Context: an optimization exercise on an open-source flow, tuned for small area and a short achievable clock period. The choices shown serve that exercise and are no tape-out recipe. Where RTL was checked, it was by simulation tests only, not by an equivalence proof against the original. The series may have gaps, and a smaller design here may also do less where the tests do not look. No functional check of the RTL was part of runs 4 to 13. Power is estimated from default activity; no workload was simulated.

==> design/flow/config.mk <==
export PLATFORM = sky130hd
export DESIGN_NAME = CAM
export DESIGN_NICKNAME = CAM
export VERILOG_FILES = /design/flow/design.v
export SDC_FILE = /design/flow/constraint.sdc
export NUM_CORES = 4
export LEC_CHECK = 0
export ABC_AREA = 1
export CAP_MARGIN = 20
export CORE_MARGIN = 2
export CORE_UTILIZATION = 40
export SETUP_SLACK_MARGIN = 2.3
export SLEW_MARGIN = 20
==> design/flow/constraint.sdc <==
create_clock -name core_clock -period 4.5 [get_ports {clock}]
set_input_delay 0.9000 -clock core_clock [delete_from_list [all_inputs] [get_ports {clock}]]
set_output_delay 0.9000 -clock core_clock [all_outputs]
set_load 0.01 [all_outputs]
==> design/flow/design.v <==
`timescale 1ns/1ns
module CAM #(parameter SIZE=32)(
	input 							clock, reset,
	input 							enable,
	input 							command,
	input[31:0]						data,
	input[$clog2(SIZE)-1:0]			write_idx,
	output reg[$clog2(SIZE)-1:0]	read_idx,
	output reg						hit
);
	localparam IW = $clog2(SIZE);
	wire wr = enable & command;
	wire rd = enable & ~command;
	reg [SIZE-1:0] valid;
	wire [SIZE-1:0] h0;
	genvar i, l;
	generate for (i = 0; i < SIZE; i = i + 1) begin : e
		reg [31:0] word;
		always @(posedge clock)
			if (!reset && wr && write_idx == i)
				word <= data;
		assign h0[i] = valid[i] && (word == data);
	end endgenerate
	generate for (l = 1; l <= IW; l = l + 1) begin : t
		localparam N = SIZE >> l;
		wire [N-1:0] h;
		wire [N*l-1:0] x;
		for (i = 0; i < N; i = i + 1) begin : n
			wire hl, hh;
			if (l == 1) begin : b
				assign hl = h0[2*i];
				assign hh = h0[2*i+1];
				assign x[i] = !hl && hh;
			end else begin : b
				assign hl = t[l-1].h[2*i];
				assign hh = t[l-1].h[2*i+1];
				assign x[i*l +: l] = hl ? {1'b0, t[l-1].x[(2*i)*(l-1) +: l-1]}
				                        : {hh,   t[l-1].x[(2*i+1)*(l-1) +: l-1]};
			end
			assign h[i] = hl || hh;
		end
	end endgenerate
	always @(posedge clock)
		if (reset || !rd) begin
			hit <= 1'b0;
			read_idx <= 0;
		end else begin
			hit <= t[IW].h[0];
			read_idx <= t[IW].x[IW-1:0];
		end
	always @(posedge clock)
		if (reset)
			valid <= 0;
		else if (wr)
			valid[write_idx] <= 1'b1;
endmodule
==> design/flow/run.sh <==
#!/bin/bash
# synth_recipe.tcl (not shown) runs the flow's synth.tcl, then flattens the netlist and writes it again
# the make line also repeats each setting of config.mk as NAME=value (left out here)
make -C /OpenROAD-flow-scripts/flow DESIGN_CONFIG=/design/flow/config.mk WORK_HOME=/design/flow/orfs CLKGATE_MAP_FILE= SYNTH_SCRIPT=/design/flow/synth_recipe.tcl finish
==> run_1/closeup.png <==
Window x 69 to 109, y 246 to 286 µm. Cells in gray, sequential cells in the stronger gray; small squares are vias.
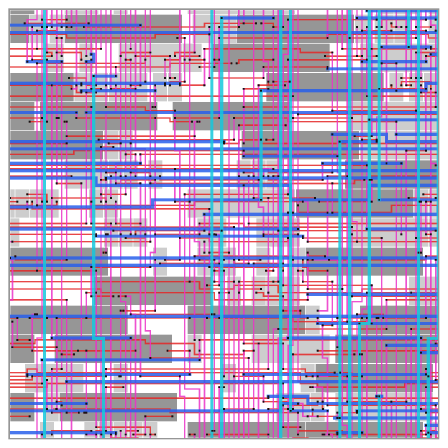
blue -> M3
red -> M1
magenta -> M2
cyan -> M4
netlist names of flops here include = e.word (23)
most frequent = nand2_1 (35), edfxtp_1 (23), inv_1 (9)
sequential cells in the window = 23
cells with their middle in the window = 97

==> run_1/m1.png <==
The bar under the picture is 100 µm long.
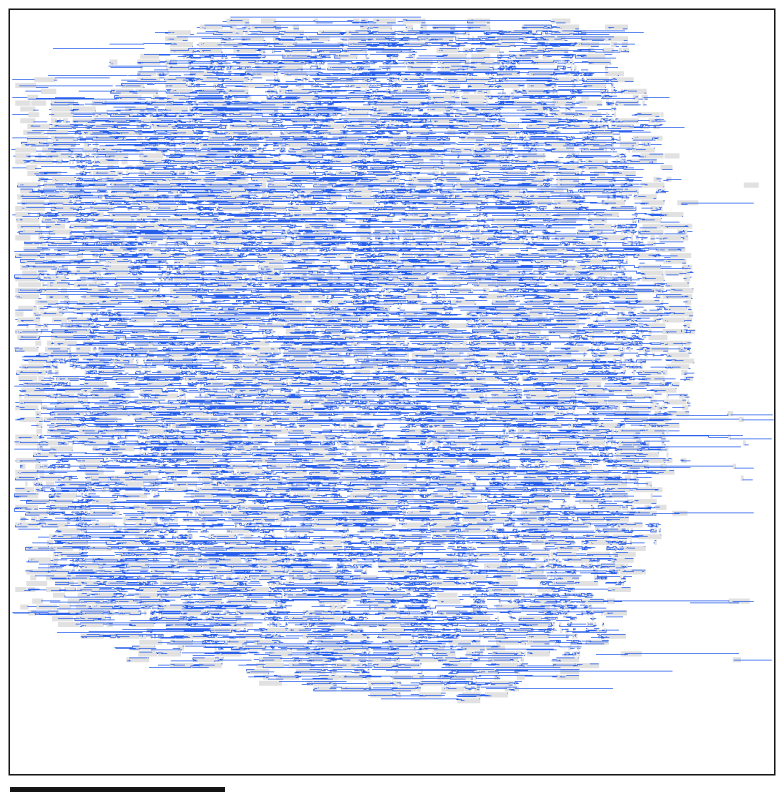
nets with wire on the layer = 4837
longest straight run = 98.4 µm
wire length on this layer = 72.5 mm
met1 Use GR: 39.8%
final WL: 195000 µm

==> impl_metrics.py, run 1 <==
metrics = {
    "run_status": {
        "outcome": "finished clean",
    },
    "final_layout": {
        "regMostFlops": "e.word",
        "largest_reg_flops": 1024,
        "final_cell_mix": "1356 x nand2_1, 1024 x edfxtp_1, 491 x inv_1, 444 x nor2_1, 301 x o21ai_0",
        "drive_above_1_share_pct": 13.6,
        "final_util_pct": 49.1,
        "area_growth_pct": 21.7,
    },
    "clocking": {
        "cts.clk_slew.worst_paths_ns": 0.06,
        "cts-buffers-inserted": 113,
        "hold_buffers": 0,
        "cts_tree": "done",
        "htree_levels": 3,
    },
    "synthesis": {
        "synth_top_family_by_area": "simple AND/OR/NAND/NOR gates",
        "synth_warnings": 1,
        "postSynthNetCount": 4857,
        "synth_cell_types": 38,
        "synth_xor_area_share_pct": 5.75,
        "synth-compound-area-share_pct": 5.46,
        "syn_area_um2": 49200,
        "synth-simple-area-share_pct": 17.9,
        "syn_area_per_cell_um2": 10.2,
        "synth-seq-cells": 1062,
        "async_flop_share_pct": 0,
    },
    "worst_setup_path": {
        "critPathRequiredTime_ns": 5.08,
        "path_buf_inv": 3,
        "max_stage_delay_ns": 0.20,
        "end_kind": "flop",
        "cp.arrival_ns": 2.89,
        "crit_chain": "buf_12 > inv_6 > nand2_1 > nand3_1 > nor2_4 > nand2_1 > nor2_1 > nand3_2 > inv_1 > o21ai_1 > nand2_2 > nand2_1 > a21oi_1 > a21oi_1",
        "setup.worst_path.class": "input pin to flop",
    },
    "floorplanning": {
        "initial_core_util_pct": 40.4,
        "fp.dieH_um": 355,
        "num_rows": 128,
    },
    "power": {
        "p_comb_uw": 2090,
        "p_leak_uw": 0.0224,
        "switchingPower_uw": 5440,
        "switching_share_pct": 24.1,
        "power.share.combinational_pct": 9.3,
        "worst_ir_drop_vdd_mv": 0.334,
        "top_power_group": "registers",
        "p_per_area_nw_per_um2": 376,
    },
    "detailed_routing": {
        "drt_first_iter_violations": 5807,
        "vias": 38200,
        "wl_per_cell_um": 28.6,
    },
    "grt": {
        "grt_pass1_wl_um": 255000,
        "grt_pass1_vias": 34400,
        "track_usage_pct": 28.7,
    },
    "timing": {
        "period_minus_slack_ns": 2.31,
        "fin_crit_sh_pct": 51.4,
        "setup_tns_ns": 0,
        "fmax_mhz": 432,
        "setup_violations": 0,
        "rsz0062_at_grt": "true",
        "hold_viol": 0,
    },
    "place": {
        "io_buffers": 46,
        "place_congestion": 0.930,
        "placedCellCount": 6445,
    },
    "min_path": {
        "hp-class": "flop to flop",
    },
}
==> run_1/clock_wires.png <==
The bar under the picture is 100 µm long.
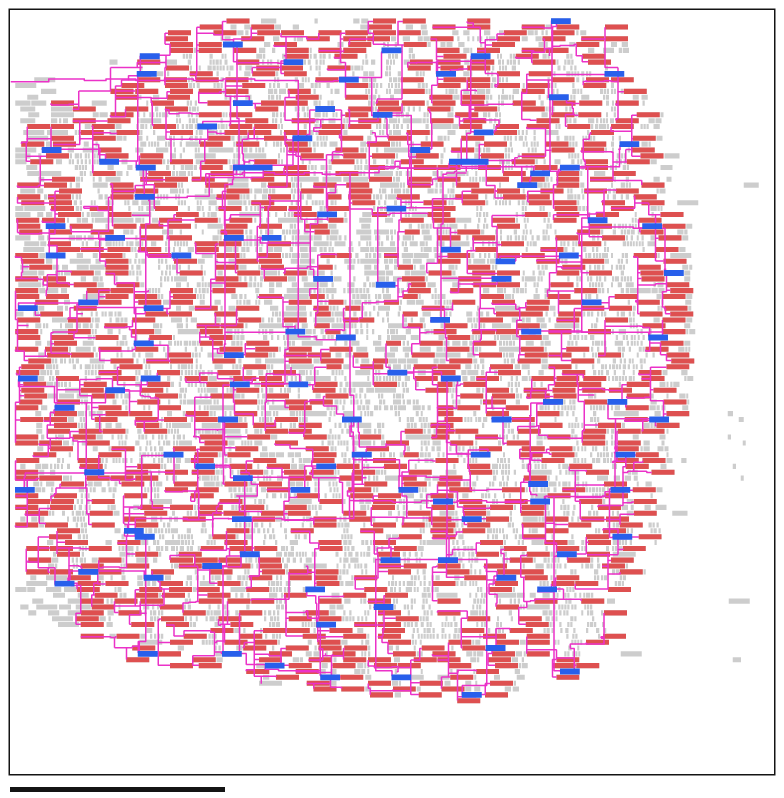
blue -> clock-net drivers  # count 113
red -> flip-flops  # count 1062
magenta -> clock wires  # length 13200 µm
flops lie = widely spread
Clk power: 9550 µW
worst-skew pair later-pin latency: 0.70 ns
clk_skew: 0.0264 ns
Clock Power Share: 42.4%

==> run 1: cells in the mapped netlist, types with 5 or more instances <==
cell type,count,area (µm²)
nand2_1,1372,5150
or2_2,22,138
nor3_1,33,165
xnor2_1,274,2400
buf_4,53,398
dfxtp_1,38,761
clkbuf_1,13,48.8
buf_6,40,450
nand4_1,53,332
o221ai_1,11,96.3
buf_2,74,370
xor2_1,49,429
ha_1,7,87.6
a21oi_1,60,300
or2_1,5,31.3
edfxtp_1,1024,30700
o22ai_1,42,263
nand3b_1,6,45.0
o211ai_1,14,105
inv_1,497,1870
nor2_1,535,2010
nand3_1,140,701
or2_0,10,62.6
o21ai_1,60,300
inv_2,26,97.6
inv_4,8,50.1
o21ai_0,314,1570
==> run 1: stage by stage <==
step	hold slack [ns]	setup slack (ns)	power (µW)
finish	0.454	2.19	22500
global route	0.469	2.16	22900
CTS	0.449	2.26	22300
detailed placement	0.440	0.866	12600
global placement	0.437	0.831	12600
floorplan	0.427	2.06	11900
==> run 1: layer usage <==
layer / global-route usage [%] / wire (µm) / share of wire [%] / vias to the layer above
met5: 0 / 32 / 0.016 / -
met4: 13.6 / 11900 / 6.1 / 4
met3: 5.71 / 26800 / 14 / 564
met2: 43.5 / 83400 / 43 / 2766
met1: 39.8 / 72500 / 37 / 18500
li1: - / - / - / 16400
==> run 1: final cells by class <==
cell class | count | area [µm²]
Clock buffer | 150 | 3070
Inverter | 533 | 2390
Timing Repair inverter | 7 | 68.8
Timing Repair Buffer | 307 | 4800
Tap cell | 1625 | 2030
Fill cell | 10800 | 62000
Antenna cell | 15 | 37.5
Multi-Input combinational cell | 3037 | 15300
Clock inverter | 63 | 649
Sequential cell | 1062 | 31500
==> run 1: tightest hold or removal path, delay by kind of cell (launching register included) <==
family	cells	cell delay, ns
flops	1	0.31
compound gates	1	0.05
buf+inv	1	0.05
==> run 1: repair_timing <==
item	4_1_cts	5_1_grt
setup endpoints to repair	1068	722
gates resized for setup	398	197
cloned	26	22
pin swaps	20	36
buffers inserted	44	34
==> run 1: final timing paths <==
path | startpoint | to | slack, ns | cells after the start
worst max-delay path | data[16] | read_idx[0] | 2.19 | 14
worst min-delay path | valid[25] | valid[25] | 0.45 | 2
worst max register to register | e[4].word[29] | read_idx[0] | 2.38 | 13
worst min register to register | valid[25] | valid[25] | 0.45 | 2
==> inputs of run 2 (changes only) <==
--- a/design/flow/config.mk
+++ b/design/flow/config.mk
@@ -11,3 +11,4 @@
 export CORE_UTILIZATION = 40
 export SETUP_SLACK_MARGIN = 2.3
 export SLEW_MARGIN = 20
+export TNS_END_PERCENT = 5
==> run_2/m1.png <==
The bar under the picture is 100 µm long.
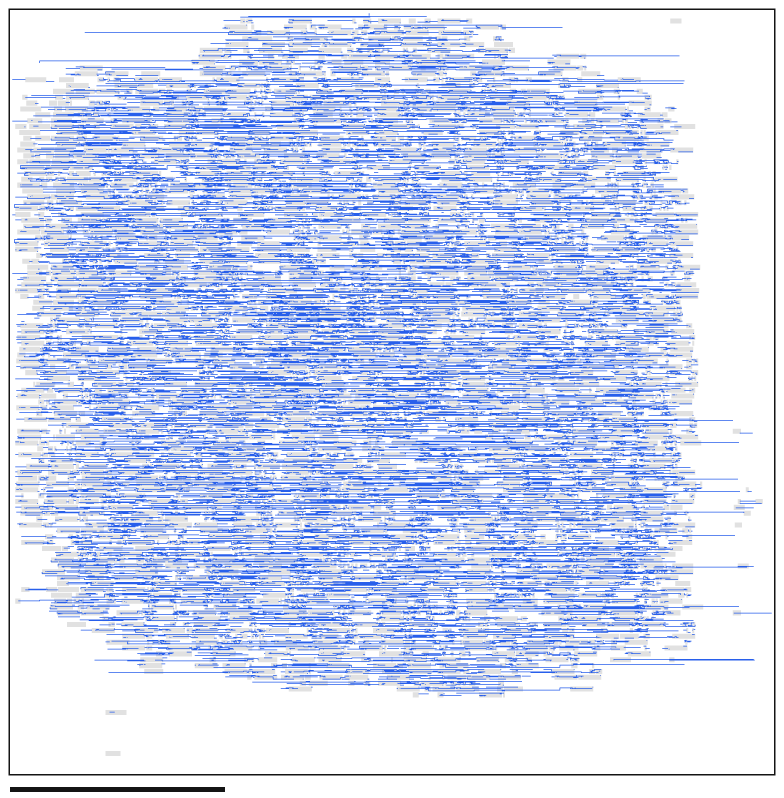
longest straight run = 129 µm
main direction = horizontal
wire length on this layer = 74.3 mm
nets with wire on the layer = 4864
via count: 38400
final WL: 199000 µm
met1 Use GR: 42.0%

==> run 2 against run 1 <==
Highest routed layer unchanged. Sequential cell count unchanged. Critical path type unchanged. Still clean on timing, DRC and antenna. Register-to-register slack got worse by 0.19 ns. Combinational power increased by 2%. Routed wire length increased by 2.2%.
==> impl_metrics.py, run 2 <==
metrics = {
    "run_status": {
        "outcome": "finished clean",
    },
    "worst_setup_path": {
        "critPathRequiredTime_ns": 5.09,
        "end_kind": "flop",
        "regToRegEndpoint": "read_idx[0]",
        "reg2reg_depth": 13,
        "cp.arrival_ns": 2.94,
        "r2r_slack_ns": 2.19,
        "r2r_start": "e[8].word[9]",
        "startpoint": "data[9]",
        "setup.worst_path.class": "input pin to flop",
    },
    "min_path": {
        "holdCritStartpoint": "data[24]",
        "holdPathEnd": "e[30].word[24]",
        "whs_path_depth": 1,
        "hp-class": "input pin to flop",
    },
    "synthesis": {
        "synth-seq-cells": 1062,
        "syn_area_um2": 49200,
        "synth_cells": 4809,
        "synth_cell_types": 38,
        "async_flop_share_pct": 0,
        "synth_top_area_share_pct": 62.5,
        "yosys.cell_count.top_type": "nand2_1",
        "yosysTopAreaCell": "edfxtp_1",
        "synth_warnings": 1,
        "syn_area_per_cell_um2": 10.2,
        "synthTopCellsByCount": "1372 x nand2_1, 1024 x edfxtp_1, 535 x nor2_1",
        "postSynthNetCount": 4857,
    },
    "detailed_routing": {
        "wl_per_cell_um": 29.3,
        "drt_first_iter_violations": 6839,
    },
    "final_layout": {
        "largest_reg_flops": 1024,
        "area_growth_pct": 20.7,
        "final_cell_mix": "1362 x nand2_1, 1024 x edfxtp_1, 488 x inv_1, 463 x nor2_1, 309 x o21ai_0",
        "regMostFlops": "e.word",
    },
    "timing": {
        "fin_skew_ns": 0.0236,
        "rsz0062_at_grt": "true",
        "hold_viol": 0,
        "period_minus_slack_ns": 2.35,
        "whs_ns": 0.459,
        "setup_violations": 0,
        "setup_tns_ns": 0,
    },
    "clocking": {
        "hold_buffers": 0,
        "cts_tree": "done",
        "cts.clk_slew.worst_paths_ns": 0.06,
        "cts_setup_buffers": 33,
        "htree_levels": 3,
    },
    "power": {
        "p_per_area_nw_per_um2": 370,
        "power_uw": 21900,
        "p_leak_uw": 0.0223,
    },
    "grt": {
        "track_usage_pct": 30.1,
        "grt_pass1_vias": 34000,
    },
    "place": {
        "io_buffers": 46,
        "place_congestion": 0.931,
        "place_ws_ns": 0.820,
    },
    "floorplanning": {
        "num_rows": 128,
        "initial_core_util_pct": 40.4,
    },
}
==> run_2/closeup.png <==
Window x 69 to 109, y 246 to 286 µm. Cells in gray, sequential cells in the stronger gray; small squares are vias.
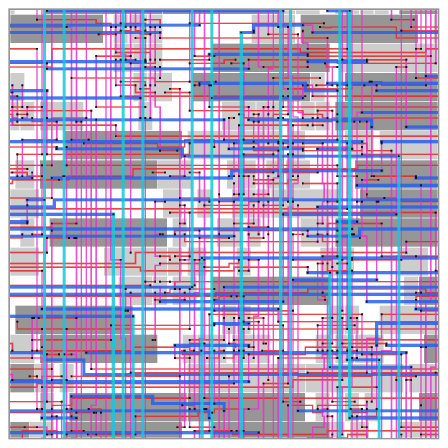
red -> M1
cyan -> M4
magenta -> M2
blue -> M3
cells with their middle in the window = 97
netlist names of flops here include = e.word (19)
most frequent = nand2_1 (27), edfxtp_1 (19), nor2_1 (8)
sequential cells in the window = 19

-- run 2: cell counts after synthesis --
No cell type changed its count.
-- run 2: worst max-delay path, stage by stage --
cell	delay, ns
buf_4	0.15
clkinv_8	0.09
buf_12	0.11
nor2_1	0.05
nor2_2	0.20
nand2_1	0.11
nor2_2	0.17
nand2_1	0.12
nor2_4	0.22
nand3_4	0.16
nand2_2	0.14
nor2_2	0.07
nand3_1	0.07
nand2_1	0.06
a21oi_1	0.21
a21oi_2	0.08
-- run 2: worst max path at each step --
stage	slack (ns)	end	cells past startpoint
5_1_grt	2.13	read_idx[0]	13
3_3_place_gp	0.78	read_idx[0]	15
4_1_cts	2.20	valid[3]	8
2_1_floorplan	2.06	e[10].word[0]	5
3_5_place_dp	0.82	read_idx[0]	15
6_report	2.15	read_idx[0]	16
-- run 2: cell families after synthesis --
| family | count (synthesis) | share of synthesized area, % |
|---|---|---|
| xor gates and xnor gates | 323 | 5.75 |
| buffers and inverters | 713 | 6.68 |
| adders and majority gates | 7 | 0.178 |
| DFF | 1062 | 64.1 |
| and+or+nand+nor | 2197 | 17.9 |
| AOI/OAI and AO/OA | 507 | 5.46 |
-- run 2: power by group --
part           internal, µW  total, µW  switching (µW)
Combinational           664       2140            1480
Sequential            10900      10900            16.1
Clock                  4960       8920            3960
Total                 16500      21900            5460
-- run 2: per-stage QoR --
| stage | utilization [%] | instances |
|---|---|---|
| floorplan | - | 4809 |
| CTS | 47.7 | 6735 |
| detailed placement | 42.8 | 6459 |
| global placement | 42.8 | 6459 |
| global route | 48.7 | 6788 |
| finish | 48.7 | 6799 |
-- run 2: per-layer routing --
metal / track usage [%] / vias to the layer above / share of wire, % / wire [µm]
met5: 0 / - / 0.039 / 78
met4: 14.0 / 10 / 5.8 / 11500
met3: 7.05 / 537 / 15 / 29500
met2: 44.3 / 2985 / 42 / 83600
met1: 42.0 / 18500 / 37 / 74300
li1: - / 16400 / - / -
-- run 2: cell type report --
| cell class | count | area, µm² |
|---|---|---|
| Fill cell | 10800 | 62500 |
| Inverter | 533 | 2410 |
| Sequential cell | 1062 | 31500 |
| Timing Repair inverter | 6 | 60.1 |
| Tap cell | 1625 | 2030 |
| Clock inverter | 56 | 362 |
| Timing Repair Buffer | 317 | 4750 |
| Multi-Input combinational cell | 3035 | 15100 |
| Clock buffer | 153 | 3090 |
| Antenna cell | 12 | 30.0 |
==> inputs of run 3 (changes only) <==
==> design/flow/config.mk (replaced) <==
export PLATFORM = sky130hd
export DESIGN_NAME = CAM
export DESIGN_NICKNAME = CAM
export VERILOG_FILES = /design/flow/design.v
export SDC_FILE = /design/flow/constraint.sdc
export NUM_CORES = 4
export LEC_CHECK = 0
export CAP_MARGIN = 20
export CORE_MARGIN = 2
export CORE_UTILIZATION = 40
export SETUP_SLACK_MARGIN = 2.2
export SLEW_MARGIN = 20
==> run_3/m1.png <==
The bar under the picture is 100 µm long.
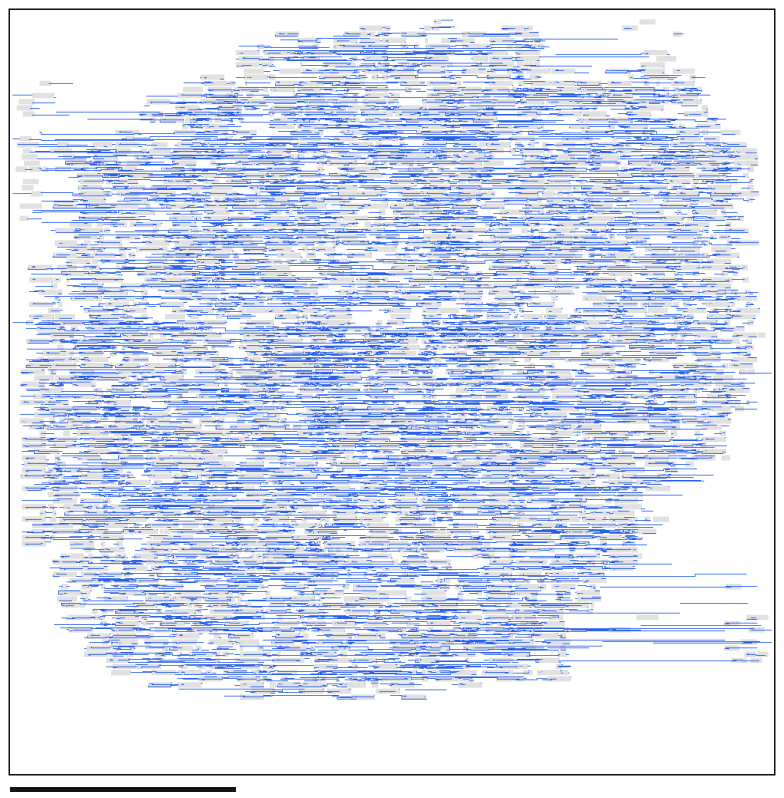
wire length on this layer = 57.6 mm
nets with wire on the layer = 3089
longest straight run = 109 µm
main direction = horizontal
via count: 26000
met1 Use GR: 33.2%
final WL: 140000 µm

==> run 3 against run 2 <==
Still clean on timing, DRC and antenna. Via count down 32%. Synthesized cell count down 41%. Cell area down 7.0%. Sequential share of layout area up 4.0 points. Non-clock buffer count up 59. First-iteration DRC count down 58%. Combinational power down 19%. Sequential power about the same. Routed wire length down 30%. Clock power down 2%. Register-to-register slack worse by 0.39 ns. Critical path type unchanged. Largest power group unchanged.
==> impl_metrics.py, run 3 <==
metrics = {
    "clocking": {
        "cts-buffers-inserted": 108,
        "hold_buffers": 0,
        "cts_tree": "done",
        "cts.clk_slew.worst_paths_ns": 0.06,
    },
    "run_status": {
        "outcome": "finished clean",
    },
    "worst_setup_path": {
        "cp_common_cell": "nand4_1",
        "crit_chain": "buf_8 > buf_12 > buf_16 > xnor2_2 > nand4_1 > nor4_2 > nand4_1 > or4_4 > nand4_1 > nand3b_1 > buf_4 > a21oi_1 > buf_4",
        "path_buf_inv": 5,
        "r2r_start": "e[14].word[27]",
        "r2r_slack_ns": 1.80,
        "regToRegEndpoint": "read_idx[0]",
        "cp.arrival_ns": 3.44,
        "path_depth": 13,
        "end_kind": "flop",
        "path_delay_family": "simple AND/OR/NAND/NOR gates",
    },
    "detailed_routing": {
        "drt_first_iter_violations": 2895,
        "wl_per_cell_um": 29.5,
        "met2_length_um": 62900,
    },
    "timing": {
        "rsz0062_at_grt": "true",
        "whs_ns": 0.459,
        "fin_crit_sh_pct": 63.2,
        "setup_violations": 0,
        "fmax_mhz": 352,
        "period_minus_slack_ns": 2.84,
        "hold_viol": 0,
    },
    "power": {
        "seq_power_share_pct": 50.9,
        "power_uw": 21400,
        "power.share.combinational_pct": 8.1,
        "p_leak_uw": 0.0180,
        "p_int_uw": 16500,
        "switching_share_pct": 22.8,
    },
    "synthesis": {
        "syn_area_um2": 44800,
        "synth_top_area_share_pct": 68.7,
        "synth-seq-cells": 1062,
        "synthTopCellsByCount": "1024 x edfxtp_1, 613 x xnor2_1, 402 x xor2_1",
        "synth_cells": 2819,
        "synth_cell_types": 49,
        "async_flop_share_pct": 0,
        "postSynthNetCount": 2867,
        "synth_warnings": 1,
        "synth_area_leaders": "edfxtp_1 69%, xnor2_1 12%, xor2_1 7.9%, nand4_1 2.1%, dfxtp_1 1.7%",
    },
    "place": {
        "place_congestion": 0.878,
    },
    "min_path": {
        "holdPathEnd": "e[14].word[23]",
        "holdCritStartpoint": "data[23]",
    },
    "grt": {
        "grt_pass1_vias": 25700,
    },
    "final_layout": {
        "final_util_pct": 49.8,
        "area_growth_pct": 23.3,
        "regMostFlops": "e.word",
        "final_cell_mix": "1024 x edfxtp_1, 599 x xnor2_1, 400 x xor2_1, 204 x buf_4, 153 x nand4_1",
    },
    "floorplanning": {
        "initial_core_util_pct": 40.4,
        "num_rows": 122,
    },
}
==> run_3/clock_wires.png <==
The bar under the picture is 100 µm long.
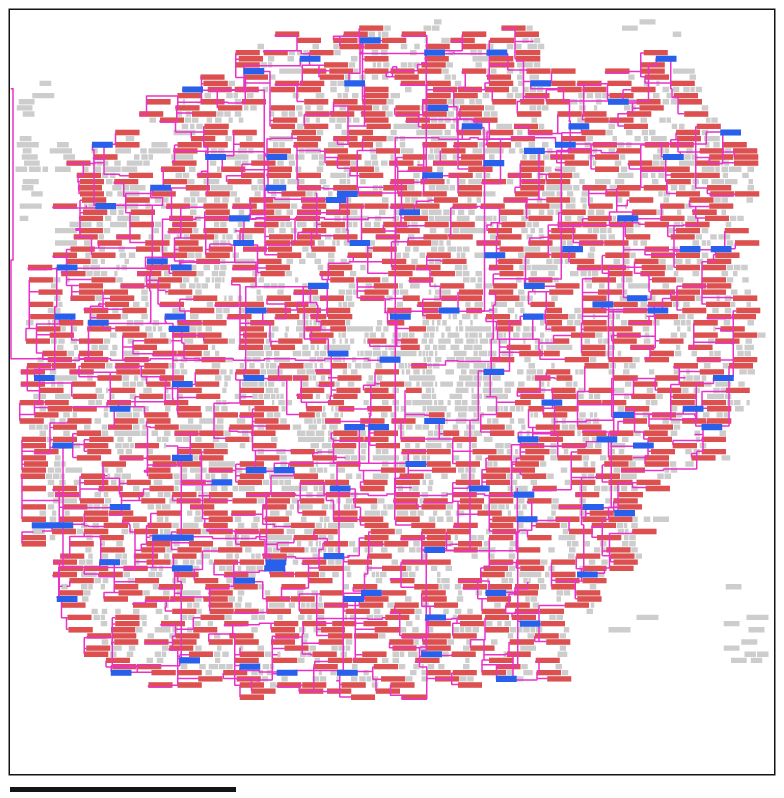
blue -> clock-net drivers  # count 108
magenta -> clock wires  # length 12800 µm
red -> flip-flops  # count 1062
routed clock nets = 109
clk_skew: 0.0221 ns
Clock Power Share: 41.0%
Clk power: 8760 µW

run 3: metal layers:
layer / track usage (%) / vias up
met4: 9.71 / 10
met2: 36.9 / 1249
met1: 33.2 / 13400
met5: 0 / -
li1: - / 11000
met3: 6.15 / 280
run 3: worst max path at each step:
stage | endpoint | startpoint
3_3_place_gp | read_idx[0] | data[25]
6_report | read_idx[3] | data[3]
5_1_grt | read_idx[1] | data[5]
2_1_floorplan | read_idx[2] | data[6]
4_1_cts | read_idx[0] | e[14].word[27]
3_5_place_dp | read_idx[0] | data[25]
run 3: metrics by stage:
step                instances  setup WS [ns]
floorplan                2819           1.53
global placement         4408          0.441
detailed placement       4408          0.481
CTS                      4736           1.81
global route             4747           1.64
finish                   4749           1.66
run 3: what timing repair did:
| action | 4_1_cts | 5_1_grt |
|---|---|---|
| setup buffers | 106 | 9 |
| cloned | 24 | 2 |
| setup endpoints to repair | 1064 | 469 |
| pin swaps | 44 | 15 |
| resized for setup | 269 | 37 |
run 3: cell type report:
| type | count | area (µm²) |
|---|---|---|
| inverters | 18 | 71.3 |
| well taps | 1488 | 1860 |
| diodes | 2 | 5.00 |
| flip-flops and latches | 1062 | 31500 |
| repair buffers | 376 | 4860 |
| clock inverters | 54 | 474 |
| multi-input cells | 1605 | 13500 |
| fillers | 9269 | 55600 |
| clock buffers | 144 | 2920 |
run 3: power groups by stage:
stage                     clock network, µW  logic (µW)  registers, µW
after floorplan                           0         757          11100
after global placement                    0        1330          11100
after detailed placement                  0        1350          11100
after CTS                              8870        1710          10900
after global routing                   9230        1810          10900
final                                  8760        1740          10900
run 3: logic make-up (layout without fill, tap and decap cells):
family | after synthesis | after routing | synth area share, %
buffers and inverters | 157 | 592 | 2.06
XOR/XNOR | 1018 | 1018 | 20.0
other | 0 | 2 | 0
AND/OR/NAND/NOR | 503 | 508 | 6.31
AO/OA/AOI/OAI | 72 | 72 | 1.05
adder cells (fa/ha/maj) | 7 | 7 | 0.196
flip-flops | 1062 | 1062 | 70.4
==> inputs of run 4 (changes only) <==
==> design/flow/design.v (replaced) <==
`timescale 1ns/1ns
module CAM #(parameter SIZE=32)(
	input 							clock, reset,
	input 							enable,
	input 							command,
	input[31:0]						data,
	input[$clog2(SIZE)-1:0]			write_idx,
	output reg[$clog2(SIZE)-1:0]	read_idx,
	output reg						hit
);
	localparam IW = $clog2(SIZE);
	wire wr = enable & command;
	wire rd = enable & ~command;
	reg [SIZE-1:0] valid;
	wire [SIZE-1:0] match;
	genvar i;
	generate for (i = 0; i < SIZE; i = i + 1) begin : e
		reg [31:0] word;
		always @(posedge clock)
			if (!reset && wr && write_idx == i)
				word <= data;
		assign match[i] = valid[i] && (word == data);
	end endgenerate
	always @(posedge clock)
		if (reset)
			valid <= 0;
		else if (wr)
			valid[write_idx] <= 1'b1;
	reg [IW-1:0] idx;
	integer k;
	always @* begin
		idx = 0;
		for (k = SIZE - 1; k >= 0; k = k - 1)
			if (match[k]) idx = k;
	end
	always @(posedge clock)
		if (reset || !rd) begin
			hit <= 1'b0;
			read_idx <= 0;
		end else begin
			hit <= |match;
			read_idx <= idx;
		end
endmodule
--- a/design/flow/config.mk
+++ b/design/flow/config.mk
@@ -8,5 +8,4 @@
 export CAP_MARGIN = 20
 export CORE_MARGIN = 2
 export CORE_UTILIZATION = 40
-export SETUP_SLACK_MARGIN = 2.2
 export SLEW_MARGIN = 20
==> run_4/critical_path.png <==
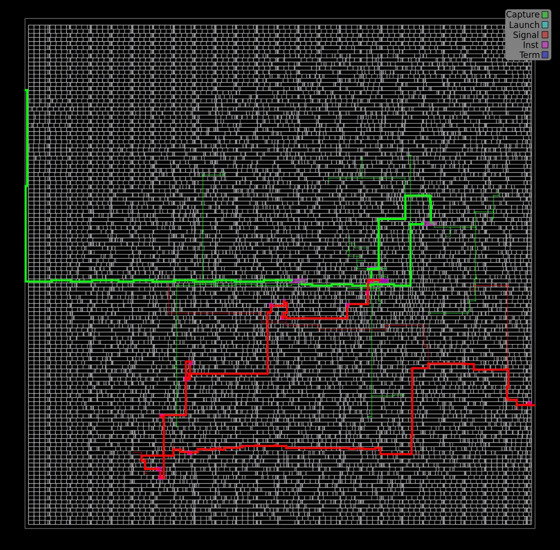
Cell Count, Final, Fillers Out: 4608
fin crit period: 3.43 ns
setup slack after layout: 1.07 ns
final core utilization: 46.7%

==> run 4 against run 3 <==
Highest routed layer unchanged. First-iteration DRC count fell by 11%. Critical endpoint is now read_idx[2]. Cell area fell by 6.1%. Combinational power fell by 22%. Die area rose by 0.30%. Utilization fell by 3.1 points.
==> impl_metrics.py, run 4 <==
metrics = {
    "worst_setup_path": {
        "cp.arrival_ns": 4.02,
        "end_kind": "flop",
        "setup.worst_path.class": "input pin to flop",
        "startpoint": "data[14]",
        "critPathRequiredTime_ns": 5.09,
    },
    "place": {
        "place_congestion": 0.918,
        "io_buffers": 46,
        "placedCellCount": 4409,
    },
    "grt": {
        "track_usage_pct": 20.8,
        "grt_pass1_wl_um": 175000,
        "grt_pass1_vias": 24300,
    },
    "synthesis": {
        "syn_area_per_cell_um2": 16.0,
        "yosys.cell_count.top_type": "edfxtp_1",
        "syn_area_um2": 44900,
        "synth_cell_types": 40,
        "postSynthNetCount": 2849,
        "yosysTopAreaCell": "edfxtp_1",
        "synth_cells": 2801,
        "synth-seq-cells": 1062,
    },
    "clocking": {
        "cts-buffers-inserted": 108,
        "cts.clk_slew.worst_paths_ns": 0.06,
        "clk_latency_ns": 0.70,
        "ctsResizeCount": 0,
        "cts_setup_buffers": 0,
        "htree_levels": 3,
    },
    "floorplanning": {
        "initial_core_util_pct": 40.5,
        "num_rows": 122,
    },
    "final_layout": {
        "regMostFlops": "e.word",
        "area_growth_pct": 15.4,
        "seq_area_um2": 31500,
        "final_cell_mix": "1024 x edfxtp_1, 765 x xnor2_1, 257 x xor2_1, 205 x buf_4, 198 x nand4_1",
    },
    "run_status": {
        "outcome": "finished clean",
    },
    "timing": {
        "hold_viol": 0,
        "setup_tns_ns": 0,
        "setup_violations": 0,
        "fin_skew_ns": 0.0372,
    },
    "power": {
        "p_per_area_nw_per_um2": 410,
        "p_leak_uw": 0.0161,
        "worst_ir_drop_vdd_mv": 0.300,
    },
    "detailed_routing": {
        "wl_per_cell_um": 26.2,
    },
}
==> run_4/m1.png <==
The bar under the picture is 100 µm long.
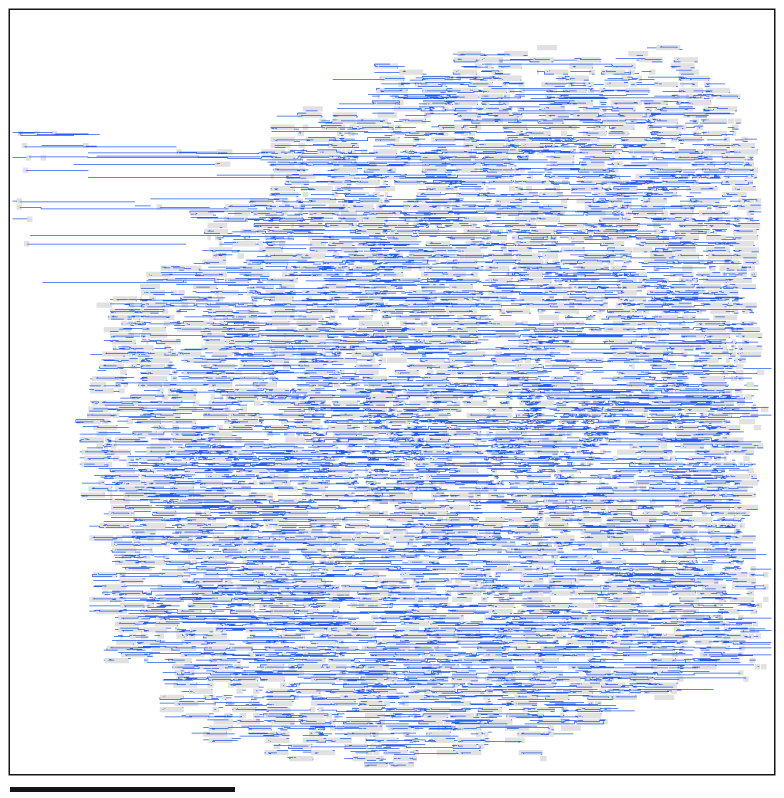
share of all routed wire = 45%
nets with wire on the layer = 2930
main direction = horizontal
wire length on this layer = 54.0 mm
via count: 24600
final WL: 121000 µm

-- run 4: cell count changes after synthesis, moves of 8 or more --
cell / delta
buf_6: +18
xnor2_1: +152
nand2_1: -8
nand3_1: -12
nor4_1: -24
or4_1: +10
nand4_1: +45
a21oi_1: +12
a31oi_1: -9
nor3_1: -17
buf_2: -25
xor2_1: -144
-- run 4: per-layer routing --
metal	vias up	part of all wire [%]	global-route usage [%]
li1	10700	-	-
met1	12800	45	29.8
met2	902	46	32.5
met3	179	7.0	3.88
met4	10	2.4	5.75
met5	-	0.064	0
-- run 4: metrics by stage --
stage	total power, µW	hold WS, ns
after floorplan	11800	0.429
after global placement	12400	0.472
after detailed placement	12400	0.475
after CTS	21400	0.491
after global routing	21900	0.518
final	21200	0.493
-- run 4: final cells by class --
type | count | area share [%]
inverters | 11 | 0.0797
well taps | 1488 | 3.59
clock inverters | 50 | 1.06
diodes | 1 | 0.00483
flip-flops and latches | 1062 | 60.8
repair buffers | 258 | 4.74
clock buffers | 148 | 5.83
multi-input cells | 1590 | 23.9
-- run 4: worst paths after layout --
| kind | end | slack, ns | cells past startpoint |
|---|---|---|---|
| hold reg to reg | valid[12] | 0.49 | 2 |
| hold / removal | valid[12] | 0.49 | 2 |
| setup reg to reg | read_idx[2] | 1.41 | 11 |
| setup / recovery | read_idx[2] | 1.07 | 13 |
-- run 4: kinds of logic (layout without fill, tap and decap cells) --
family	count (synthesis)	count (layout)	share of synthesized area (%)
DFF	1062	1062	70.2
xor gates and xnor gates	1025	1025	20.0
and+or+nand+nor	498	498	6.40
buffers and inverters	149	467	2.39
AOI/OAI and AO/OA	60	60	0.783
adders and majority gates	7	7	0.195
other	0	1	0
-- run 4: critical path, cell delays in order --
cell and delay (ns):
buf_4 0.37, buf_4 0.26, xnor2_1 0.13, nand4_1 0.16
nor4_1 0.44, nand4_1 0.16, or4_1 0.70, nand2_2 0.13
nor2_1 0.06, a21oi_1 0.30, o21ai_1 0.13, a21oi_1 0.19
nor3_2 0.05
-- run 4: where the power goes --
| group | internal [µW] | total, µW | switching, µW |
|---|---|---|---|
| logic | 486 | 1350 | 860 |
| clock network | 5210 | 9010 | 3800 |
| registers | 10900 | 10900 | 16.9 |
| total | 16600 | 21200 | 4670 |
==> inputs of run 5 (changes only) <==
--- a/design/flow/config.mk
+++ b/design/flow/config.mk
@@ -8,4 +8,5 @@
 export CAP_MARGIN = 20
 export CORE_MARGIN = 2
 export CORE_UTILIZATION = 40
+export SETUP_SLACK_MARGIN = 1.5
 export SLEW_MARGIN = 20
==> run_5/clock_wires.png <==
The bar under the picture is 100 µm long.
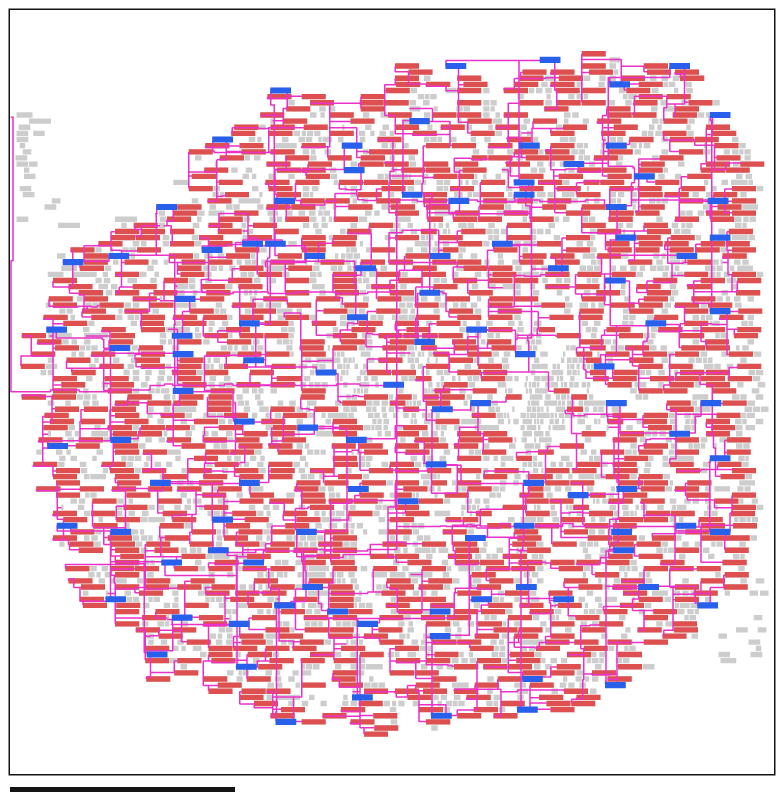
magenta -> clock wires  # length 12700 µm
blue -> clock-net drivers  # count 108
red -> flip-flops  # count 1062
routed clock nets = 109
Clk power: 8960 µW
Clock Power Share: 42.1%
worst-skew pair later-pin latency: 0.69 ns
clk_skew: 0.0260 ns

==> run 5 against run 4 <==
Critical path type unchanged. Largest power group unchanged. Sequential power is essentially flat. Sequential cell count is the same. Clock skew shrank 0.011 ns. Cell area grew 1.9%.
==> impl_metrics.py, run 5 <==
metrics = {
    "run_status": {
        "outcome": "finished clean",
    },
    "synthesis": {
        "synth_area_leaders": "edfxtp_1 69%, xnor2_1 15%, xor2_1 5.0%, nand4_1 2.8%, dfxtp_1 1.7%",
        "synth_top_area_share_pct": 68.5,
        "synth-seq-cells": 1062,
        "synthTopCellsByCount": "1024 x edfxtp_1, 765 x xnor2_1, 258 x xor2_1",
        "syn_area_per_cell_um2": 16.0,
        "async_flop_share_pct": 0,
        "yosysTopAreaCell": "edfxtp_1",
        "postSynthNetCount": 2849,
        "synth_warnings": 1,
        "syn_area_um2": 44900,
    },
    "worst_setup_path": {
        "critPathRequiredTime_ns": 5.07,
        "reg2reg_depth": 10,
        "max_stage_delay_ns": 0.62,
        "path_buf_inv": 2,
        "path_depth": 10,
    },
    "timing": {
        "setup_violations": 0,
        "fin_crit_sh_pct": 66.1,
        "rsz0062_at_grt": "true",
        "fmax_mhz": 336,
    },
    "final_layout": {
        "fillers": 9469,
        "multi_input_area_um2": 12800,
        "seq_area_um2": 31500,
        "drive_above_1_share_pct": 16.1,
        "area_growth_pct": 17.7,
        "largest_reg_flops": 1024,
    },
    "grt": {
        "grt_pass1_wl_um": 178000,
        "track_usage_pct": 21.2,
    },
    "clocking": {
        "cts.clk_slew.worst_paths_ns": 0.06,
        "htree_levels": 3,
        "cts_tree": "done",
    },
    "min_path": {
        "whs_path_depth": 2,
    },
    "power": {
        "seq_power_share_pct": 51.1,
        "top_power_group": "registers",
        "switching_share_pct": 21.9,
        "worst_ir_drop_vdd_mv": 0.372,
        "switchingPower_uw": 4670,
        "p_leak_uw": 0.0166,
    },
    "detailed_routing": {
        "vias": 24900,
        "drt_first_iter_violations": 2760,
        "wl_um": 126000,
    },
    "floorplanning": {
        "initial_core_util_pct": 40.5,
        "fp.dieH_um": 339,
    },
}
==> run_5/critical_path.png <==
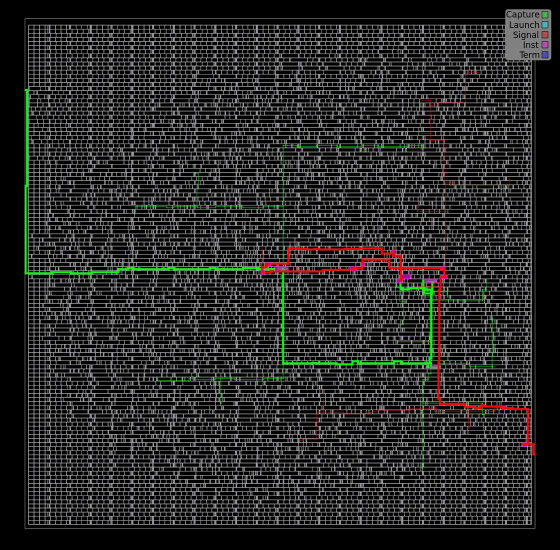
setup slack after layout: 1.52 ns
Cell Count, Final, Fillers Out: 4646
fin crit period: 2.98 ns
final core utilization: 47.6%
setup TNS: 0 ns

run 5: changes by cell type in the layout (fill, tap and decap cells not counted), moves of 7 or more:
cell / change
buf_12: -7
buf_16: +7
buf_4: -15
buf_6: +26
buf_8: +18
clkbuf_1: +7
clkinvlp_4: -7
nor4_1: -25
nor4_2: +17
nor4_4: +8
or4_1: -9
or4_4: +9
run 5: cells by family (layout without fill, tap and decap cells):
group / Yosys count / in the layout / share of synthesized area (%)
other: 0 / 3 / 0
buffers and inverters: 149 / 503 / 2.39
AOI/OAI and AO/OA: 60 / 60 / 0.783
adders and majority gates: 7 / 7 / 0.195
DFF: 1062 / 1062 / 70.2
xor gates and xnor gates: 1025 / 1025 / 20.0
and+or+nand+nor: 498 / 498 / 6.40
run 5: cell type report:
type	count	area share, %
multi-input cells	1590	24.2
clock inverters	47	0.995
inverters	11	0.0782
repair buffers	293	5.90
diodes	3	0.0142
flip-flops and latches	1062	59.7
well taps	1488	3.53
clock buffers	152	5.62
run 5: worst min-delay path: stages (launching register included):
cell	delay, ns
dfxtp_1	0.33
a31oi_1	0.05
nor2_1	0.07
run 5: final timing paths:
path,start,slack (ns),endpoint
worst max-delay path,data[13],1.52,read_idx[2]
worst min-delay path,valid[11],0.48,valid[11]
worst max register to register,e[21].word[11],1.71,read_idx[0]
worst min register to register,valid[11],0.48,valid[11]
run 5: repair_timing:
item | in CTS | in global routing
endpoints found under the setup margin | 18 | 59
gates resized for setup | 58 | 93
setup buffers | 0 | 9
gates cloned | 0 | 6
pin swaps | 0 | 15
run 5: metal layers:
layer  global-route usage (%)  vias to the layer above  routed length [µm]
met1                     31.1                    13100               56600
met2                     33.3                      912               58100
met4                     5.01                        2                2490
met3                     2.75                      149                8600
li1                         -                    10800                   -
met5                        0                        -                  20
run 5: through the flow:
| step | setup WS (ns) | hold slack [ns] | utilization [%] | cells |
|---|---|---|---|---|
| final | 1.52 | 0.480 | 47.6 | 4646 |
| after floorplan | 1.18 | 0.429 | - | 2801 |
| after CTS | 1.45 | 0.472 | 47.0 | 4628 |
| after detailed placement | 0.282 | 0.455 | 43.6 | 4429 |
| after global placement | 0.236 | 0.443 | 43.6 | 4429 |
| after global routing | 1.46 | 0.491 | 47.6 | 4644 |
==> inputs of run 6 (changes only) <==
--- a/design/flow/config.mk
+++ b/design/flow/config.mk
@@ -8,5 +8,5 @@
 export CAP_MARGIN = 20
 export CORE_MARGIN = 2
 export CORE_UTILIZATION = 40
-export SETUP_SLACK_MARGIN = 1.5
+export SETUP_SLACK_MARGIN = 2.2
 export SLEW_MARGIN = 20
==> run_6/m1.png <==
The bar under the picture is 100 µm long.
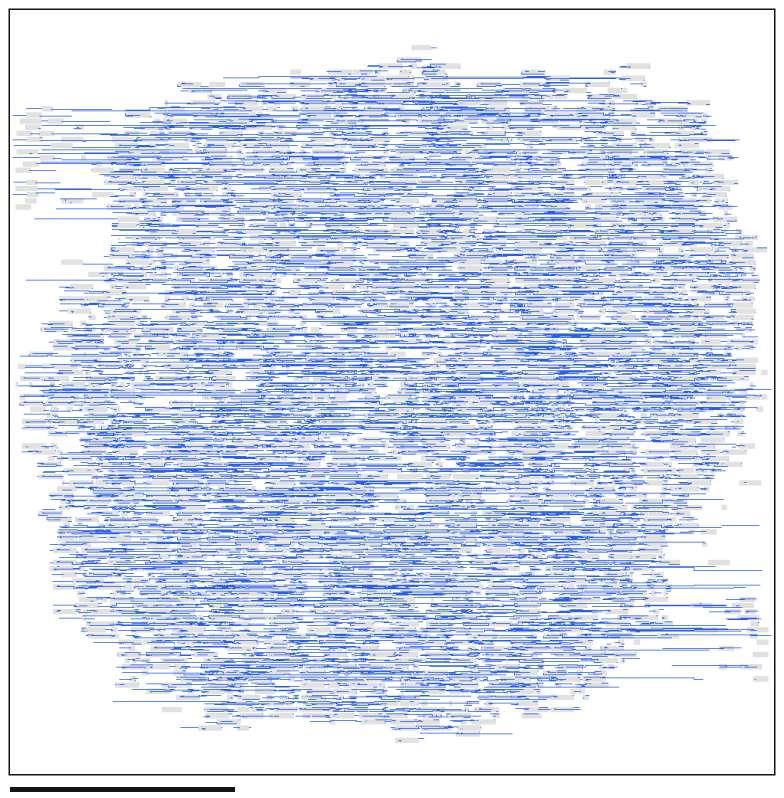
longest straight run = 88.3 µm
wire length on this layer = 59.8 mm
nets with wire on the layer = 3106
share of all routed wire = 42%
main direction = horizontal
met1 Use GR: 34.7%
via count: 26400
final WL: 144000 µm

==> run 6 against run 5 <==
Cell area up 6.2%. Combinational power up 25%. First-iteration DRC count up 31%. Area after synthesis unchanged. Sequential share of layout area down 3.5 points. Final cell count up 2.6%. Via count up 6.0%. Total power up 2.3%. Hold slack worse by 0.039 ns. Routed wire length up 14%. Fmax up 3.8%. Highest routed layer unchanged.
==> impl_metrics.py, run 6 <==
metrics = {
    "worst_setup_path": {
        "r2r_slack_ns": 1.70,
        "regToRegEndpoint": "hit",
        "end_kind": "flop",
        "cp.arrival_ns": 3.44,
        "reg2reg_depth": 8,
        "setup.worst_path.class": "input pin to flop",
        "r2r_start": "e[17].word[8]",
    },
    "synthesis": {
        "synth_top_area_share_pct": 68.5,
        "syn_area_per_cell_um2": 16.0,
        "synth_warnings": 1,
        "yosys.cell_count.top_type": "edfxtp_1",
        "synth_area_leaders": "edfxtp_1 69%, xnor2_1 15%, xor2_1 5.0%, nand4_1 2.8%, dfxtp_1 1.7%",
        "synth_cell_types": 40,
        "syn_area_um2": 44900,
        "synth-seq-cells": 1062,
        "yosysTopAreaCell": "edfxtp_1",
        "async_flop_share_pct": 0,
        "synth_cells": 2801,
    },
    "clocking": {
        "cts_tree": "done",
        "cts.clk_slew.worst_paths_ns": 0.06,
        "cts-buffers-inserted": 111,
        "clk_latency_ns": 0.70,
    },
    "final_layout": {
        "drive_above_1_share_pct": 23.6,
        "largest_reg_flops": 1024,
        "multi_input_area_um2": 13800,
        "seq_area_um2": 31500,
        "area_growth_pct": 24.9,
        "final_cell_mix": "1024 x edfxtp_1, 723 x xnor2_1, 257 x xor2_1, 218 x buf_4, 198 x nand4_1",
    },
    "place": {
        "place_congestion": 0.873,
        "io_buffers": 46,
        "placedCellCount": 4397,
    },
    "grt": {
        "track_usage_pct": 24.3,
    },
    "floorplanning": {
        "fp.dieH_um": 339,
        "num_rows": 122,
        "initial_core_util_pct": 40.5,
    },
    "timing": {
        "rsz0062_at_grt": "true",
        "setup_violations": 0,
        "hold_viol": 0,
        "fmax_mhz": 349,
        "fin_crit_sh_pct": 63.7,
    },
    "detailed_routing": {
        "routed.top_layer": "met5",
        "wl_per_cell_um": 30.2,
        "wl_met1_um": 59800,
        "drt_first_iter_violations": 3616,
    },
    "power": {
        "p_leak_uw": 0.0182,
    },
    "run_status": {
        "outcome": "finished clean",
    },
    "min_path": {
        "hp-class": "input pin to flop",
    },
}
==> run_6/critical_path.png <==
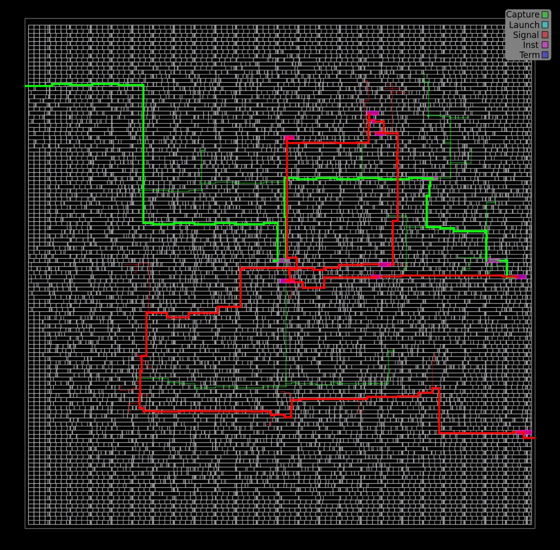
fin crit period: 2.87 ns
Cell Count, Final, Fillers Out: 4767
setup slack after layout: 1.63 ns
final core utilization: 50.5%

==> run 6: cell counts after synthesis <==
No cell type changed its count.
==> run 6: kinds of logic after synthesis <==
logic type	Yosys count	synth area share [%]
compound gates	60	0.783
flops	1062	70.2
fa+ha+maj	7	0.195
simple gates	498	6.40
xor+xnor	1025	20.0
buf+inv	149	2.39
==> run 6: layout make-up <==
cell class | instances | area share [%]
flip-flops and latches | 1062 | 56.2
multi-input cells | 1601 | 24.6
repair buffers | 399 | 9.49
clock buffers | 149 | 5.43
well taps | 1488 | 3.32
clock inverters | 56 | 0.915
inverters | 11 | 0.0736
diodes | 1 | 0.00446
==> run 6: worst max-delay path by stage <==
stage	to	slack [ns]	cells past startpoint	from
after floorplan	read_idx[1]	1.69	13	data[17]
after global placement	hit	0.21	11	data[31]
after detailed placement	hit	0.24	12	data[8]
after CTS	hit	1.81	12	data[1]
after global routing	hit	1.65	10	data[11]
final	hit	1.63	10	data[12]
==> run 6: report_power, final <==
part	switching (µW)	leakage, µW	total [µW]	internal (µW)
Combinational	1060	0.00696	1820	764
Sequential	17.8	0.00951	10900	10900
Clock	3830	0.00175	9070	5240
==> run 6: layer usage <==
layer	vias to the layer above	global-route usage, %
li1	11100	-
met1	13700	34.7
met2	1368	37.6
met3	235	4.83
met4	14	7.06
met5	-	0
==> run 6: through the flow <==
step	setup WS [ns]	total power (µW)	instance area [µm²]	hold WS, ns
after floorplan	1.69	11900	45900	0.429
after global placement	0.215	12500	48700	0.445
after detailed placement	0.241	12500	48700	0.461
after CTS	1.81	21800	55400	0.404
after global routing	1.65	22300	56100	0.417
final	1.63	21800	56100	0.441
==> run 6: worst max-delay path: stages <==
cell and delay [ns]:
buf_16 0.15, buf_12 0.22, xnor2_2 0.15, nand4_1 0.15, nor4_4 0.39, nand4_1 0.13
or4_4 0.56, nand4_1 0.26, nor3b_4 0.11, a41oi_2 0.32
==> run 6: what timing repair did <==
item,in CTS,in global routing
pin swaps,61,33
gates cloned,33,6
setup endpoints to repair,1063,584
resized for setup,292,68
setup buffers,91,34
==> inputs of run 7 (changes only) <==
--- a/design/flow/config.mk
+++ b/design/flow/config.mk
@@ -7,6 +7,7 @@
 export LEC_CHECK = 0
 export CAP_MARGIN = 20
 export CORE_MARGIN = 2
-export CORE_UTILIZATION = 40
+export CORE_UTILIZATION = 65
+export PLACE_DENSITY = 0.75
 export SETUP_SLACK_MARGIN = 2.2
 export SLEW_MARGIN = 20
==> run_7/critical_path.png <==
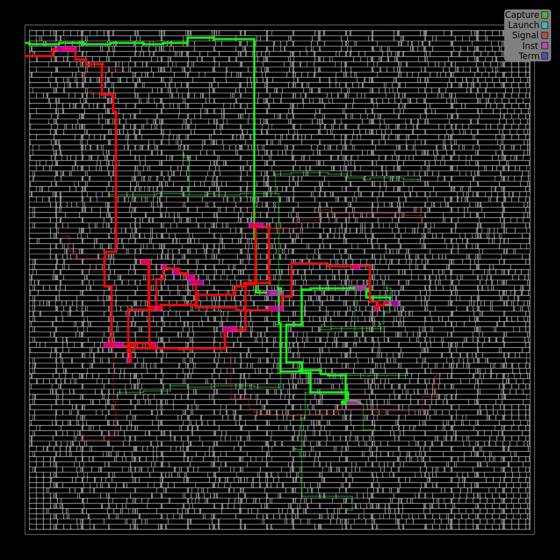
fin crit period: 2.88 ns
final core utilization: 81.9%
Cell Count, Final, Fillers Out: 4195
setup slack after layout: 1.62 ns

==> run 7 against run 6 <==
Area after synthesis did not move. Via count is 5.3% higher. Cell area hardly changed. Clock-buffer cell count fell by 11. Register-to-register slack gained 0.07 ns. Utilization up 31 points. Critical endpoint is now read_idx[1]. Clock skew shrank 0.0038 ns.
==> impl_metrics.py, run 7 <==
metrics = {
    "worst_setup_path": {
        "cp.arrival_ns": 3.48,
        "setup.worst_path.class": "input pin to flop",
        "max_stage_delay_ns": 0.38,
        "startpoint": "data[26]",
        "r2r_start": "e[24].word[13]",
        "end_kind": "flop",
        "slowest_stage": "nor4_2",
    },
    "final_layout": {
        "area_growth_pct": 24.9,
        "drive_above_1_share_pct": 25.0,
        "final_area_um2": 56100,
        "final_cell_mix": "1024 x edfxtp_1, 707 x xnor2_1, 254 x xor2_1, 252 x buf_4, 198 x nand4_1",
        "largest_reg_flops": 1024,
        "fillers": 3225,
    },
    "floorplanning": {
        "num_rows": 96,
        "initial_core_util_pct": 65.6,
        "fp.dieH_um": 267,
        "io_pins": 47,
    },
    "synthesis": {
        "synth-seq-cells": 1062,
        "yosys.cell_count.top_type": "edfxtp_1",
        "synth_top_area_share_pct": 68.5,
        "synthTopCellsByCount": "1024 x edfxtp_1, 765 x xnor2_1, 258 x xor2_1",
        "postSynthNetCount": 2849,
        "yosysTopAreaCell": "edfxtp_1",
        "synth_cell_types": 40,
        "async_flop_share_pct": 0,
        "synth_area_leaders": "edfxtp_1 69%, xnor2_1 15%, xor2_1 5.0%, nand4_1 2.8%, dfxtp_1 1.7%",
        "synth_warnings": 1,
    },
    "timing": {
        "fin_crit_sh_pct": 64.0,
        "fmax_mhz": 347,
        "rsz0062_at_grt": "true",
        "setup_violations": 0,
        "setup_tns_ns": 0,
        "hold_viol": 0,
        "fin_skew_ns": 0.0180,
    },
    "clocking": {
        "htree_levels": 3,
        "cts-buffers-inserted": 103,
        "hold_buffers": 0,
        "cts_tree": "done",
        "clk_latency_ns": 0.67,
        "cts.clk_slew.worst_paths_ns": 0.06,
    },
    "power": {
        "p_per_area_nw_per_um2": 383,
        "p_leak_uw": 0.0186,
        "worst_ir_drop_vdd_mv": 0.352,
    },
    "place": {
        "placedCellCount": 3775,
        "io_buffers": 46,
        "place_area_um2": 47700,
        "place_congestion": 0.973,
    },
    "min_path": {
        "holdCritStartpoint": "valid[24]",
        "hp-class": "flop to flop",
    },
    "run_status": {
        "outcome": "finished clean",
    },
    "grt": {
        "grt_pass1_wl_um": 199000,
        "grt_pass1_vias": 27400,
        "track_usage_pct": 40.4,
        "grt_use_met3_pct": 9.78,
        "grt_most_used_layer": "met2",
    },
    "detailed_routing": {
        "wl_per_cell_um": 33.7,
        "drt_first_iter_violations": 3848,
    },
}
==> run_7/m1.png <==
The bar under the picture is 100 µm long.
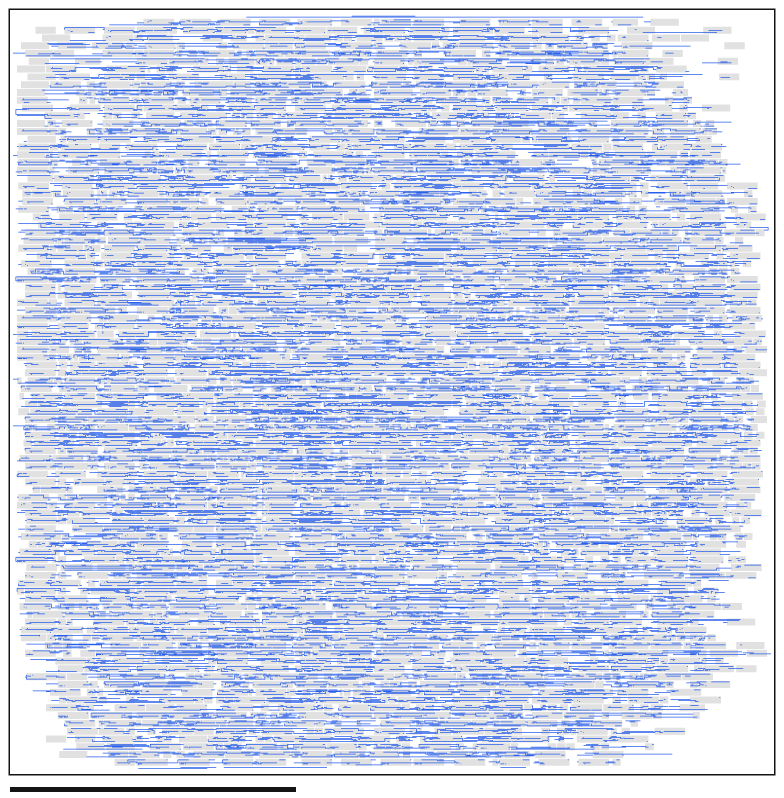
wire length on this layer = 48.9 mm
main direction = horizontal
met1 Use GR: 54.7%
via count: 27800
final WL: 142000 µm

==> run 7: layout make-up <==
type	count	area [µm²]	share of cell area, %
repair buffers	448	6110	10.9
well taps	882	1100	1.97
diodes	4	10.0	0.0179
clock buffers	138	2820	5.04
multi-input cells	1602	14000	24.9
clock inverters	48	475	0.848
inverters	11	43.8	0.0781
flip-flops and latches	1062	31500	56.2
==> run 7: logic make-up (layout without fill, tap and decap cells) <==
kind of cell / Yosys count / after routing / share of synthesized area (%)
flip-flops: 1062 / 1062 / 70.2
XOR/XNOR: 1025 / 1025 / 20.0
AND/OR/NAND/NOR: 498 / 510 / 6.40
buffers and inverters: 149 / 645 / 2.39
AO/OA/AOI/OAI: 60 / 60 / 0.783
adder cells (fa/ha/maj): 7 / 7 / 0.195
other: 0 / 4 / 0
==> run 7: worst paths after layout <==
check        slack, ns  cells after the start     endpoint
max               1.62                     15  read_idx[1]
min               0.47                      2    valid[24]
max reg2reg       1.77                     12  read_idx[2]
min reg2reg       0.47                      2    valid[24]
==> run 7: worst max-delay path, delay by kind of cell <==
family | cells | cell delay (ns)
simple gates | 5 | 1.12
compound gates | 5 | 0.63
xor+xnor | 1 | 0.19
buf+inv | 4 | 0.57
==> run 7: layer usage <==
| layer | wire [µm] | vias to the layer above | part of all wire, % |
|---|---|---|---|
| met3 | 19000 | 524 | 13 |
| met1 | 48900 | 14000 | 35 |
| met4 | 10000 | 6 | 7.1 |
| met2 | 63600 | 2166 | 45 |
| li1 | - | 11100 | - |
| met5 | 34 | - | 0.024 |
==> run 7: through the flow <==
stage	hold WS [ns]	power (µW)	setup WS, ns
final	0.475	21500	1.62
after global routing	0.463	21800	1.59
after detailed placement	0.456	12400	0.533
after global placement	0.448	12400	0.510
after CTS	0.462	21300	1.85
after floorplan	0.429	11900	1.69
==> run 7: repair_timing <==
item                        CTS  global route
setup endpoints to repair  1068           953
pin swaps                    65            56
gates resized for setup     363            59
gates cloned                 49             0
setup buffers               141            40
==> run 7: power breakdown <==
group          switching [µW]  total, µW  internal, µW
registers                18.0      10900         10900
logic                    1090       1940           848
clock network            3720       8630          4900
total                    4840      21500         16600
==> inputs of run 8 (changes only) <==
==> design/flow/config.mk (replaced) <==
export PLATFORM = sky130hd
export DESIGN_NAME = CAM
export DESIGN_NICKNAME = CAM
export VERILOG_FILES = /design/flow/design.v
export SDC_FILE = /design/flow/constraint.sdc
export NUM_CORES = 4
export LEC_CHECK = 0
export ABC_AREA = 1
export CAP_MARGIN = 20
export CORE_MARGIN = 2
export CORE_UTILIZATION = 40
export SETUP_SLACK_MARGIN = 2.3
export SLEW_MARGIN = 20
==> run_8/closeup.png <==
Window x 65 to 105, y 236 to 276 µm. Cells in gray, sequential cells in the stronger gray; small squares are vias.
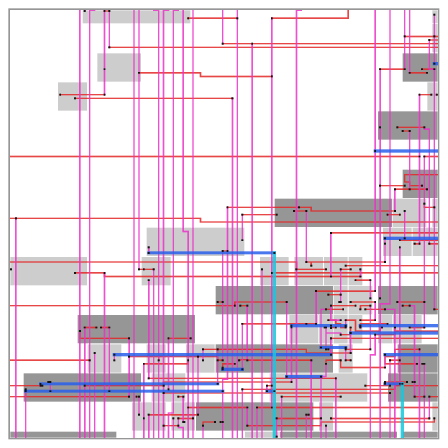
cyan -> M4
blue -> M3
red -> M1
magenta -> M2
netlist names of flops here include = e.word (8)
cells with their middle in the window = 38
sequential cells in the window = 8
most frequent = edfxtp_1 (8), buf_4 (8)

==> run 8 against run 7 <==
Still clean on timing, DRC and antenna. First-iteration DRC count grew 42%. Routed wire length rose by 20%. Critical path depth grew 15. Via count increased by 20%. Total power grew 3.2%. Hold slack worse by 0.011 ns. Worst setup slack worse by 0.57 ns. Area after synthesis grew 1.5%. Synthesized cell count rose by 30%. Clock power increased by 11%. Fmax fell by 17%. Highest routed layer unchanged.
==> impl_metrics.py, run 8 <==
metrics = {
    "final_layout": {
        "area_growth_pct": 21.4,
        "fillers": 9728,
        "regMostFlops": "e.word",
        "final_cell_mix": "1024 x edfxtp_1, 646 x nand2_1, 285 x buf_4, 246 x o21ai_0, 186 x xnor2_1",
    },
    "power": {
        "p_leak_uw": 0.0187,
        "p_per_area_nw_per_um2": 400,
        "worst_ir_drop_vdd_mv": 0.274,
    },
    "place": {
        "place_congestion": 0.970,
        "io_buffers": 46,
    },
    "detailed_routing": {
        "drt_first_iter_violations": 5446,
        "met2_length_um": 74600,
        "dr_wl_met3_um": 21400,
        "wl_per_cell_um": 30.5,
        "routed.top_layer": "met5",
        "wl_met1_um": 67100,
    },
    "clocking": {
        "cts_tree": "done",
        "hold_buffers": 0,
        "clk_latency_ns": 0.71,
        "htree_levels": 3,
        "cts-buffers-inserted": 110,
    },
    "floorplanning": {
        "fp.dieH_um": 342,
    },
    "synthesis": {
        "synth_cell_types": 46,
        "syn_area_per_cell_um2": 12.5,
        "synth_area_leaders": "edfxtp_1 67%, nand2_1 5.5%, xnor2_1 3.6%, o21ai_0 2.7%, o22ai_1 2.0%",
        "synth_cells": 3633,
        "postSynthNetCount": 3681,
        "yosys.cell_count.top_type": "edfxtp_1",
    },
    "worst_setup_path": {
        "r2r_start": "e[23].word[10]",
        "path_buf_inv": 6,
        "setup.worst_path.class": "input pin to flop",
        "critPathRequiredTime_ns": 5.15,
        "reg2reg_depth": 31,
        "path_depth": 30,
        "max_stage_delay_ns": 0.44,
        "cp_common_cell": "nand2_1",
    },
    "min_path": {
        "holdPathEnd": "e[12].word[24]",
        "whs_path_depth": 1,
    },
    "timing": {
        "period_minus_slack_ns": 3.45,
        "fin_skew_ns": 0.0311,
        "hold_viol": 0,
        "fin_crit_sh_pct": 76.7,
        "fmax_mhz": 290,
    },
    "run_status": {
        "outcome": "finished clean",
    },
    "grt": {
        "track_usage_pct": 28.7,
    },
}
==> run_8/ff_map.png <==
Other sequential cells in the stronger gray, the rest of the logic in the fainter gray.
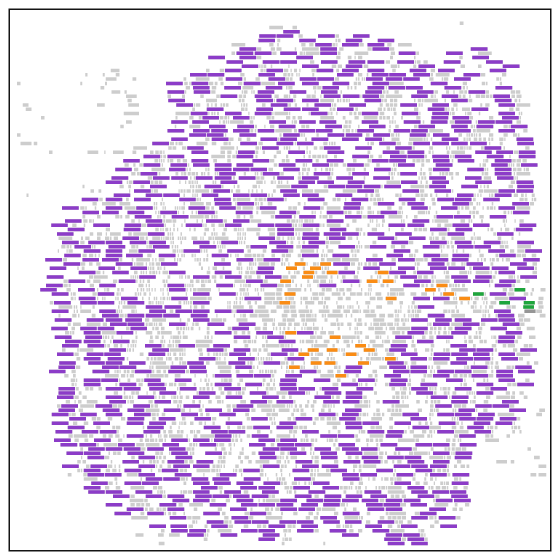
purple -> e.word  # flops 1024, where widely spread
green -> read_idx  # flops 5, where middle right
orange -> valid  # flops 32, where center
not colored = 1
fraction of area in registers: 57.0%
P_seq: 10900 µW
sequential cell area: 31500 µm²
final core utilization: 49.0%

run 8: layer usage:
| layer | up-vias | track usage (%) |
|---|---|---|
| met4 | 12 | 10.7 |
| met3 | 379 | 6.71 |
| met2 | 2303 | 43.1 |
| li1 | 14100 | - |
| met1 | 16600 | 40.6 |
| met5 | - | 0 |
run 8: cell families (layout without fill, tap and decap cells):
logic type,after synthesis,after routing,share of synthesized area (%)
compound gates,679,679,9.56
other cells,0,5,0
simple gates,1236,1238,12.1
buf+inv,358,802,3.45
xor+xnor,291,291,5.59
flops,1062,1062,69.1
fa+ha+maj,7,7,0.192
run 8: worst reg2reg max path, delay by kind of cell (launching register included):
kind | cells | cell delay (ns)
DFF | 1 | 0.42
buffers and inverters | 2 | 0.35
and+or+nand+nor | 26 | 2.09
AOI/OAI and AO/OA | 3 | 0.43
run 8: power breakdown:
group	internal, µW	switching [µW]	leakage, µW	total, µW
registers	10900	17.7	0.00951	10900
logic	504	1190	0.00739	1690
clock network	5620	3950	0.00184	9570
run 8: what timing repair did:
item | in CTS | in global routing
endpoints found under the setup margin | 1068 | 1029
gates cloned | 3 | 4
pin swaps | 25 | 31
setup buffers | 18 | 7
resized for setup | 178 | 64
run 8: through the flow:
stage / setup WS, ns / instances / TNS (ns)
final: 1.05 / 5584 / 0
after global routing: 0.896 / 5580 / 0
after CTS: 1.17 / 5568 / 0
after detailed placement: -0.0312 / 5340 / -0.0312
after global placement: -0.189 / 5340 / -0.199
after floorplan: 1.26 / 3633 / 0
run 8: worst max path at each step:
stage	startpoint	end	slack, ns
4_1_cts	data[1]	read_idx[0]	1.17
6_report	data[1]	read_idx[0]	1.05
5_1_grt	data[1]	read_idx[0]	0.90
3_5_place_dp	data[31]	read_idx[0]	-0.03
2_1_floorplan	data[2]	read_idx[0]	1.26
3_3_place_gp	data[31]	read_idx[0]	-0.19
run 8: area by class of cell:
cell class / instances / area share, %
tap: 1500 / 3.39
clock buffer: 148 / 5.66
timing repair inverter: 1 / 0.0136
timing repair buffer: 417 / 7.41
sequential: 1062 / 57.0
antenna: 5 / 0.0226
multi-input combinational: 2215 / 23.9
clock inverter: 59 / 1.17
inverter: 177 / 1.45
==> inputs of run 9 (changes only) <==
==> design/flow/design.v (replaced) <==
`timescale 1ns/1ns
module CAM #(parameter SIZE=32)(
	input 							clock, reset,
	input 							enable,
	input 							command,
	input[31:0]						data,
	input[$clog2(SIZE)-1:0]			write_idx,
	output reg[$clog2(SIZE)-1:0]	read_idx,
	output reg						hit
);
	localparam IW = $clog2(SIZE);
	wire wr = enable & command;
	wire rd = enable & ~command;
	reg [SIZE-1:0] valid;
	reg [SIZE-1:0] found;
	genvar i;
	generate for (i = 0; i < SIZE; i = i + 1) begin : e
		reg [31:0] word;
		always @(posedge clock)
			if (!reset && wr && write_idx == i)
				word <= data;
		always @(posedge clock)
			found[i] <= !reset && rd && valid[i] && (word == data);
	end endgenerate
	always @(posedge clock)
		if (reset)
			valid <= 0;
		else if (wr)
			valid[write_idx] <= 1'b1;
	integer k;
	always @* begin
		hit = |found;
		read_idx = 0;
		for (k = SIZE - 1; k >= 0; k = k - 1)
			if (found[k]) read_idx = k;
	end
endmodule
==> design/flow/config.mk (replaced) <==
export PLATFORM = sky130hd
export DESIGN_NAME = CAM
export DESIGN_NICKNAME = CAM
export VERILOG_FILES = /design/flow/design.v
export SDC_FILE = /design/flow/constraint.sdc
export NUM_CORES = 4
export LEC_CHECK = 0
export CAP_MARGIN = 20
export CORE_MARGIN = 2
export CORE_UTILIZATION = 40
export SLEW_MARGIN = 20
==> run_9/critical_path.png <==
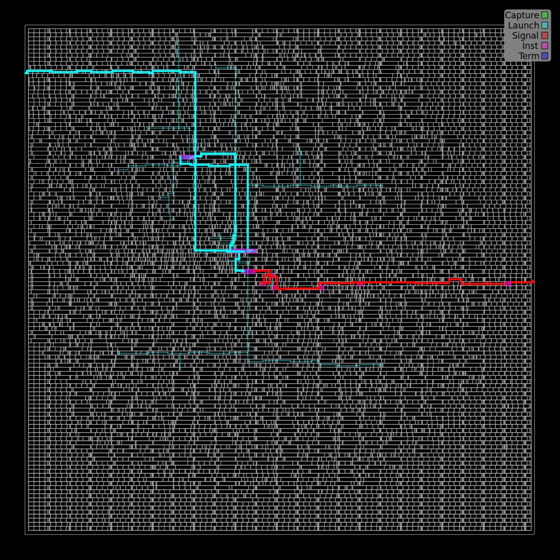
fin crit period: 4.10 ns
setup slack after layout: 0.403 ns

==> run 9 against run 8 <==
Sequential share of layout area grew 4.7 points. Largest cell class unchanged. Fmax decreased by 16%. Total power fell by 1.4%. Synthesized cell count decreased by 21%. Cell area is 6.1% lower.
==> impl_metrics.py, run 9 <==
metrics = {
    "run_status": {
        "outcome": "finished clean",
    },
    "final_layout": {
        "fillers": 9529,
        "regMostFlops": "e.word",
        "final_area_um2": 52000,
        "final_cells": 4632,
        "final_cell_mix": "1024 x edfxtp_1, 546 x xor2_1, 468 x xnor2_1, 179 x buf_4, 165 x nor4_1",
    },
    "power": {
        "power_uw": 21800,
        "worst_ir_drop_vdd_mv": 0.349,
        "p_per_area_nw_per_um2": 420,
    },
    "timing": {
        "setup_violations": 0,
        "fin_crit_sh_pct": 91.0,
        "hold_viol": 0,
        "fin_skew_ns": 0.0195,
    },
    "detailed_routing": {
        "wl_per_cell_um": 25.9,
        "vias": 24700,
        "drt_first_iter_violations": 2239,
    },
    "clocking": {
        "hold_buffers": 0,
        "clk_latency_ns": 0.68,
        "cts_setup_buffers": 0,
        "cts.clk_slew.worst_paths_ns": 0.07,
        "cts_tree": "done",
        "cts-buffers-inserted": 109,
        "htree_levels": 3,
    },
    "synthesis": {
        "synth_area_leaders": "edfxtp_1 68%, xor2_1 11%, xnor2_1 9.1%, dfxtp_1 2.8%, nor4_1 2.3%",
        "synth_cells": 2856,
        "synth_cell_types": 42,
        "syn_area_per_cell_um2": 15.8,
        "synth_top_area_share_pct": 68.2,
        "synthTopCellsByCount": "1024 x edfxtp_1, 546 x xor2_1, 468 x xnor2_1",
        "yosys.cell_count.top_type": "edfxtp_1",
        "synth-seq-cells": 1088,
    },
    "floorplanning": {
        "fp.dieH_um": 340,
    },
    "worst_setup_path": {
        "setup.worst_path.class": "flop to output pin",
        "end_kind": "output pin",
        "regToRegEndpoint": "found[4]",
    },
    "place": {
        "place_area_um2": 48200,
    },
    "grt": {
        "grt_use_met3_pct": 2.96,
        "grt_pass1_vias": 24500,
        "globalRouteMet1Util_pct": 29.8,
        "grt_pass1_wl_um": 173000,
    },
    "min_path": {
        "whs_path_depth": 2,
        "hp-class": "flop to flop",
        "holdCritStartpoint": "valid[23]",
    },
}
==> run_9/ff_map.png <==
Other sequential cells in the stronger gray, the rest of the logic in the fainter gray.
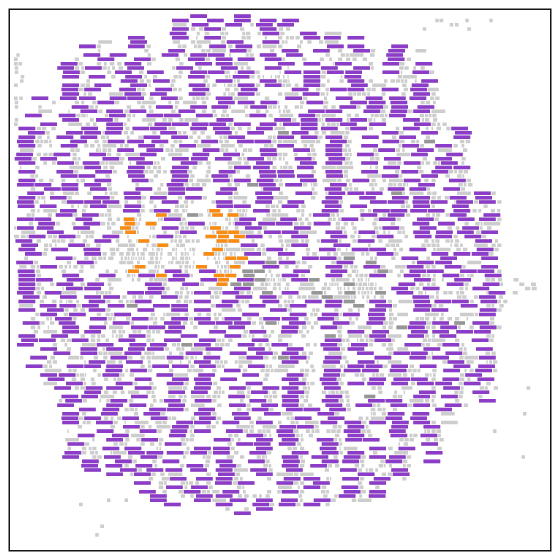
purple -> e.word  # flops 1024, where widely spread
orange -> valid  # flops 32
final core utilization: 46.3%
sequential cell area: 32000 µm²
fraction of area in registers: 61.6%
P_seq: 11100 µW

-- run 9: cell count changes in the layout (fill, tap and decap cells not counted), moves of 98 or more --
cell | previous run | this run
nand2_1 | 646 | 41
inv_1 | 146 | 21
xor2_1 | 103 | 546
xnor2_1 | 186 | 468
buf_4 | 285 | 179
nor4_1 | 67 | 165
nor2_1 | 154 | 52
o22ai_1 | 147 | 4
o21ai_0 | 246 | 3
-- run 9: cells by family (layout without fill, tap and decap cells) --
kind of cell | after synthesis | in the layout | share of synthesized area, %
xor gates and xnor gates | 1014 | 1014 | 19.7
AOI/OAI and AO/OA | 70 | 70 | 0.996
buffers and inverters | 163 | 437 | 1.64
and+or+nand+nor | 515 | 515 | 6.48
DFF | 1088 | 1088 | 71.0
other | 0 | 2 | 0
adders and majority gates | 6 | 6 | 0.166
-- run 9: critical path: stages, from the launching register on --
cell and delay, ns:
dfxtp_1 0.35, nor3b_1 0.24, nor3_1 0.09, o31ai_1 0.31, o2111ai_1 0.22, a221oi_1 0.63, clkdlybuf4s50_1 0.68
-- run 9: worst max path at each step --
stage / start / endpoint / slack [ns]
6_report: found[28] / read_idx[0] / 0.40
5_1_grt: found[28] / read_idx[0] / 0.27
4_1_cts: found[28] / read_idx[0] / 0.41
3_5_place_dp: write_idx[3] / e[4].word[4] / 0.64
3_3_place_gp: enable / found[16] / 0.50
2_1_floorplan: reset / e[17].word[0] / 0.29
-- run 9: where the power goes --
| part | total (µW) | internal (µW) | switching [µW] |
|---|---|---|---|
| clock | 9480 | 5660 | 3820 |
| combinational | 1250 | 394 | 852 |
| sequential | 11100 | 11100 | 18.2 |
-- run 9: cell type report --
cell class / count / area (µm²) / share of cell area, %
Clock buffer: 161 / 3270 / 6.29
Antenna cell: 2 / 5.00 / 0.00963
Tap cell: 1500 / 1880 / 3.61
Sequential cell: 1088 / 32000 / 61.6
Multi-Input combinational cell: 1605 / 12400 / 23.8
Clock inverter: 44 / 528 / 1.02
Timing Repair Buffer: 208 / 1780 / 3.42
Inverter: 24 / 90.1 / 0.173
-- run 9: per-stage QoR --
step | hold slack [ns] | util (%)
global route | 0.508 | 46.3
detailed placement | 0.473 | 42.9
floorplan | 0.430 | -
global placement | 0.485 | 42.9
CTS | 0.489 | 46.3
finish | 0.484 | 46.3
-- run 9: metal layers --
layer	vias up	share of wire [%]
li1	10800	-
met1	12900	46
met2	826	46
met5	-	0.028
met4	6	2.4
met3	164	5.7
==> inputs of run 10 (changes only) <==
==> design/flow/design.v (replaced) <==
`timescale 1ns/1ns
module CAM #(parameter SIZE=32)(
	input 							clock, reset,
	input 							enable,
	input 							command,
	input[31:0]						data,
	input[$clog2(SIZE)-1:0]			write_idx,
	output logic[$clog2(SIZE)-1:0]	read_idx,
	output logic					hit
);
	localparam logic READ = 1'b0, WRITE = 1'b1;
	logic[SIZE-1:0][31:0]			mem;	
	logic[SIZE-1:0]					mem_valid, next_mem_valid;
	logic[$clog2(SIZE)-1:0]			next_read_idx;
	logic							next_hit;
	always@* begin
		next_mem_valid	= mem_valid;
		next_hit 		= 0;
		next_read_idx	= 0;
		if(enable && command == WRITE & write_idx <= SIZE-1)begin
			next_mem_valid[write_idx] = 1;
		end
		else if(enable && command == READ)begin
			for(int i = SIZE - 1; i >= 0; i--)begin
				if(mem[i] == data && mem_valid[i])begin
					next_hit		= 1;
					next_read_idx	= i;
				end
			end
		end
	end
	always@(posedge clock)begin
		if(reset)begin
			read_idx	<= 0;
			hit			<= 0;
			mem_valid	<= 0;
		end
		else begin
			read_idx	<= next_read_idx;
			hit			<= next_hit;
			mem_valid	<= next_mem_valid;
			if(enable && command == WRITE & write_idx <= SIZE-1)begin
				mem[write_idx] <= data;
			end
		end
	end
endmodule
==> run_10/clock_wires.png <==
The bar under the picture is 100 µm long.
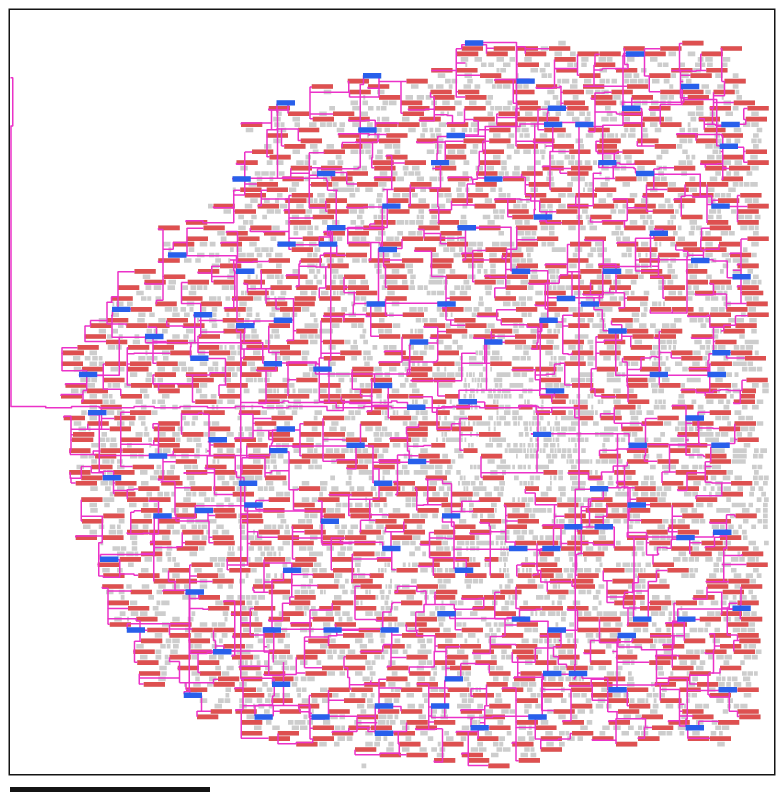
magenta -> clock wires  # length 15100 µm
red -> flip-flops  # count 1062
blue -> clock-net drivers  # count 118
routed clock nets = 119
worst-skew pair later-pin latency: 0.74 ns
Clock Power Share: 40.4%
Clk power: 9170 µW
clk_skew: 0.0239 ns

==> run 10 against run 9 <==
Clock power is 3.3% lower. Routed wire length is 29% higher. Fmax increased by 17%. Area after synthesis up 27%. Critical path type is now input pin to flop. Critical endpoint is now mem[291].
==> impl_metrics.py, run 10 <==
metrics = {
    "run_status": {
        "outcome": "finished clean",
    },
    "worst_setup_path": {
        "startpoint": "write_idx[0]",
        "path_delay_family": "buffers and inverters",
        "r2r_start": "mem[497]",
        "max_stage_delay_ns": 0.59,
        "end_kind": "flop",
        "cp.arrival_ns": 4.00,
    },
    "floorplanning": {
        "io_pins": 47,
    },
    "power": {
        "switchingPower_uw": 5530,
        "worst_ir_drop_vdd_mv": 0.319,
        "p_per_area_nw_per_um2": 351,
        "power.share.combinational_pct": 10.0,
    },
    "synthesis": {
        "yosysTopAreaCell": "edfxtp_1",
        "synthTopCellsByCount": "1024 x edfxtp_1, 969 x mux2_2, 793 x xnor2_1",
        "synth_cells": 4090,
        "synth_warnings": 1,
        "yosys.cell_count.top_type": "edfxtp_1",
        "async_flop_share_pct": 0,
        "synth_cell_types": 56,
        "synth-seq-cells": 1062,
    },
    "timing": {
        "fmax_mhz": 285,
        "setup_tns_ns": 0,
        "rsz0062_at_grt": "false",
    },
    "clocking": {
        "htree_levels": 3,
        "hold_buffers": 0,
        "cts.clk_slew.worst_paths_ns": 0.06,
    },
    "final_layout": {
        "largest_reg_flops": 1024,
        "final_area_um2": 64700,
    },
    "grt": {
        "grt_pass1_vias": 32300,
        "grt_pass1_wl_um": 223000,
    },
    "detailed_routing": {
        "wl_um": 154000,
        "drt_first_iter_violations": 3008,
    },
    "min_path": {
        "hp-class": "flop to flop",
    },
}
==> run_10/ff_map.png <==
Other sequential cells in the stronger gray, the rest of the logic in the fainter gray.
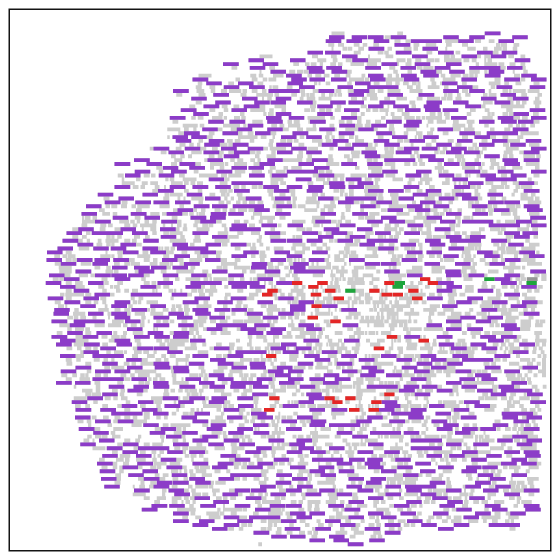
purple -> mem  # flops 1024, where widely spread
red -> mem_valid  # flops 32
green -> read_idx  # flops 5
not colored = 1
final core utilization: 45.7%
sequential cell area: 31500 µm²

run 10: worst register-to-register path: cells and delay by family, from the launching register on:
family | cells | cell delay (ns)
and+or+nand+nor | 6 | 2.01
DFF | 1 | 0.40
xor gates and xnor gates | 1 | 0.30
AOI/OAI and AO/OA | 2 | 0.29
run 10: cell type report:
cell class,count,area [µm²],area share [%]
timing repair buffer,332,3310,5.11
multi-input combinational,2682,23900,36.9
antenna,1,2.50,0.00387
clock buffer,169,3280,5.06
inverter,12,45.0,0.0696
tap,1890,2360,3.65
clock inverter,48,303,0.468
sequential,1062,31500,48.7
run 10: power groups by stage:
| stage | Clock, µW | Combinational, µW | Sequential (µW) |
|---|---|---|---|
| final | 9170 | 2270 | 11300 |
| after global routing | 9730 | 2420 | 11300 |
| after CTS | 9350 | 2280 | 11300 |
| after detailed placement | 0 | 2270 | 11500 |
| after global placement | 0 | 2250 | 11500 |
| after floorplan | 0 | 1500 | 11600 |
run 10: cell families after synthesis:
family	Yosys count	synth area share [%]
adders and majority gates	3	0.0655
buffers and inverters	346	3.36
DFF	1062	55.0
xor gates and xnor gates	1023	15.7
and+or+nand+nor	568	5.61
AOI/OAI and AO/OA	114	1.10
muxes	974	19.2
run 10: stage by stage:
stage                     hold slack [ns]  worst slack (ns)  cells  total power (µW)
after floorplan                     0.429            -12.44   4090             13100
after global placement              0.450             0.287   5978             13700
after detailed placement            0.464             0.279   5978             13700
after CTS                           0.479              1.07   6195             22900
after global routing                0.505             0.943   6196             23400
final                               0.475             0.985   6196             22700
run 10: worst paths after layout:
| check | endpoint | slack (ns) | depth (start not counted) |
|---|---|---|---|
| worst max-delay path | mem[291] | 0.99 | 11 |
| worst min register to register | mem_valid[19] | 0.47 | 2 |
| worst min-delay path | mem_valid[19] | 0.47 | 2 |
| worst max register to register | read_idx[2] | 1.41 | 9 |
run 10: routing by layer:
metal | global-route usage [%] | part of all wire [%] | routed length, µm | vias to the layer above
met5 | 0.364 | 0.082 | 126 | -
met4 | 6.35 | 2.7 | 4130 | 8
met3 | 3.70 | 6.4 | 9800 | 195
met2 | 31.4 | 44 | 68500 | 912
met1 | 30.0 | 46 | 71500 | 17300
li1 | - | - | - | 15300
==> inputs of run 11 (changes only) <==
==> design/flow/design.v (replaced) <==
`timescale 1ns/1ns
module CAM #(parameter SIZE=32)(
	input 							clock, reset,
	input 							enable,
	input 							command,
	input[31:0]						data,
	input[$clog2(SIZE)-1:0]			write_idx,
	output reg[$clog2(SIZE)-1:0]	read_idx,
	output reg						hit
);
	localparam IW = $clog2(SIZE);
	wire wr = enable & command;
	wire rd = enable & ~command;
	reg [SIZE-1:0] valid;
	wire [SIZE-1:0] match;
	genvar i;
	generate for (i = 0; i < SIZE; i = i + 1) begin : e
		reg [31:0] word;
		always @(posedge clock)
			if (!reset && wr && write_idx == i)
				word <= data;
		CAM_match u_match (.word(word), .key(data), .valid(valid[i]), .match(match[i]));
	end endgenerate
	wire			any;
	wire [IW-1:0]	first;
	CAM_first u_first (.m(match), .hit(any), .idx(first));
	always @(posedge clock)
		if (reset || !rd) begin
			hit <= 1'b0;
			read_idx <= 0;
		end else begin
			hit <= any;
			read_idx <= first;
		end
	always @(posedge clock)
		if (reset)
			valid <= 0;
		else if (wr)
			valid[write_idx] <= 1'b1;
endmodule
module CAM_match(
	input [31:0]	word,
	input [31:0]	key,
	input			valid,
	output			match
);
	assign match = valid && (word == key);
endmodule
module CAM_first(
	input [31:0]	m,
	output			hit,
	output [4:0]	idx
);
	genvar i, l;
	generate for (l = 1; l <= 5; l = l + 1) begin : t
		localparam N = 32 >> l;
		wire [N-1:0] h;
		wire [N*l-1:0] x;
		for (i = 0; i < N; i = i + 1) begin : n
			wire hl, hh;
			if (l == 1) begin : b
				assign hl = m[2*i];
				assign hh = m[2*i+1];
				assign x[i] = !hl && hh;
			end else begin : b
				assign hl = t[l-1].h[2*i];
				assign hh = t[l-1].h[2*i+1];
				assign x[i*l +: l] = hl ? {1'b0, t[l-1].x[(2*i)*(l-1) +: l-1]}
				                        : {hh,   t[l-1].x[(2*i+1)*(l-1) +: l-1]};
			end
			assign h[i] = hl || hh;
		end
	end endgenerate
	assign hit = t[5].h[0];
	assign idx = t[5].x[4:0];
endmodule
--- a/design/flow/config.mk
+++ b/design/flow/config.mk
@@ -8,4 +8,7 @@
 export CAP_MARGIN = 20
 export CORE_MARGIN = 2
 export CORE_UTILIZATION = 40
+export SETUP_SLACK_MARGIN = 2.3
 export SLEW_MARGIN = 20
+export SYNTH_HIERARCHICAL = 1
+export SYNTH_MINIMUM_KEEP_SIZE = 0
==> run_11/critical_path.png <==
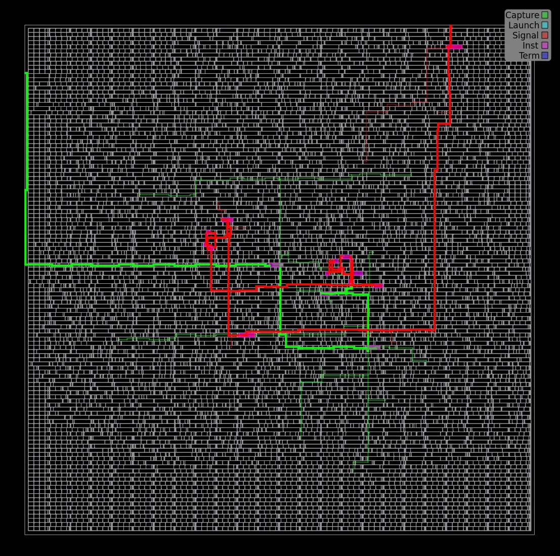
final core utilization: 51.1%
Cell Count, Final, Fillers Out: 4791
setup slack after layout: 1.69 ns
fin crit period: 2.81 ns

==> run 11 against run 10 <==
Non-clock buffer count grew 70. Clock skew is 0.0051 ns higher. Cell area is 13% lower. Global-route usage grew 0.79 points. Fmax up 25%. Die area shrank 22%. Critical path type unchanged. Critical endpoint is now read_idx[0]. Largest cell class unchanged.
==> impl_metrics.py, run 11 <==
metrics = {
    "run_status": {
        "outcome": "finished clean",
    },
    "min_path": {
        "holdCritStartpoint": "data[6]",
    },
    "synthesis": {
        "postSynthNetCount": 2743,
        "yosys.cell_count.top_type": "edfxtp_1",
        "syn_area_um2": 44300,
        "syn_area_per_cell_um2": 16.4,
        "async_flop_share_pct": 0,
        "yosysTopAreaCell": "edfxtp_1",
    },
    "worst_setup_path": {
        "path_delay_family": "simple AND/OR/NAND/NOR gates",
        "cp.arrival_ns": 3.39,
        "r2r_start": "e[26].word[25]",
        "critPathRequiredTime_ns": 5.08,
    },
    "place": {
        "place_congestion": 0.821,
        "io_buffers": 46,
    },
    "floorplanning": {
        "num_rows": 122,
        "fp.dieH_um": 337,
        "initial_core_util_pct": 40.2,
    },
    "timing": {
        "setup_violations": 0,
        "fmax_mhz": 356,
        "fin_crit_sh_pct": 62.4,
    },
    "final_layout": {
        "final_cell_mix": "1024 x edfxtp_1, 981 x xor2_1, 238 x buf_4, 143 x nor4_1, 122 x clkbuf_16",
        "drive_above_1_share_pct": 24.0,
        "seq_area_um2": 31500,
        "regMostFlops": "e.word",
    },
    "power": {
        "p_per_area_nw_per_um2": 384,
    },
    "clocking": {
        "cts.clk_slew.worst_paths_ns": 0.06,
        "cts-buffers-inserted": 109,
    },
    "grt": {
        "track_usage_pct": 21.5,
        "grt_pass1_wl_um": 175000,
    },
    "detailed_routing": {
        "wl_per_cell_um": 26.8,
    },
}
==> run_11/m1.png <==
The bar under the picture is 100 µm long.
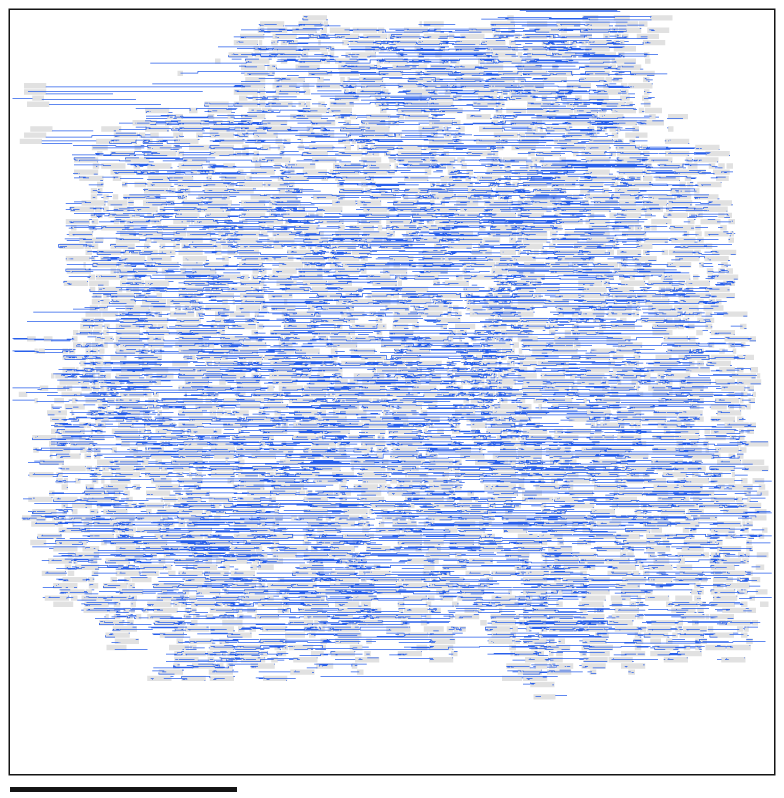
longest straight run = 130 µm
wire length on this layer = 57.3 mm
met1 Use GR: 32.4%
via count: 25500

==> run 11: cell count changes in the layout (fill, tap and decap cells not counted), sizes merged, moves of 45 or more <==
cell / previous run / this run
mux2: 974 / 0
xor2: 227 / 993
xnor2: 796 / 33
nand4: 201 / 34
nor4: 86 / 231
nand2: 88 / 13
o21ai: 56 / 4
nor3: 27 / 74
buf: 319 / 364
==> run 11: worst paths after layout <==
check             endpoint  slack [ns]  cells past startpoint
max            read_idx[0]        1.69                     13
min          e[11].word[6]        0.43                      1
max reg2reg    read_idx[0]        1.82                     10
min reg2reg      valid[21]        0.48                      2
==> run 11: per-module statistics from Yosys (local to each module, per instance) <==
module	cells inside	flip-flops and latches	copies in the design	cell area, µm²
CAM	1227	1062	1	32500
CAM_first	61	0	1	375
CAM_match	44	0	32	355
==> run 11: per-stage QoR <==
| step | hold slack (ns) | area (µm²) | setup slack [ns] | power [µW] | util, % |
|---|---|---|---|---|---|
| CTS | 0.449 | 54800 | 1.77 | 21600 | 49.7 |
| global placement | 0.460 | 48500 | 0.376 | 12200 | 44.0 |
| detailed placement | 0.468 | 48500 | 0.293 | 12200 | 44.0 |
| finish | 0.431 | 56300 | 1.69 | 21600 | 51.1 |
| floorplan | 0.427 | 44600 | 1.73 | 11500 | - |
| global route | 0.406 | 56300 | 1.66 | 22200 | 51.1 |
==> run 11: cell type report <==
class / instances / area share [%]
clock buffers: 148 / 5.34
flip-flops and latches: 1062 / 56.0
clock inverters: 57 / 1.17
multi-input cells: 1595 / 25.0
diodes: 1 / 0.00444
well taps: 1488 / 3.31
inverters: 38 / 0.258
repair buffers: 402 / 8.97
==> run 11: power breakdown <==
part / leakage [µW] / total, µW / switching, µW / internal (µW)
Combinational: 0.00841 / 1520 / 899 / 620
Clock: 0.00177 / 9210 / 3830 / 5370
Sequential: 0.00952 / 10900 / 16.2 / 10900
==> run 11: logic make-up (layout without fill, tap and decap cells) <==
family          Yosys count  after routing  share of synthesized area [%]
simple gates            496            503                           6.96
buf+inv                  46            645                          0.410
flops                  1062           1062                           71.2
other cells               0              1                              0
compound gates           56             56                          0.890
fa+ha+maj                 6              6                          0.170
xor+xnor               1026           1026                           20.3
mux                       4              4                         0.0905
==> run 11: per-layer routing <==
layer  vias up  GRT usage (%)  wire (µm)
li1      11100              -          -
met1     13200           32.4      57300
met2      1049           32.5      58300
met3       156           4.00      10200
met4         0           4.26       2500
met5         -              0          0
==> inputs of run 12 (changes only) <==
==> design/flow/design.v (replaced) <==
`timescale 1ns/1ns
module CAM #(parameter SIZE=32)(
	input 							clock, reset,
	input 							enable,
	input 							command,
	input[31:0]						data,
	input[$clog2(SIZE)-1:0]			write_idx,
	output reg[$clog2(SIZE)-1:0]	read_idx,
	output reg						hit
);
	localparam IW = $clog2(SIZE);	 
	wire wr = enable & command;
	wire rd = enable & ~command;
	reg [SIZE-1:0] vacant;			 
	wire [SIZE-1:0] z;				 
	genvar i;
	generate for (i = 0; i < SIZE; i = i + 1) begin : e
		reg [31:0] word;
		always @(posedge clock)
			if (!reset && wr && write_idx == i)
				word <= data;
		CAM_miss u_miss (.word(word), .key(data), .vacant(vacant[i]), .z(z[i]));
	end endgenerate
	wire			any;
	wire [IW-1:0]	first;
	CAM_first u_first (.z(z), .hit(any), .idx(first));
	always @(posedge clock)
		if (reset || !rd) begin
			hit <= 1'b0;
			read_idx <= 0;
		end else begin
			hit <= any;
			read_idx <= first;
		end
	always @(posedge clock)
		if (reset)
			vacant <= {SIZE{1'b1}};
		else if (wr)
			vacant[write_idx] <= 1'b0;
endmodule
module CAM_miss(
	input [31:0]	word,
	input [31:0]	key,
	input			vacant,
	output			z
);
	wire [31:0]	eq;		 
	wire [7:0]	ne4;	 
	wire [3:0]	eq8;	 
	genvar j;
	generate for (j = 0; j < 32; j = j + 1) begin : b
		CAM_xnor2 u (.a(word[j]), .b(key[j]), .y(eq[j]));
	end
	for (j = 0; j < 8; j = j + 1) begin : n
		CAM_nand4 u (.a(eq[4*j]), .b(eq[4*j+1]), .c(eq[4*j+2]), .d(eq[4*j+3]), .y(ne4[j]));
	end
	for (j = 1; j < 4; j = j + 1) begin : y
		CAM_nor2 u (.a(ne4[2*j]), .b(ne4[2*j+1]), .y(eq8[j]));
	end endgenerate
	CAM_nor3 u_y0 (.a(ne4[0]), .b(ne4[1]), .c(vacant), .y(eq8[0]));
	CAM_nand4 u_w (.a(eq8[0]), .b(eq8[1]), .c(eq8[2]), .d(eq8[3]), .y(z));
endmodule
module CAM_first(
	input [31:0]	z,
	output			hit,
	output [4:0]	idx
);
	genvar i, l, b;
	generate for (l = 1; l <= 5; l = l + 1) begin : t
		localparam N = 32 >> l;
		wire [N-1:0] h;
		wire [N*l-1:0] x;
		for (i = 0; i < N; i = i + 1) begin : n
			wire hl, hh;
			wire [l-1:0] xo;
			if (l == 1) begin : c
				assign hl = z[2*i];
				assign hh = z[2*i+1];
			end else begin : c
				assign hl = t[l-1].h[2*i];
				assign hh = t[l-1].h[2*i+1];
			end
			if (l % 2 == 1) begin : o
				CAM_nand2 u_h (.a(hl), .b(hh), .y(h[i]));
				CAM_andn  u_t (.a(hl), .b(hh), .y(xo[l-1]));
				for (b = 0; b < l - 1; b = b + 1) begin : m
					CAM_muxi u (.s(hl), .a(t[l-1].x[(2*i)*(l-1) + b]), .b(t[l-1].x[(2*i+1)*(l-1) + b]), .y(xo[b]));
				end
			end else begin : o
				CAM_nor2 u_h (.a(hl), .b(hh), .y(h[i]));
				CAM_andn  u_t (.a(hh), .b(hl), .y(xo[l-1]));
				for (b = 0; b < l - 1; b = b + 1) begin : m
					CAM_muxi u (.s(hl), .a(t[l-1].x[(2*i+1)*(l-1) + b]), .b(t[l-1].x[(2*i)*(l-1) + b]), .y(xo[b]));
				end
			end
			assign x[i*l +: l] = xo;
		end
	end endgenerate
	assign hit = t[5].h[0];
	assign idx = t[5].x[4:0] ^ 5'b01010;
endmodule
module CAM_xnor2(input a, input b, output y);
	assign y = ~(a ^ b);
endmodule
module CAM_nand4(input a, input b, input c, input d, output y);
	assign y = ~(a & b & c & d);
endmodule
module CAM_nor3(input a, input b, input c, output y);
	assign y = ~(a | b | c);
endmodule
module CAM_nor2(input a, input b, output y);
	assign y = ~(a | b);
endmodule
module CAM_nand2(input a, input b, output y);
	assign y = ~(a & b);
endmodule
module CAM_andn(input a, input b, output y);
	assign y = a & ~b;
endmodule
module CAM_muxi(input s, input a, input b, output y);
	assign y = ~(s ? b : a);
endmodule
==> run_12/closeup.png <==
Window x 65 to 105, y 234 to 274 µm. Cells in gray, sequential cells in the stronger gray; small squares are vias.
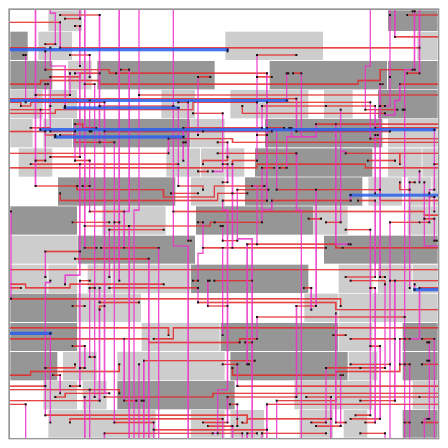
magenta -> M2
red -> M1
blue -> M3
cells with their middle in the window = 62
sequential cells in the window = 18
most frequent = xnor2_1 (21), edfxtp_1 (18)
netlist names of flops here include = e.word (18)

==> run 12 against run 11 <==
Worst setup slack improved by 0.26 ns. Sequential power is essentially flat. Critical endpoint unchanged. Largest power group unchanged. Sequential cell count unchanged. Register-to-register slack improved by 0.23 ns.
==> impl_metrics.py, run 12 <==
metrics = {
    "run_status": {
        "outcome": "finished clean",
    },
    "final_layout": {
        "largest_reg_flops": 1024,
        "drive_above_1_share_pct": 26.8,
        "final_util_pct": 52.6,
        "regMostFlops": "e.word",
        "final_area_um2": 58300,
        "final_cells": 4894,
        "area_growth_pct": 30.4,
        "final_cell_mix": "1024 x edfxtp_1, 954 x xnor2_1, 288 x nand4_1, 208 x buf_4, 121 x clkbuf_16",
    },
    "synthesis": {
        "synth_adder_area_share_pct": 0.168,
        "synth-compound-area-share_pct": 0.557,
        "synth_top_family_by_area": "XOR/XNOR gates",
        "synth-seq-cells": 1062,
        "synth_cell_types": 32,
        "postSynthNetCount": 2785,
        "synth_xor_area_share_pct": 20.2,
        "syn_area_um2": 44700,
    },
    "detailed_routing": {
        "dr_wl_met3_um": 10300,
        "met2_length_um": 65600,
        "routed.top_layer": "met5",
        "drt_first_iter_violations": 2933,
        "wl_per_cell_um": 28.6,
        "wl_met1_um": 61200,
    },
    "grt": {
        "track_usage_pct": 24.0,
        "grt_pass1_vias": 26000,
    },
    "worst_setup_path": {
        "cp_common_cell": "mux2i_1",
        "setup.worst_path.class": "input pin to flop",
        "end_kind": "flop",
        "max_stage_delay_ns": 0.28,
    },
    "power": {
        "p_per_area_nw_per_um2": 373,
        "clkPwrFrac_pct": 41.5,
        "worst_ir_drop_vdd_mv": 0.294,
        "switching_share_pct": 21.7,
        "power.share.combinational_pct": 8.5,
        "p_int_uw": 17000,
    },
    "min_path": {
        "hp-class": "input pin to flop",
    },
    "floorplanning": {
        "io_pins": 47,
        "fp.dieH_um": 338,
    },
    "timing": {
        "setup_tns_ns": 0,
        "rsz0062_at_grt": "true",
        "period_minus_slack_ns": 2.55,
        "whs_ns": 0.472,
        "hold_viol": 0,
        "fmax_mhz": 392,
    },
    "clocking": {
        "htree_levels": 3,
        "cts-buffers-inserted": 114,
        "cts_setup_buffers": 187,
        "ctsResizeCount": 458,
        "hold_buffers": 0,
    },
    "place": {
        "place_area_um2": 48400,
    },
}
==> run_12/m1.png <==
The bar under the picture is 100 µm long.
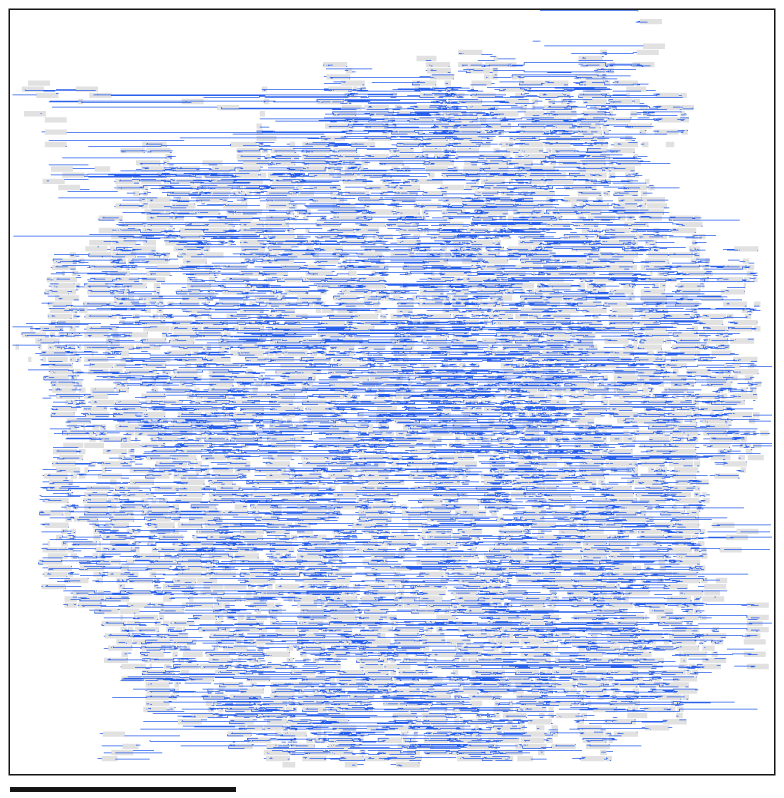
share of all routed wire = 44%
nets with wire on the layer = 3236
main direction = horizontal
final WL: 140000 µm
via count: 26400
met1 Use GR: 35.0%

run 12: cell types whose count changed after synthesis, sizes merged, moves of 23 or more:
cell / before / now
inv: 38 / 5
nand3: 65 / 4
nand4: 34 / 288
nor2: 29 / 123
nor2b: 4 / 35
nor3: 74 / 40
nor4: 231 / 1
o22a: 0 / 23
o22ai: 28 / 0
xnor2: 33 / 1027
xor2: 993 / 1
run 12: cells by family after synthesis:
| kind of cell | after synthesis |
|---|---|
| compound gates | 32 |
| xor+xnor | 1028 |
| fa+ha+maj | 6 |
| buf+inv | 16 |
| flops | 1062 |
| mux | 27 |
| simple gates | 567 |
run 12: metrics by stage:
| stage | total power, µW | worst slack, ns |
|---|---|---|
| after floorplan | 11600 | 1.80 |
| after global placement | 12200 | 0.658 |
| after detailed placement | 12300 | 0.673 |
| after CTS | 21800 | 2.06 |
| after global routing | 22300 | 1.89 |
| final | 21700 | 1.95 |
run 12: area by class of cell:
| class | count | area [µm²] |
|---|---|---|
| Tap cell | 1488 | 1860 |
| Clock buffer | 155 | 3140 |
| Timing Repair Buffer | 440 | 6760 |
| Clock inverter | 52 | 424 |
| Multi-Input combinational cell | 1689 | 14600 |
| Inverter | 5 | 18.8 |
| Fill cell | 8846 | 52500 |
| Sequential cell | 1062 | 31500 |
| Antenna cell | 3 | 7.51 |
run 12: critical path, delay by kind of cell:
| kind | cells | cell delay, ns |
|---|---|---|
| mux | 4 | 0.61 |
| simple gates | 5 | 1.16 |
| xor+xnor | 1 | 0.12 |
| buf+inv | 2 | 0.31 |
run 12: worst paths after layout:
check / slack [ns] / start / cells after the start / endpoint
min: 0.47 / data[23] / 1 / e[30].word[23]
max: 1.95 / data[0] / 12 / read_idx[0]
max reg2reg: 2.05 / e[25].word[0] / 10 / read_idx[0]
min reg2reg: 0.50 / vacant[8] / 1 / vacant[8]
run 12: power groups by stage:
stage | Combinational [µW] | Sequential [µW] | Clock [µW]
floorplan | 519 | 11100 | 0
global placement | 1150 | 11100 | 0
detailed placement | 1180 | 11100 | 0
CTS | 1800 | 10900 | 9120
global route | 1930 | 10900 | 9510
finish | 1840 | 10900 | 9020
run 12: routing by layer:
| metal | global-route usage [%] | up-vias |
|---|---|---|
| li1 | - | 11400 |
| met5 | 0 | - |
| met3 | 3.56 | 162 |
| met1 | 35.0 | 13800 |
| met2 | 38.5 | 1043 |
| met4 | 4.72 | 2 |
==> inputs of run 13 (changes only) <==
--- a/design/flow/config.mk
+++ b/design/flow/config.mk
@@ -8,7 +8,7 @@
 export CAP_MARGIN = 20
 export CORE_MARGIN = 2
 export CORE_UTILIZATION = 40
-export SETUP_SLACK_MARGIN = 2.3
+export SETUP_SLACK_MARGIN = 1.9
 export SLEW_MARGIN = 20
 export SYNTH_HIERARCHICAL = 1
 export SYNTH_MINIMUM_KEEP_SIZE = 0
==> run_13/clock_wires.png <==
The bar under the picture is 100 µm long.
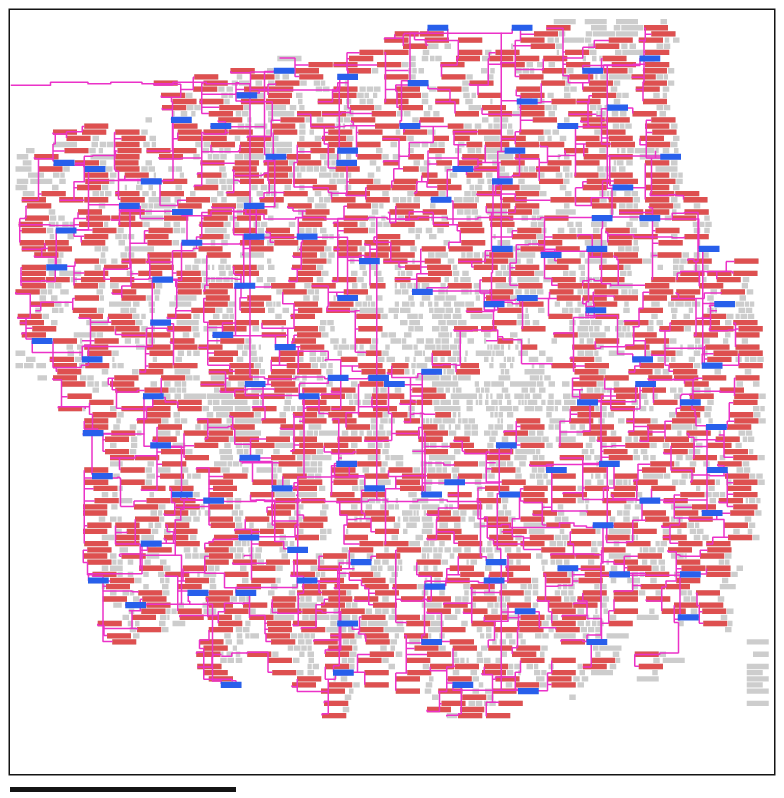
red -> flip-flops  # count 1062
blue -> clock-net drivers  # count 110
magenta -> clock wires  # length 12500 µm
flops lie = widely spread
routed clock nets = 111
Clk power: 8880 µW
Clock Power Share: 41.7%
worst-skew pair later-pin latency: 0.68 ns
clk_skew: 0.0164 ns

==> run 13 against run 12 <==
Non-clock buffer count decreased by 103. Sequential share of layout area is 2.8 points higher. Critical endpoint is now vacant[0]. Cell area shrank 4.9%. Register-to-register slack worse by 0.05 ns. Still clean. Sequential cell count unchanged. Final cell count down 2.9%.
==> impl_metrics.py, run 13 <==
metrics = {
    "timing": {
        "hold_viol": 0,
        "setup_violations": 0,
        "setup_tns_ns": 0,
        "fin_crit_sh_pct": 59.4,
        "rsz0062_at_grt": "true",
        "fmax_mhz": 374,
    },
    "power": {
        "p_per_area_nw_per_um2": 384,
        "p_leak_uw": 0.0173,
        "power_uw": 21300,
        "worst_ir_drop_vdd_mv": 0.276,
    },
    "worst_setup_path": {
        "critPathRequiredTime_ns": 5.07,
        "cp.arrival_ns": 3.25,
        "setup.worst_path.class": "input pin to flop",
        "end_kind": "flop",
    },
    "synthesis": {
        "synth_area_leaders": "edfxtp_1 69%, xnor2_1 20%, nand4_1 4.0%, dfxtp_1 1.7%, nor2_1 1.0%",
        "synth_top_area_share_pct": 68.8,
        "synth-seq-cells": 1062,
        "syn_area_per_cell_um2": 16.3,
        "yosys.cell_count.top_type": "xnor2_1",
        "syn_area_um2": 44700,
        "synthTopCellsByCount": "1026 x xnor2_1, 1024 x edfxtp_1, 288 x nand4_1",
        "postSynthNetCount": 2785,
        "synth_cells": 2738,
        "synth_cell_types": 32,
    },
    "place": {
        "placedCellCount": 4373,
        "place_congestion": 0.886,
        "io_buffers": 46,
        "place_area_um2": 48200,
    },
    "final_layout": {
        "area_growth_pct": 24.0,
        "final_area_um2": 55400,
        "final_util_pct": 50.0,
        "final_cell_mix": "1024 x edfxtp_1, 991 x xnor2_1, 288 x nand4_1, 187 x buf_4, 140 x clkbuf_16",
        "largest_reg_flops": 1024,
        "seq_area_um2": 31500,
        "regMostFlops": "e.word",
    },
    "grt": {
        "track_usage_pct": 19.8,
        "grt_use_met3_pct": 3.53,
        "grt_pass1_vias": 23600,
        "grt_pass1_wl_um": 167000,
        "grt_most_used_layer": "met2",
    },
    "clocking": {
        "cts_tree": "done",
        "cts.clk_slew.worst_paths_ns": 0.06,
        "htree_levels": 3,
    },
    "detailed_routing": {
        "wl_per_cell_um": 26.3,
        "routed.top_layer": "met5",
        "wl_met1_um": 56500,
        "wl_um": 125000,
    },
    "min_path": {
        "hp-class": "flop to flop",
    },
    "floorplanning": {
        "io_pins": 47,
        "fp.dieH_um": 338,
        "initial_core_util_pct": 40.4,
    },
    "run_status": {
        "outcome": "finished clean",
    },
}
==> run_13/closeup.png <==
Window x 65 to 105, y 234 to 274 µm. Cells in gray, sequential cells in the stronger gray; small squares are vias.
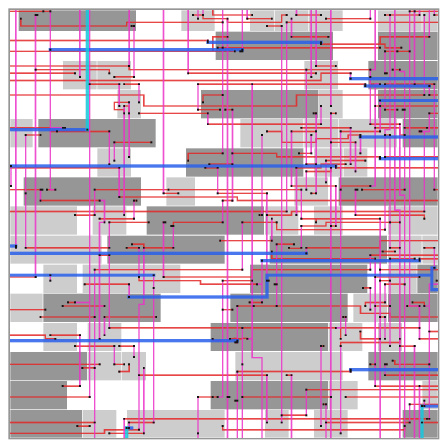
blue -> M3
cyan -> M4
magenta -> M2
red -> M1
netlist names of flops here include = e.word (21)
sequential cells in the window = 21
cells with their middle in the window = 62
most frequent = edfxtp_1 (21), xnor2_1 (19)

## run 13: cell counts after synthesis
No cell type changed its count.
## run 13: worst paths after layout
kind                              startpoint          end  slack, ns  cells after the start
worst min-delay path               vacant[0]    vacant[0]       0.48                      1
worst max register to register  e[8].word[6]  read_idx[0]       2.00                     10
worst min register to register     vacant[0]    vacant[0]       0.48                      1
worst max-delay path            write_idx[0]    vacant[0]       1.83                      8
## run 13: report_power, final
group / total [µW] / leakage (µW) / internal, µW / switching [µW]
sequential: 10900 / 0.00952 / 10900 / 16.6
combinational: 1540 / 0.00611 / 718 / 822
clock: 8880 / 0.00169 / 5160 / 3720
## run 13: cell type report
cell class	count	share of cell area, %
Antenna cell	3	0.0135
Clock buffer	156	5.51
Clock inverter	43	0.770
Inverter	5	0.0339
Multi-Input combinational cell	1660	25.0
Sequential cell	1062	56.9
Tap cell	1488	3.36
Timing Repair Buffer	337	8.48
## run 13: Yosys stat by module, one instance, submodules excluded, excerpt
module / flops+latches / cells inside / cell area, µm² / copies in the design
CAM: 1062 / 1205 / 32400 / 1
CAM_first: 0 / 5 / 30.0 / 1
CAM_andn: 0 / 1 / 13.8 / 31
CAM_muxi: 0 / 1 / 10.0 / 26
CAM_nor3: 0 / 1 / 10.0 / 32
CAM_xnor2: 0 / 1 / 8.76 / 1024
CAM_nand4: 0 / 1 / 6.26 / 288
CAM_nand2: 0 / 1 / 3.75 / 21
CAM_nor2: 0 / 1 / 3.75 / 106
## run 13: logic make-up (layout without fill, tap and decap cells)
kind of cell	Yosys count	after routing	synth area share [%]
AOI/OAI and AO/OA	32	32	0.557
xor gates and xnor gates	1028	1028	20.2
adders and majority gates	6	6	0.168
buffers and inverters	16	541	0.187
DFF	1062	1062	70.5
muxes	27	27	0.607
other	0	3	0
and+or+nand+nor	567	567	7.87
## run 13: repair_timing
| action | CTS | global route |
|---|---|---|
| gates cloned | 15 | 29 |
| buffers inserted | 16 | 119 |
| endpoints found under the setup margin | 656 | 420 |
| hold buffers | 0 | 0 |
| resized for setup | 168 | 172 |
| pin swaps | 13 | 71 |
## run 13: worst max-delay path, stage by stage
cell and delay, ns:
clkdlybuf4s50_1 0.60, inv_1 0.13, ha_4 0.22, nor3b_2 0.17, ha_1 0.40, nor4b_1 0.35, nand3_1 0.24, a21o_1 0.23
--- run 14: outline of the changes from run 13 ---
design/flow/design.v: 122 -> 131 lines; modules unchanged: 4
  CAM: edited, 39 -> 39 lines
  CAM_miss: edited, 22 -> 28 lines
  CAM_first: edited, 39 -> 39 lines
  CAM_nand2b: new, 3 lines
  CAM_nor2b: new, 3 lines
  CAM_a21oi: new, 3 lines
  CAM_o21ai: new, 3 lines
  removed: CAM_nand4, CAM_andn, CAM_muxi
==> module CAM_miss as of run 14 <==
module CAM_miss(
	input [31:0]	word,
	input [31:0]	key,
	input			vacant,
	output			z
);
	wire [31:0]	eq1;	 
	wire [15:0]	ne2;	 
	wire [7:0]	eq4;	 
	wire [3:0]	ne8;	 
	wire [1:0]	eq16;	 
	genvar j;
	generate for (j = 0; j < 32; j = j + 1) begin : b
		CAM_xnor2 u (.a(word[j]), .b(key[j]), .y(eq1[j]));
	end
	for (j = 0; j < 16; j = j + 1) begin : p
		CAM_nand2 u (.a(eq1[2*j]), .b(eq1[2*j+1]), .y(ne2[j]));
	end
	for (j = 0; j < 8; j = j + 1) begin : n
		CAM_nor2 u (.a(ne2[2*j]), .b(ne2[2*j+1]), .y(eq4[j]));
	end
	for (j = 0; j < 4; j = j + 1) begin : y
		CAM_nand2 u (.a(eq4[2*j]), .b(eq4[2*j+1]), .y(ne8[j]));
	end endgenerate
	CAM_nor3 u_h0 (.a(ne8[0]), .b(ne8[1]), .c(vacant), .y(eq16[0]));
	CAM_nor2 u_h1 (.a(ne8[2]), .b(ne8[3]), .y(eq16[1]));
	CAM_nand2 u_w (.a(eq16[0]), .b(eq16[1]), .y(z));
endmodule
==> module CAM_nor2b as of run 14 <==
module CAM_nor2b(input a, input b_n, output y);
	assign y = ~a & b_n;
endmodule
==> module CAM_a21oi as of run 14 <==
module CAM_a21oi(input a1, input a2, input b1, output y);
	assign y = ~((a1 & a2) | b1);
endmodule
==> module CAM_nand2b as of run 14 <==
module CAM_nand2b(input a_n, input b, output y);
	assign y = ~(~a_n & b);
endmodule
==> module CAM_o21ai as of run 14 <==
module CAM_o21ai(input a1, input a2, input b1, output y);
	assign y = ~((a1 | a2) & b1);
endmodule
--- a/design/flow/config.mk
+++ b/design/flow/config.mk
@@ -9,5 +9,5 @@
 export CORE_MARGIN = 2
 export CORE_UTILIZATION = 40
-export SETUP_SLACK_MARGIN = 1.9
+export SETUP_SLACK_MARGIN = 2.3
 export SLEW_MARGIN = 20
 export SYNTH_HIERARCHICAL = 1
==> run_14/m1.png <==
The bar under the picture is 100 µm long.
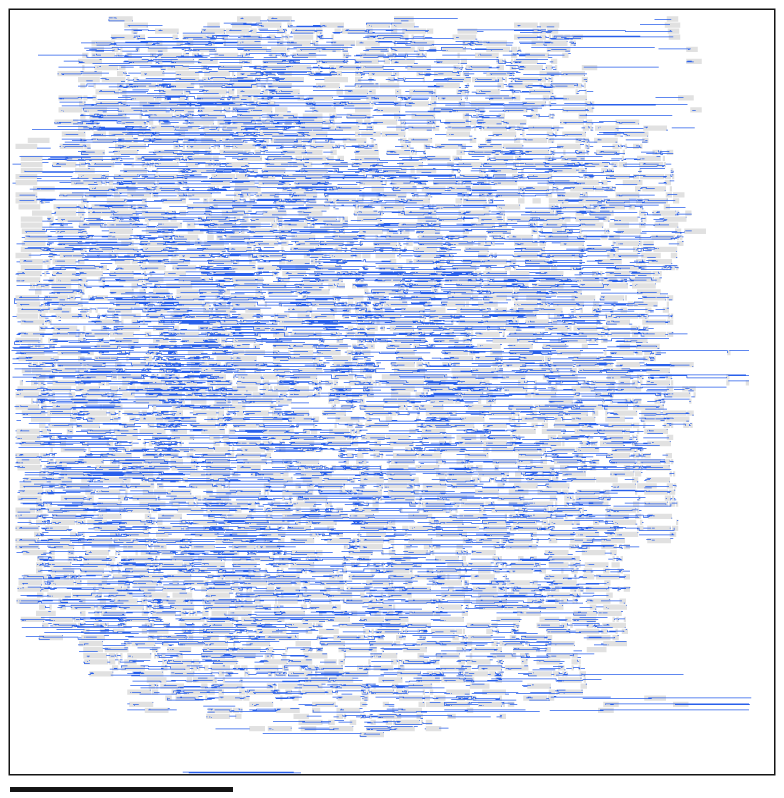
share of all routed wire = 46%
nets with wire on the layer = 3539
main direction = horizontal
longest straight run = 156 µm
final WL: 117000 µm
met1 Use GR: 28.4%
via count: 25900

==> run 14 against run 13 <==
Clock-buffer cell count is 1 lower. Clock power is 2.4% lower. Sequential power hardly changed. Global-route usage is 0.35 points lower.
==> impl_metrics.py, run 14 <==
metrics = {
    "run_status": {
        "outcome": "finished clean",
    },
    "worst_setup_path": {
        "setup.worst_path.class": "input pin to flop",
        "end_kind": "flop",
        "r2r_start": "e[17].word[12]",
        "crit_chain": "buf_16 > buf_12 > xnor2_1 > nand2_1 > nor2_1 > nand2_1 > nor3_2 > nand2_2 > nand2b_1 > o21ai_1 > a21oi_2 > o21ai_2 > a21oi_2 > nor2_1",
        "regToRegEndpoint": "read_idx[0]",
    },
    "final_layout": {
        "comb.multi_input.count": 2271,
        "nClkBuffers": 155,
        "seq_area_um2": 31500,
        "drive_above_1_share_pct": 18.0,
        "regMostFlops": "e.word",
        "num_antenna_cells": 0,
        "final_area_um2": 56700,
        "area_dominant_class": "flip-flops and latches",
        "sh_seq_area_pct": 55.6,
    },
    "detailed_routing": {
        "routed.top_layer": "met5",
        "drt_first_iter_violations": 2084,
    },
    "min_path": {
        "hp-class": "input pin to flop",
    },
    "place": {
        "placedCellCount": 4938,
        "place_area_um2": 49000,
    },
    "clocking": {
        "htree_levels": 3,
        "hold_buffers": 0,
    },
    "grt": {
        "track_usage_pct": 19.5,
        "grt_pass1_vias": 24800,
        "grt_pass1_wl_um": 167000,
        "grt_most_used_layer": "met2",
    },
    "timing": {
        "hold_viol": 0,
        "whs_ns": 0.479,
        "setup_violations": 0,
        "fin_crit_sh_pct": 49.6,
    },
    "power": {
        "worst_ir_drop_vdd_mv": 0.302,
    },
    "synthesis": {
        "async_flop_share_pct": 0,
    },
}
==> run_14/critical_path.png <==
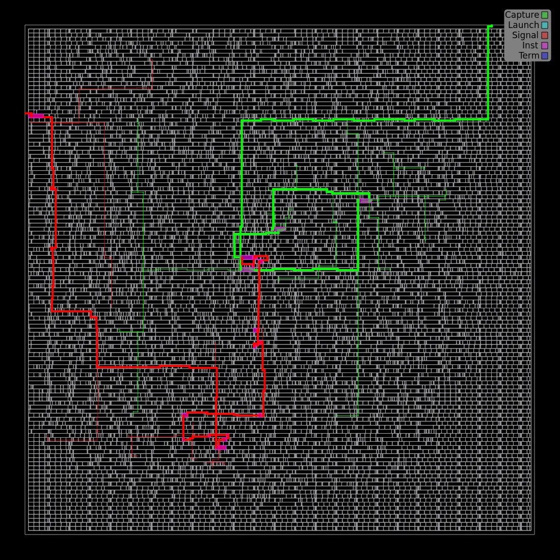
setup slack after layout: 2.27 ns
final core utilization: 49.7%
Cell Count, Final, Fillers Out: 5321
fin crit period: 2.23 ns

==> run 14: changes by cell type in the layout (fill, tap and decap cells not counted), moves of 23 or more <==
cell,previous run,this run
nand2_1,18,655
nand4_1,288,0
nor2_1,68,269
buf_4,187,87
and2_4,23,60
buf_12,21,54
nand2_2,14,42
nor3_4,4,27
==> run 14: worst max path at each step <==
stage / from / end / slack, ns / cells after the start
6_report: data[15] / read_idx[0] / 2.27 / 14
2_1_floorplan: reset / e[8].word[0] / 1.80 / 5
3_3_place_gp: write_idx[1] / e[0].word[24] / 0.77 / 6
3_5_place_dp: write_idx[1] / e[0].word[24] / 0.74 / 6
5_1_grt: data[14] / read_idx[0] / 2.18 / 15
4_1_cts: write_idx[1] / e[21].word[4] / 2.23 / 4
==> run 14: power breakdown <==
part	switching (µW)	internal, µW	total (µW)
combinational	849	722	1570
clock	3760	4900	8670
sequential	17.3	10900	10900
total	4630	16500	21100
==> run 14: timing repair <==
item                                   4_1_cts  5_1_grt
setup endpoints to repair                 1068      719
endpoints found under the hold margin        0        0
resized for setup                          336      159
gates cloned                                57       13
pin swaps                                   38       64
setup buffers                               54       51
==> run 14: per-module statistics from Yosys, one instance, submodules excluded, a selection <==
| module | cell area, µm² | cells | flops+latches |
|---|---|---|---|
| CAM_nor2b | 13.8 | 1 | 0 |
| CAM_nand2b | 6.26 | 1 | 0 |
| CAM_xnor2 | 8.76 | 1 | 0 |
| CAM | 32400 | 1207 | 1062 |
| CAM_a21oi | 8.76 | 1 | 0 |
| CAM_o21ai | 5.00 | 1 | 0 |
| CAM_nor2 | 3.75 | 1 | 0 |
| CAM_nand2 | 3.75 | 1 | 0 |
| CAM_nor3 | 10.0 | 1 | 0 |
==> run 14: cells by family (layout without fill, tap and decap cells) <==
kind of cell | after synthesis | count (layout) | share of synthesized area [%]
flops | 1062 | 1062 | 68.7
compound gates | 58 | 58 | 0.924
fa+ha+maj | 6 | 6 | 0.164
mux | 1 | 1 | 0.0245
buf+inv | 13 | 476 | 0.134
simple gates | 1143 | 1178 | 10.4
xor+xnor | 1028 | 1028 | 19.6

## Gallery

Register map, names as in the netlist.
Other sequential cells in the stronger gray, the rest of the logic in the fainter gray.
picture 1
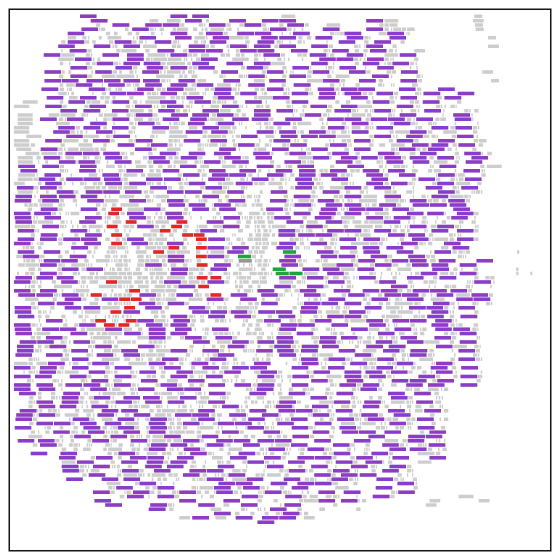
picture 2
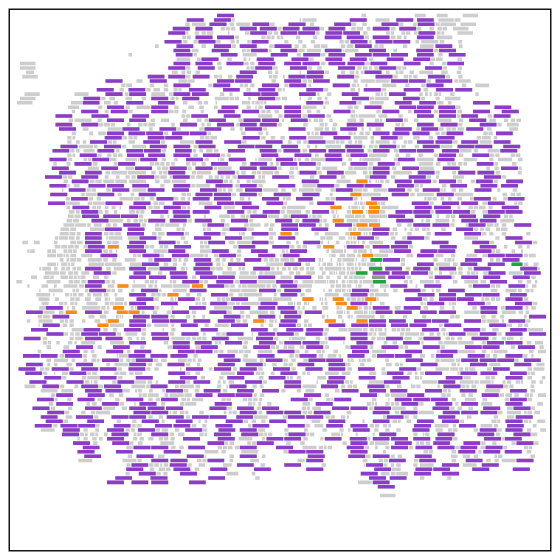
picture 3
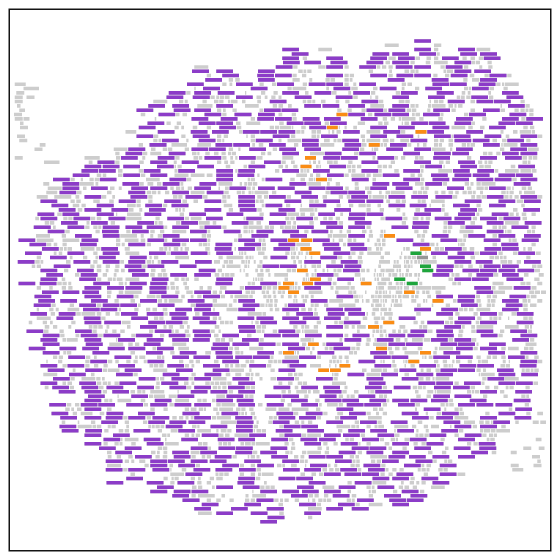
picture 4
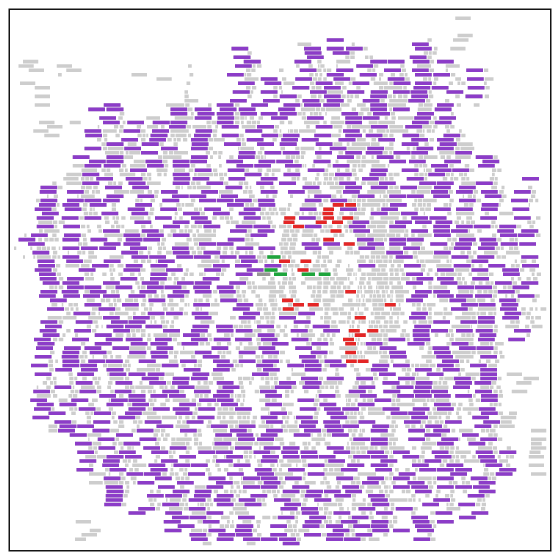
picture 5
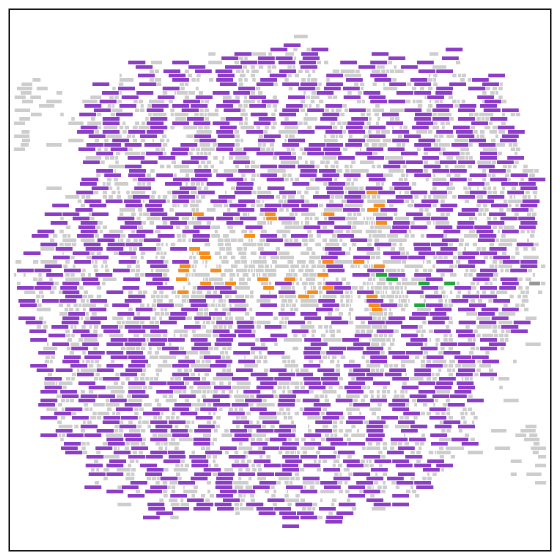
picture 6
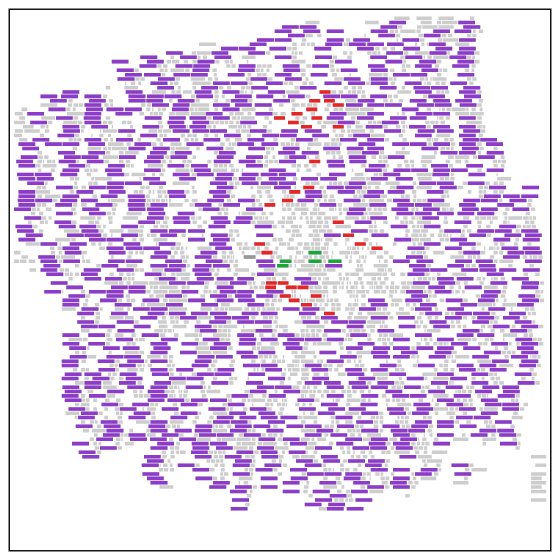
Picture 1 is run 14.
Picture 3 is run 5.
Picture 5 is run 6.
Picture 2 is run 11.
Picture 6 is run 13.
Picture 4 is run 12.

Key to picture 1:
purple -> e.word  # flops 1024, where widely spread
green -> read_idx  # flops 5, where center
red -> vacant  # flops 32, where middle left


==> layout pictures side by side <==
Register map, names as in the netlist.
Other sequential cells in the stronger gray, the rest of the logic in the fainter gray.
panel A
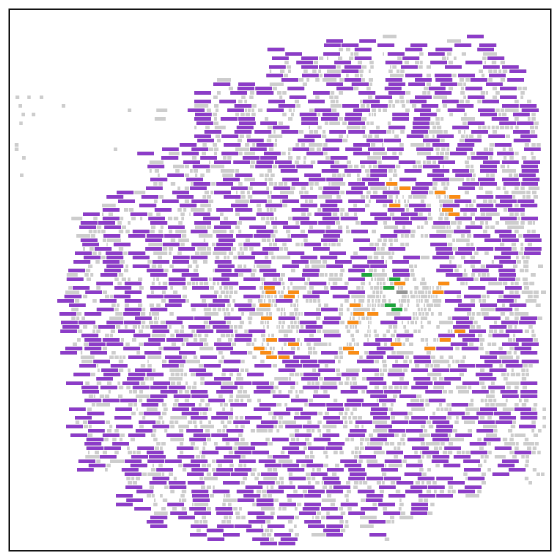
panel B
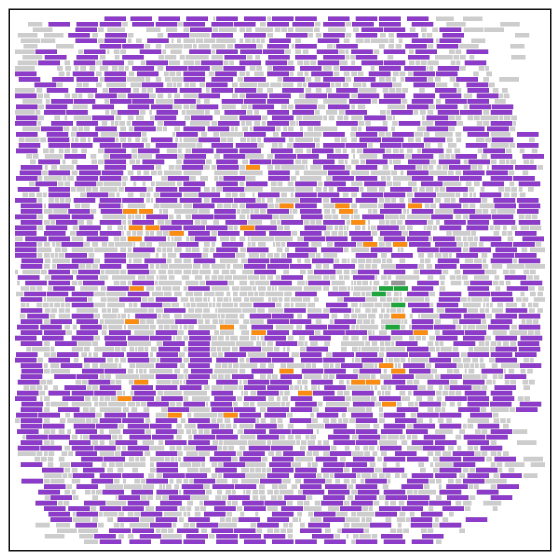
panel C
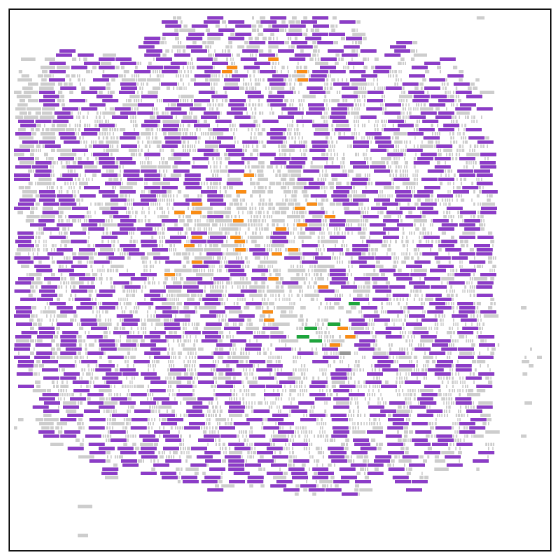
| from | picture |
|---|---|
| run 2 | panel C |
| run 7 | panel B |
| run 4 | panel A |
The one with the most cells is panel C.

static timing again, ports no longer ideal:
No port has a modelled driver above. Below, the same layouts with a new extraction and two added sets of constraints. Step 1: set_driving_cell puts a clkbuf_16 on clock and a buf_2 on each other input, an assumption about the parent block. Step 2 times the ports against the registers' clock, not the clock port: input delays grow and output delays shrink by t, the midpoint of the rising clock arrivals with the driver on. a / b / c = no drivers / after step 1 / after step 2; a / b = the first two.
run | t, ns | setup WS [ns]
run 1 | 0.768 | 2.188 / 2.086 / 1.318
run 2 | 0.776 | 2.154 / 2.170 / 1.402
run 3 | 0.760 | 1.657 / 1.677 / 0.917
run 4 | 0.748 | 1.073 / 1.113 / 0.365
run 5 | 0.746 | 1.525 / 1.491 / 0.745
run 6 | 0.760 | 1.633 / 1.631 / 0.871
run 7 | 0.732 | 1.622 / 1.581 / 0.848
run 8 | 0.773 | 1.051 / 0.958 / 0.185
run 9 | 0.740 | 0.403 / 0.336 / 0.565
run 10 | 0.800 | 0.985 / 1.019 / 0.218
run 11 | 0.746 | 1.693 / 1.628 / 0.883
run 12 | 0.740 | 1.950 / 1.789 / 1.048
run 13 | 0.744 | 1.827 / 1.789 / 1.045
run 14 | 0.762 | 2.268 / 2.134 / 1.372
After both steps every run listed still meets setup and hold.
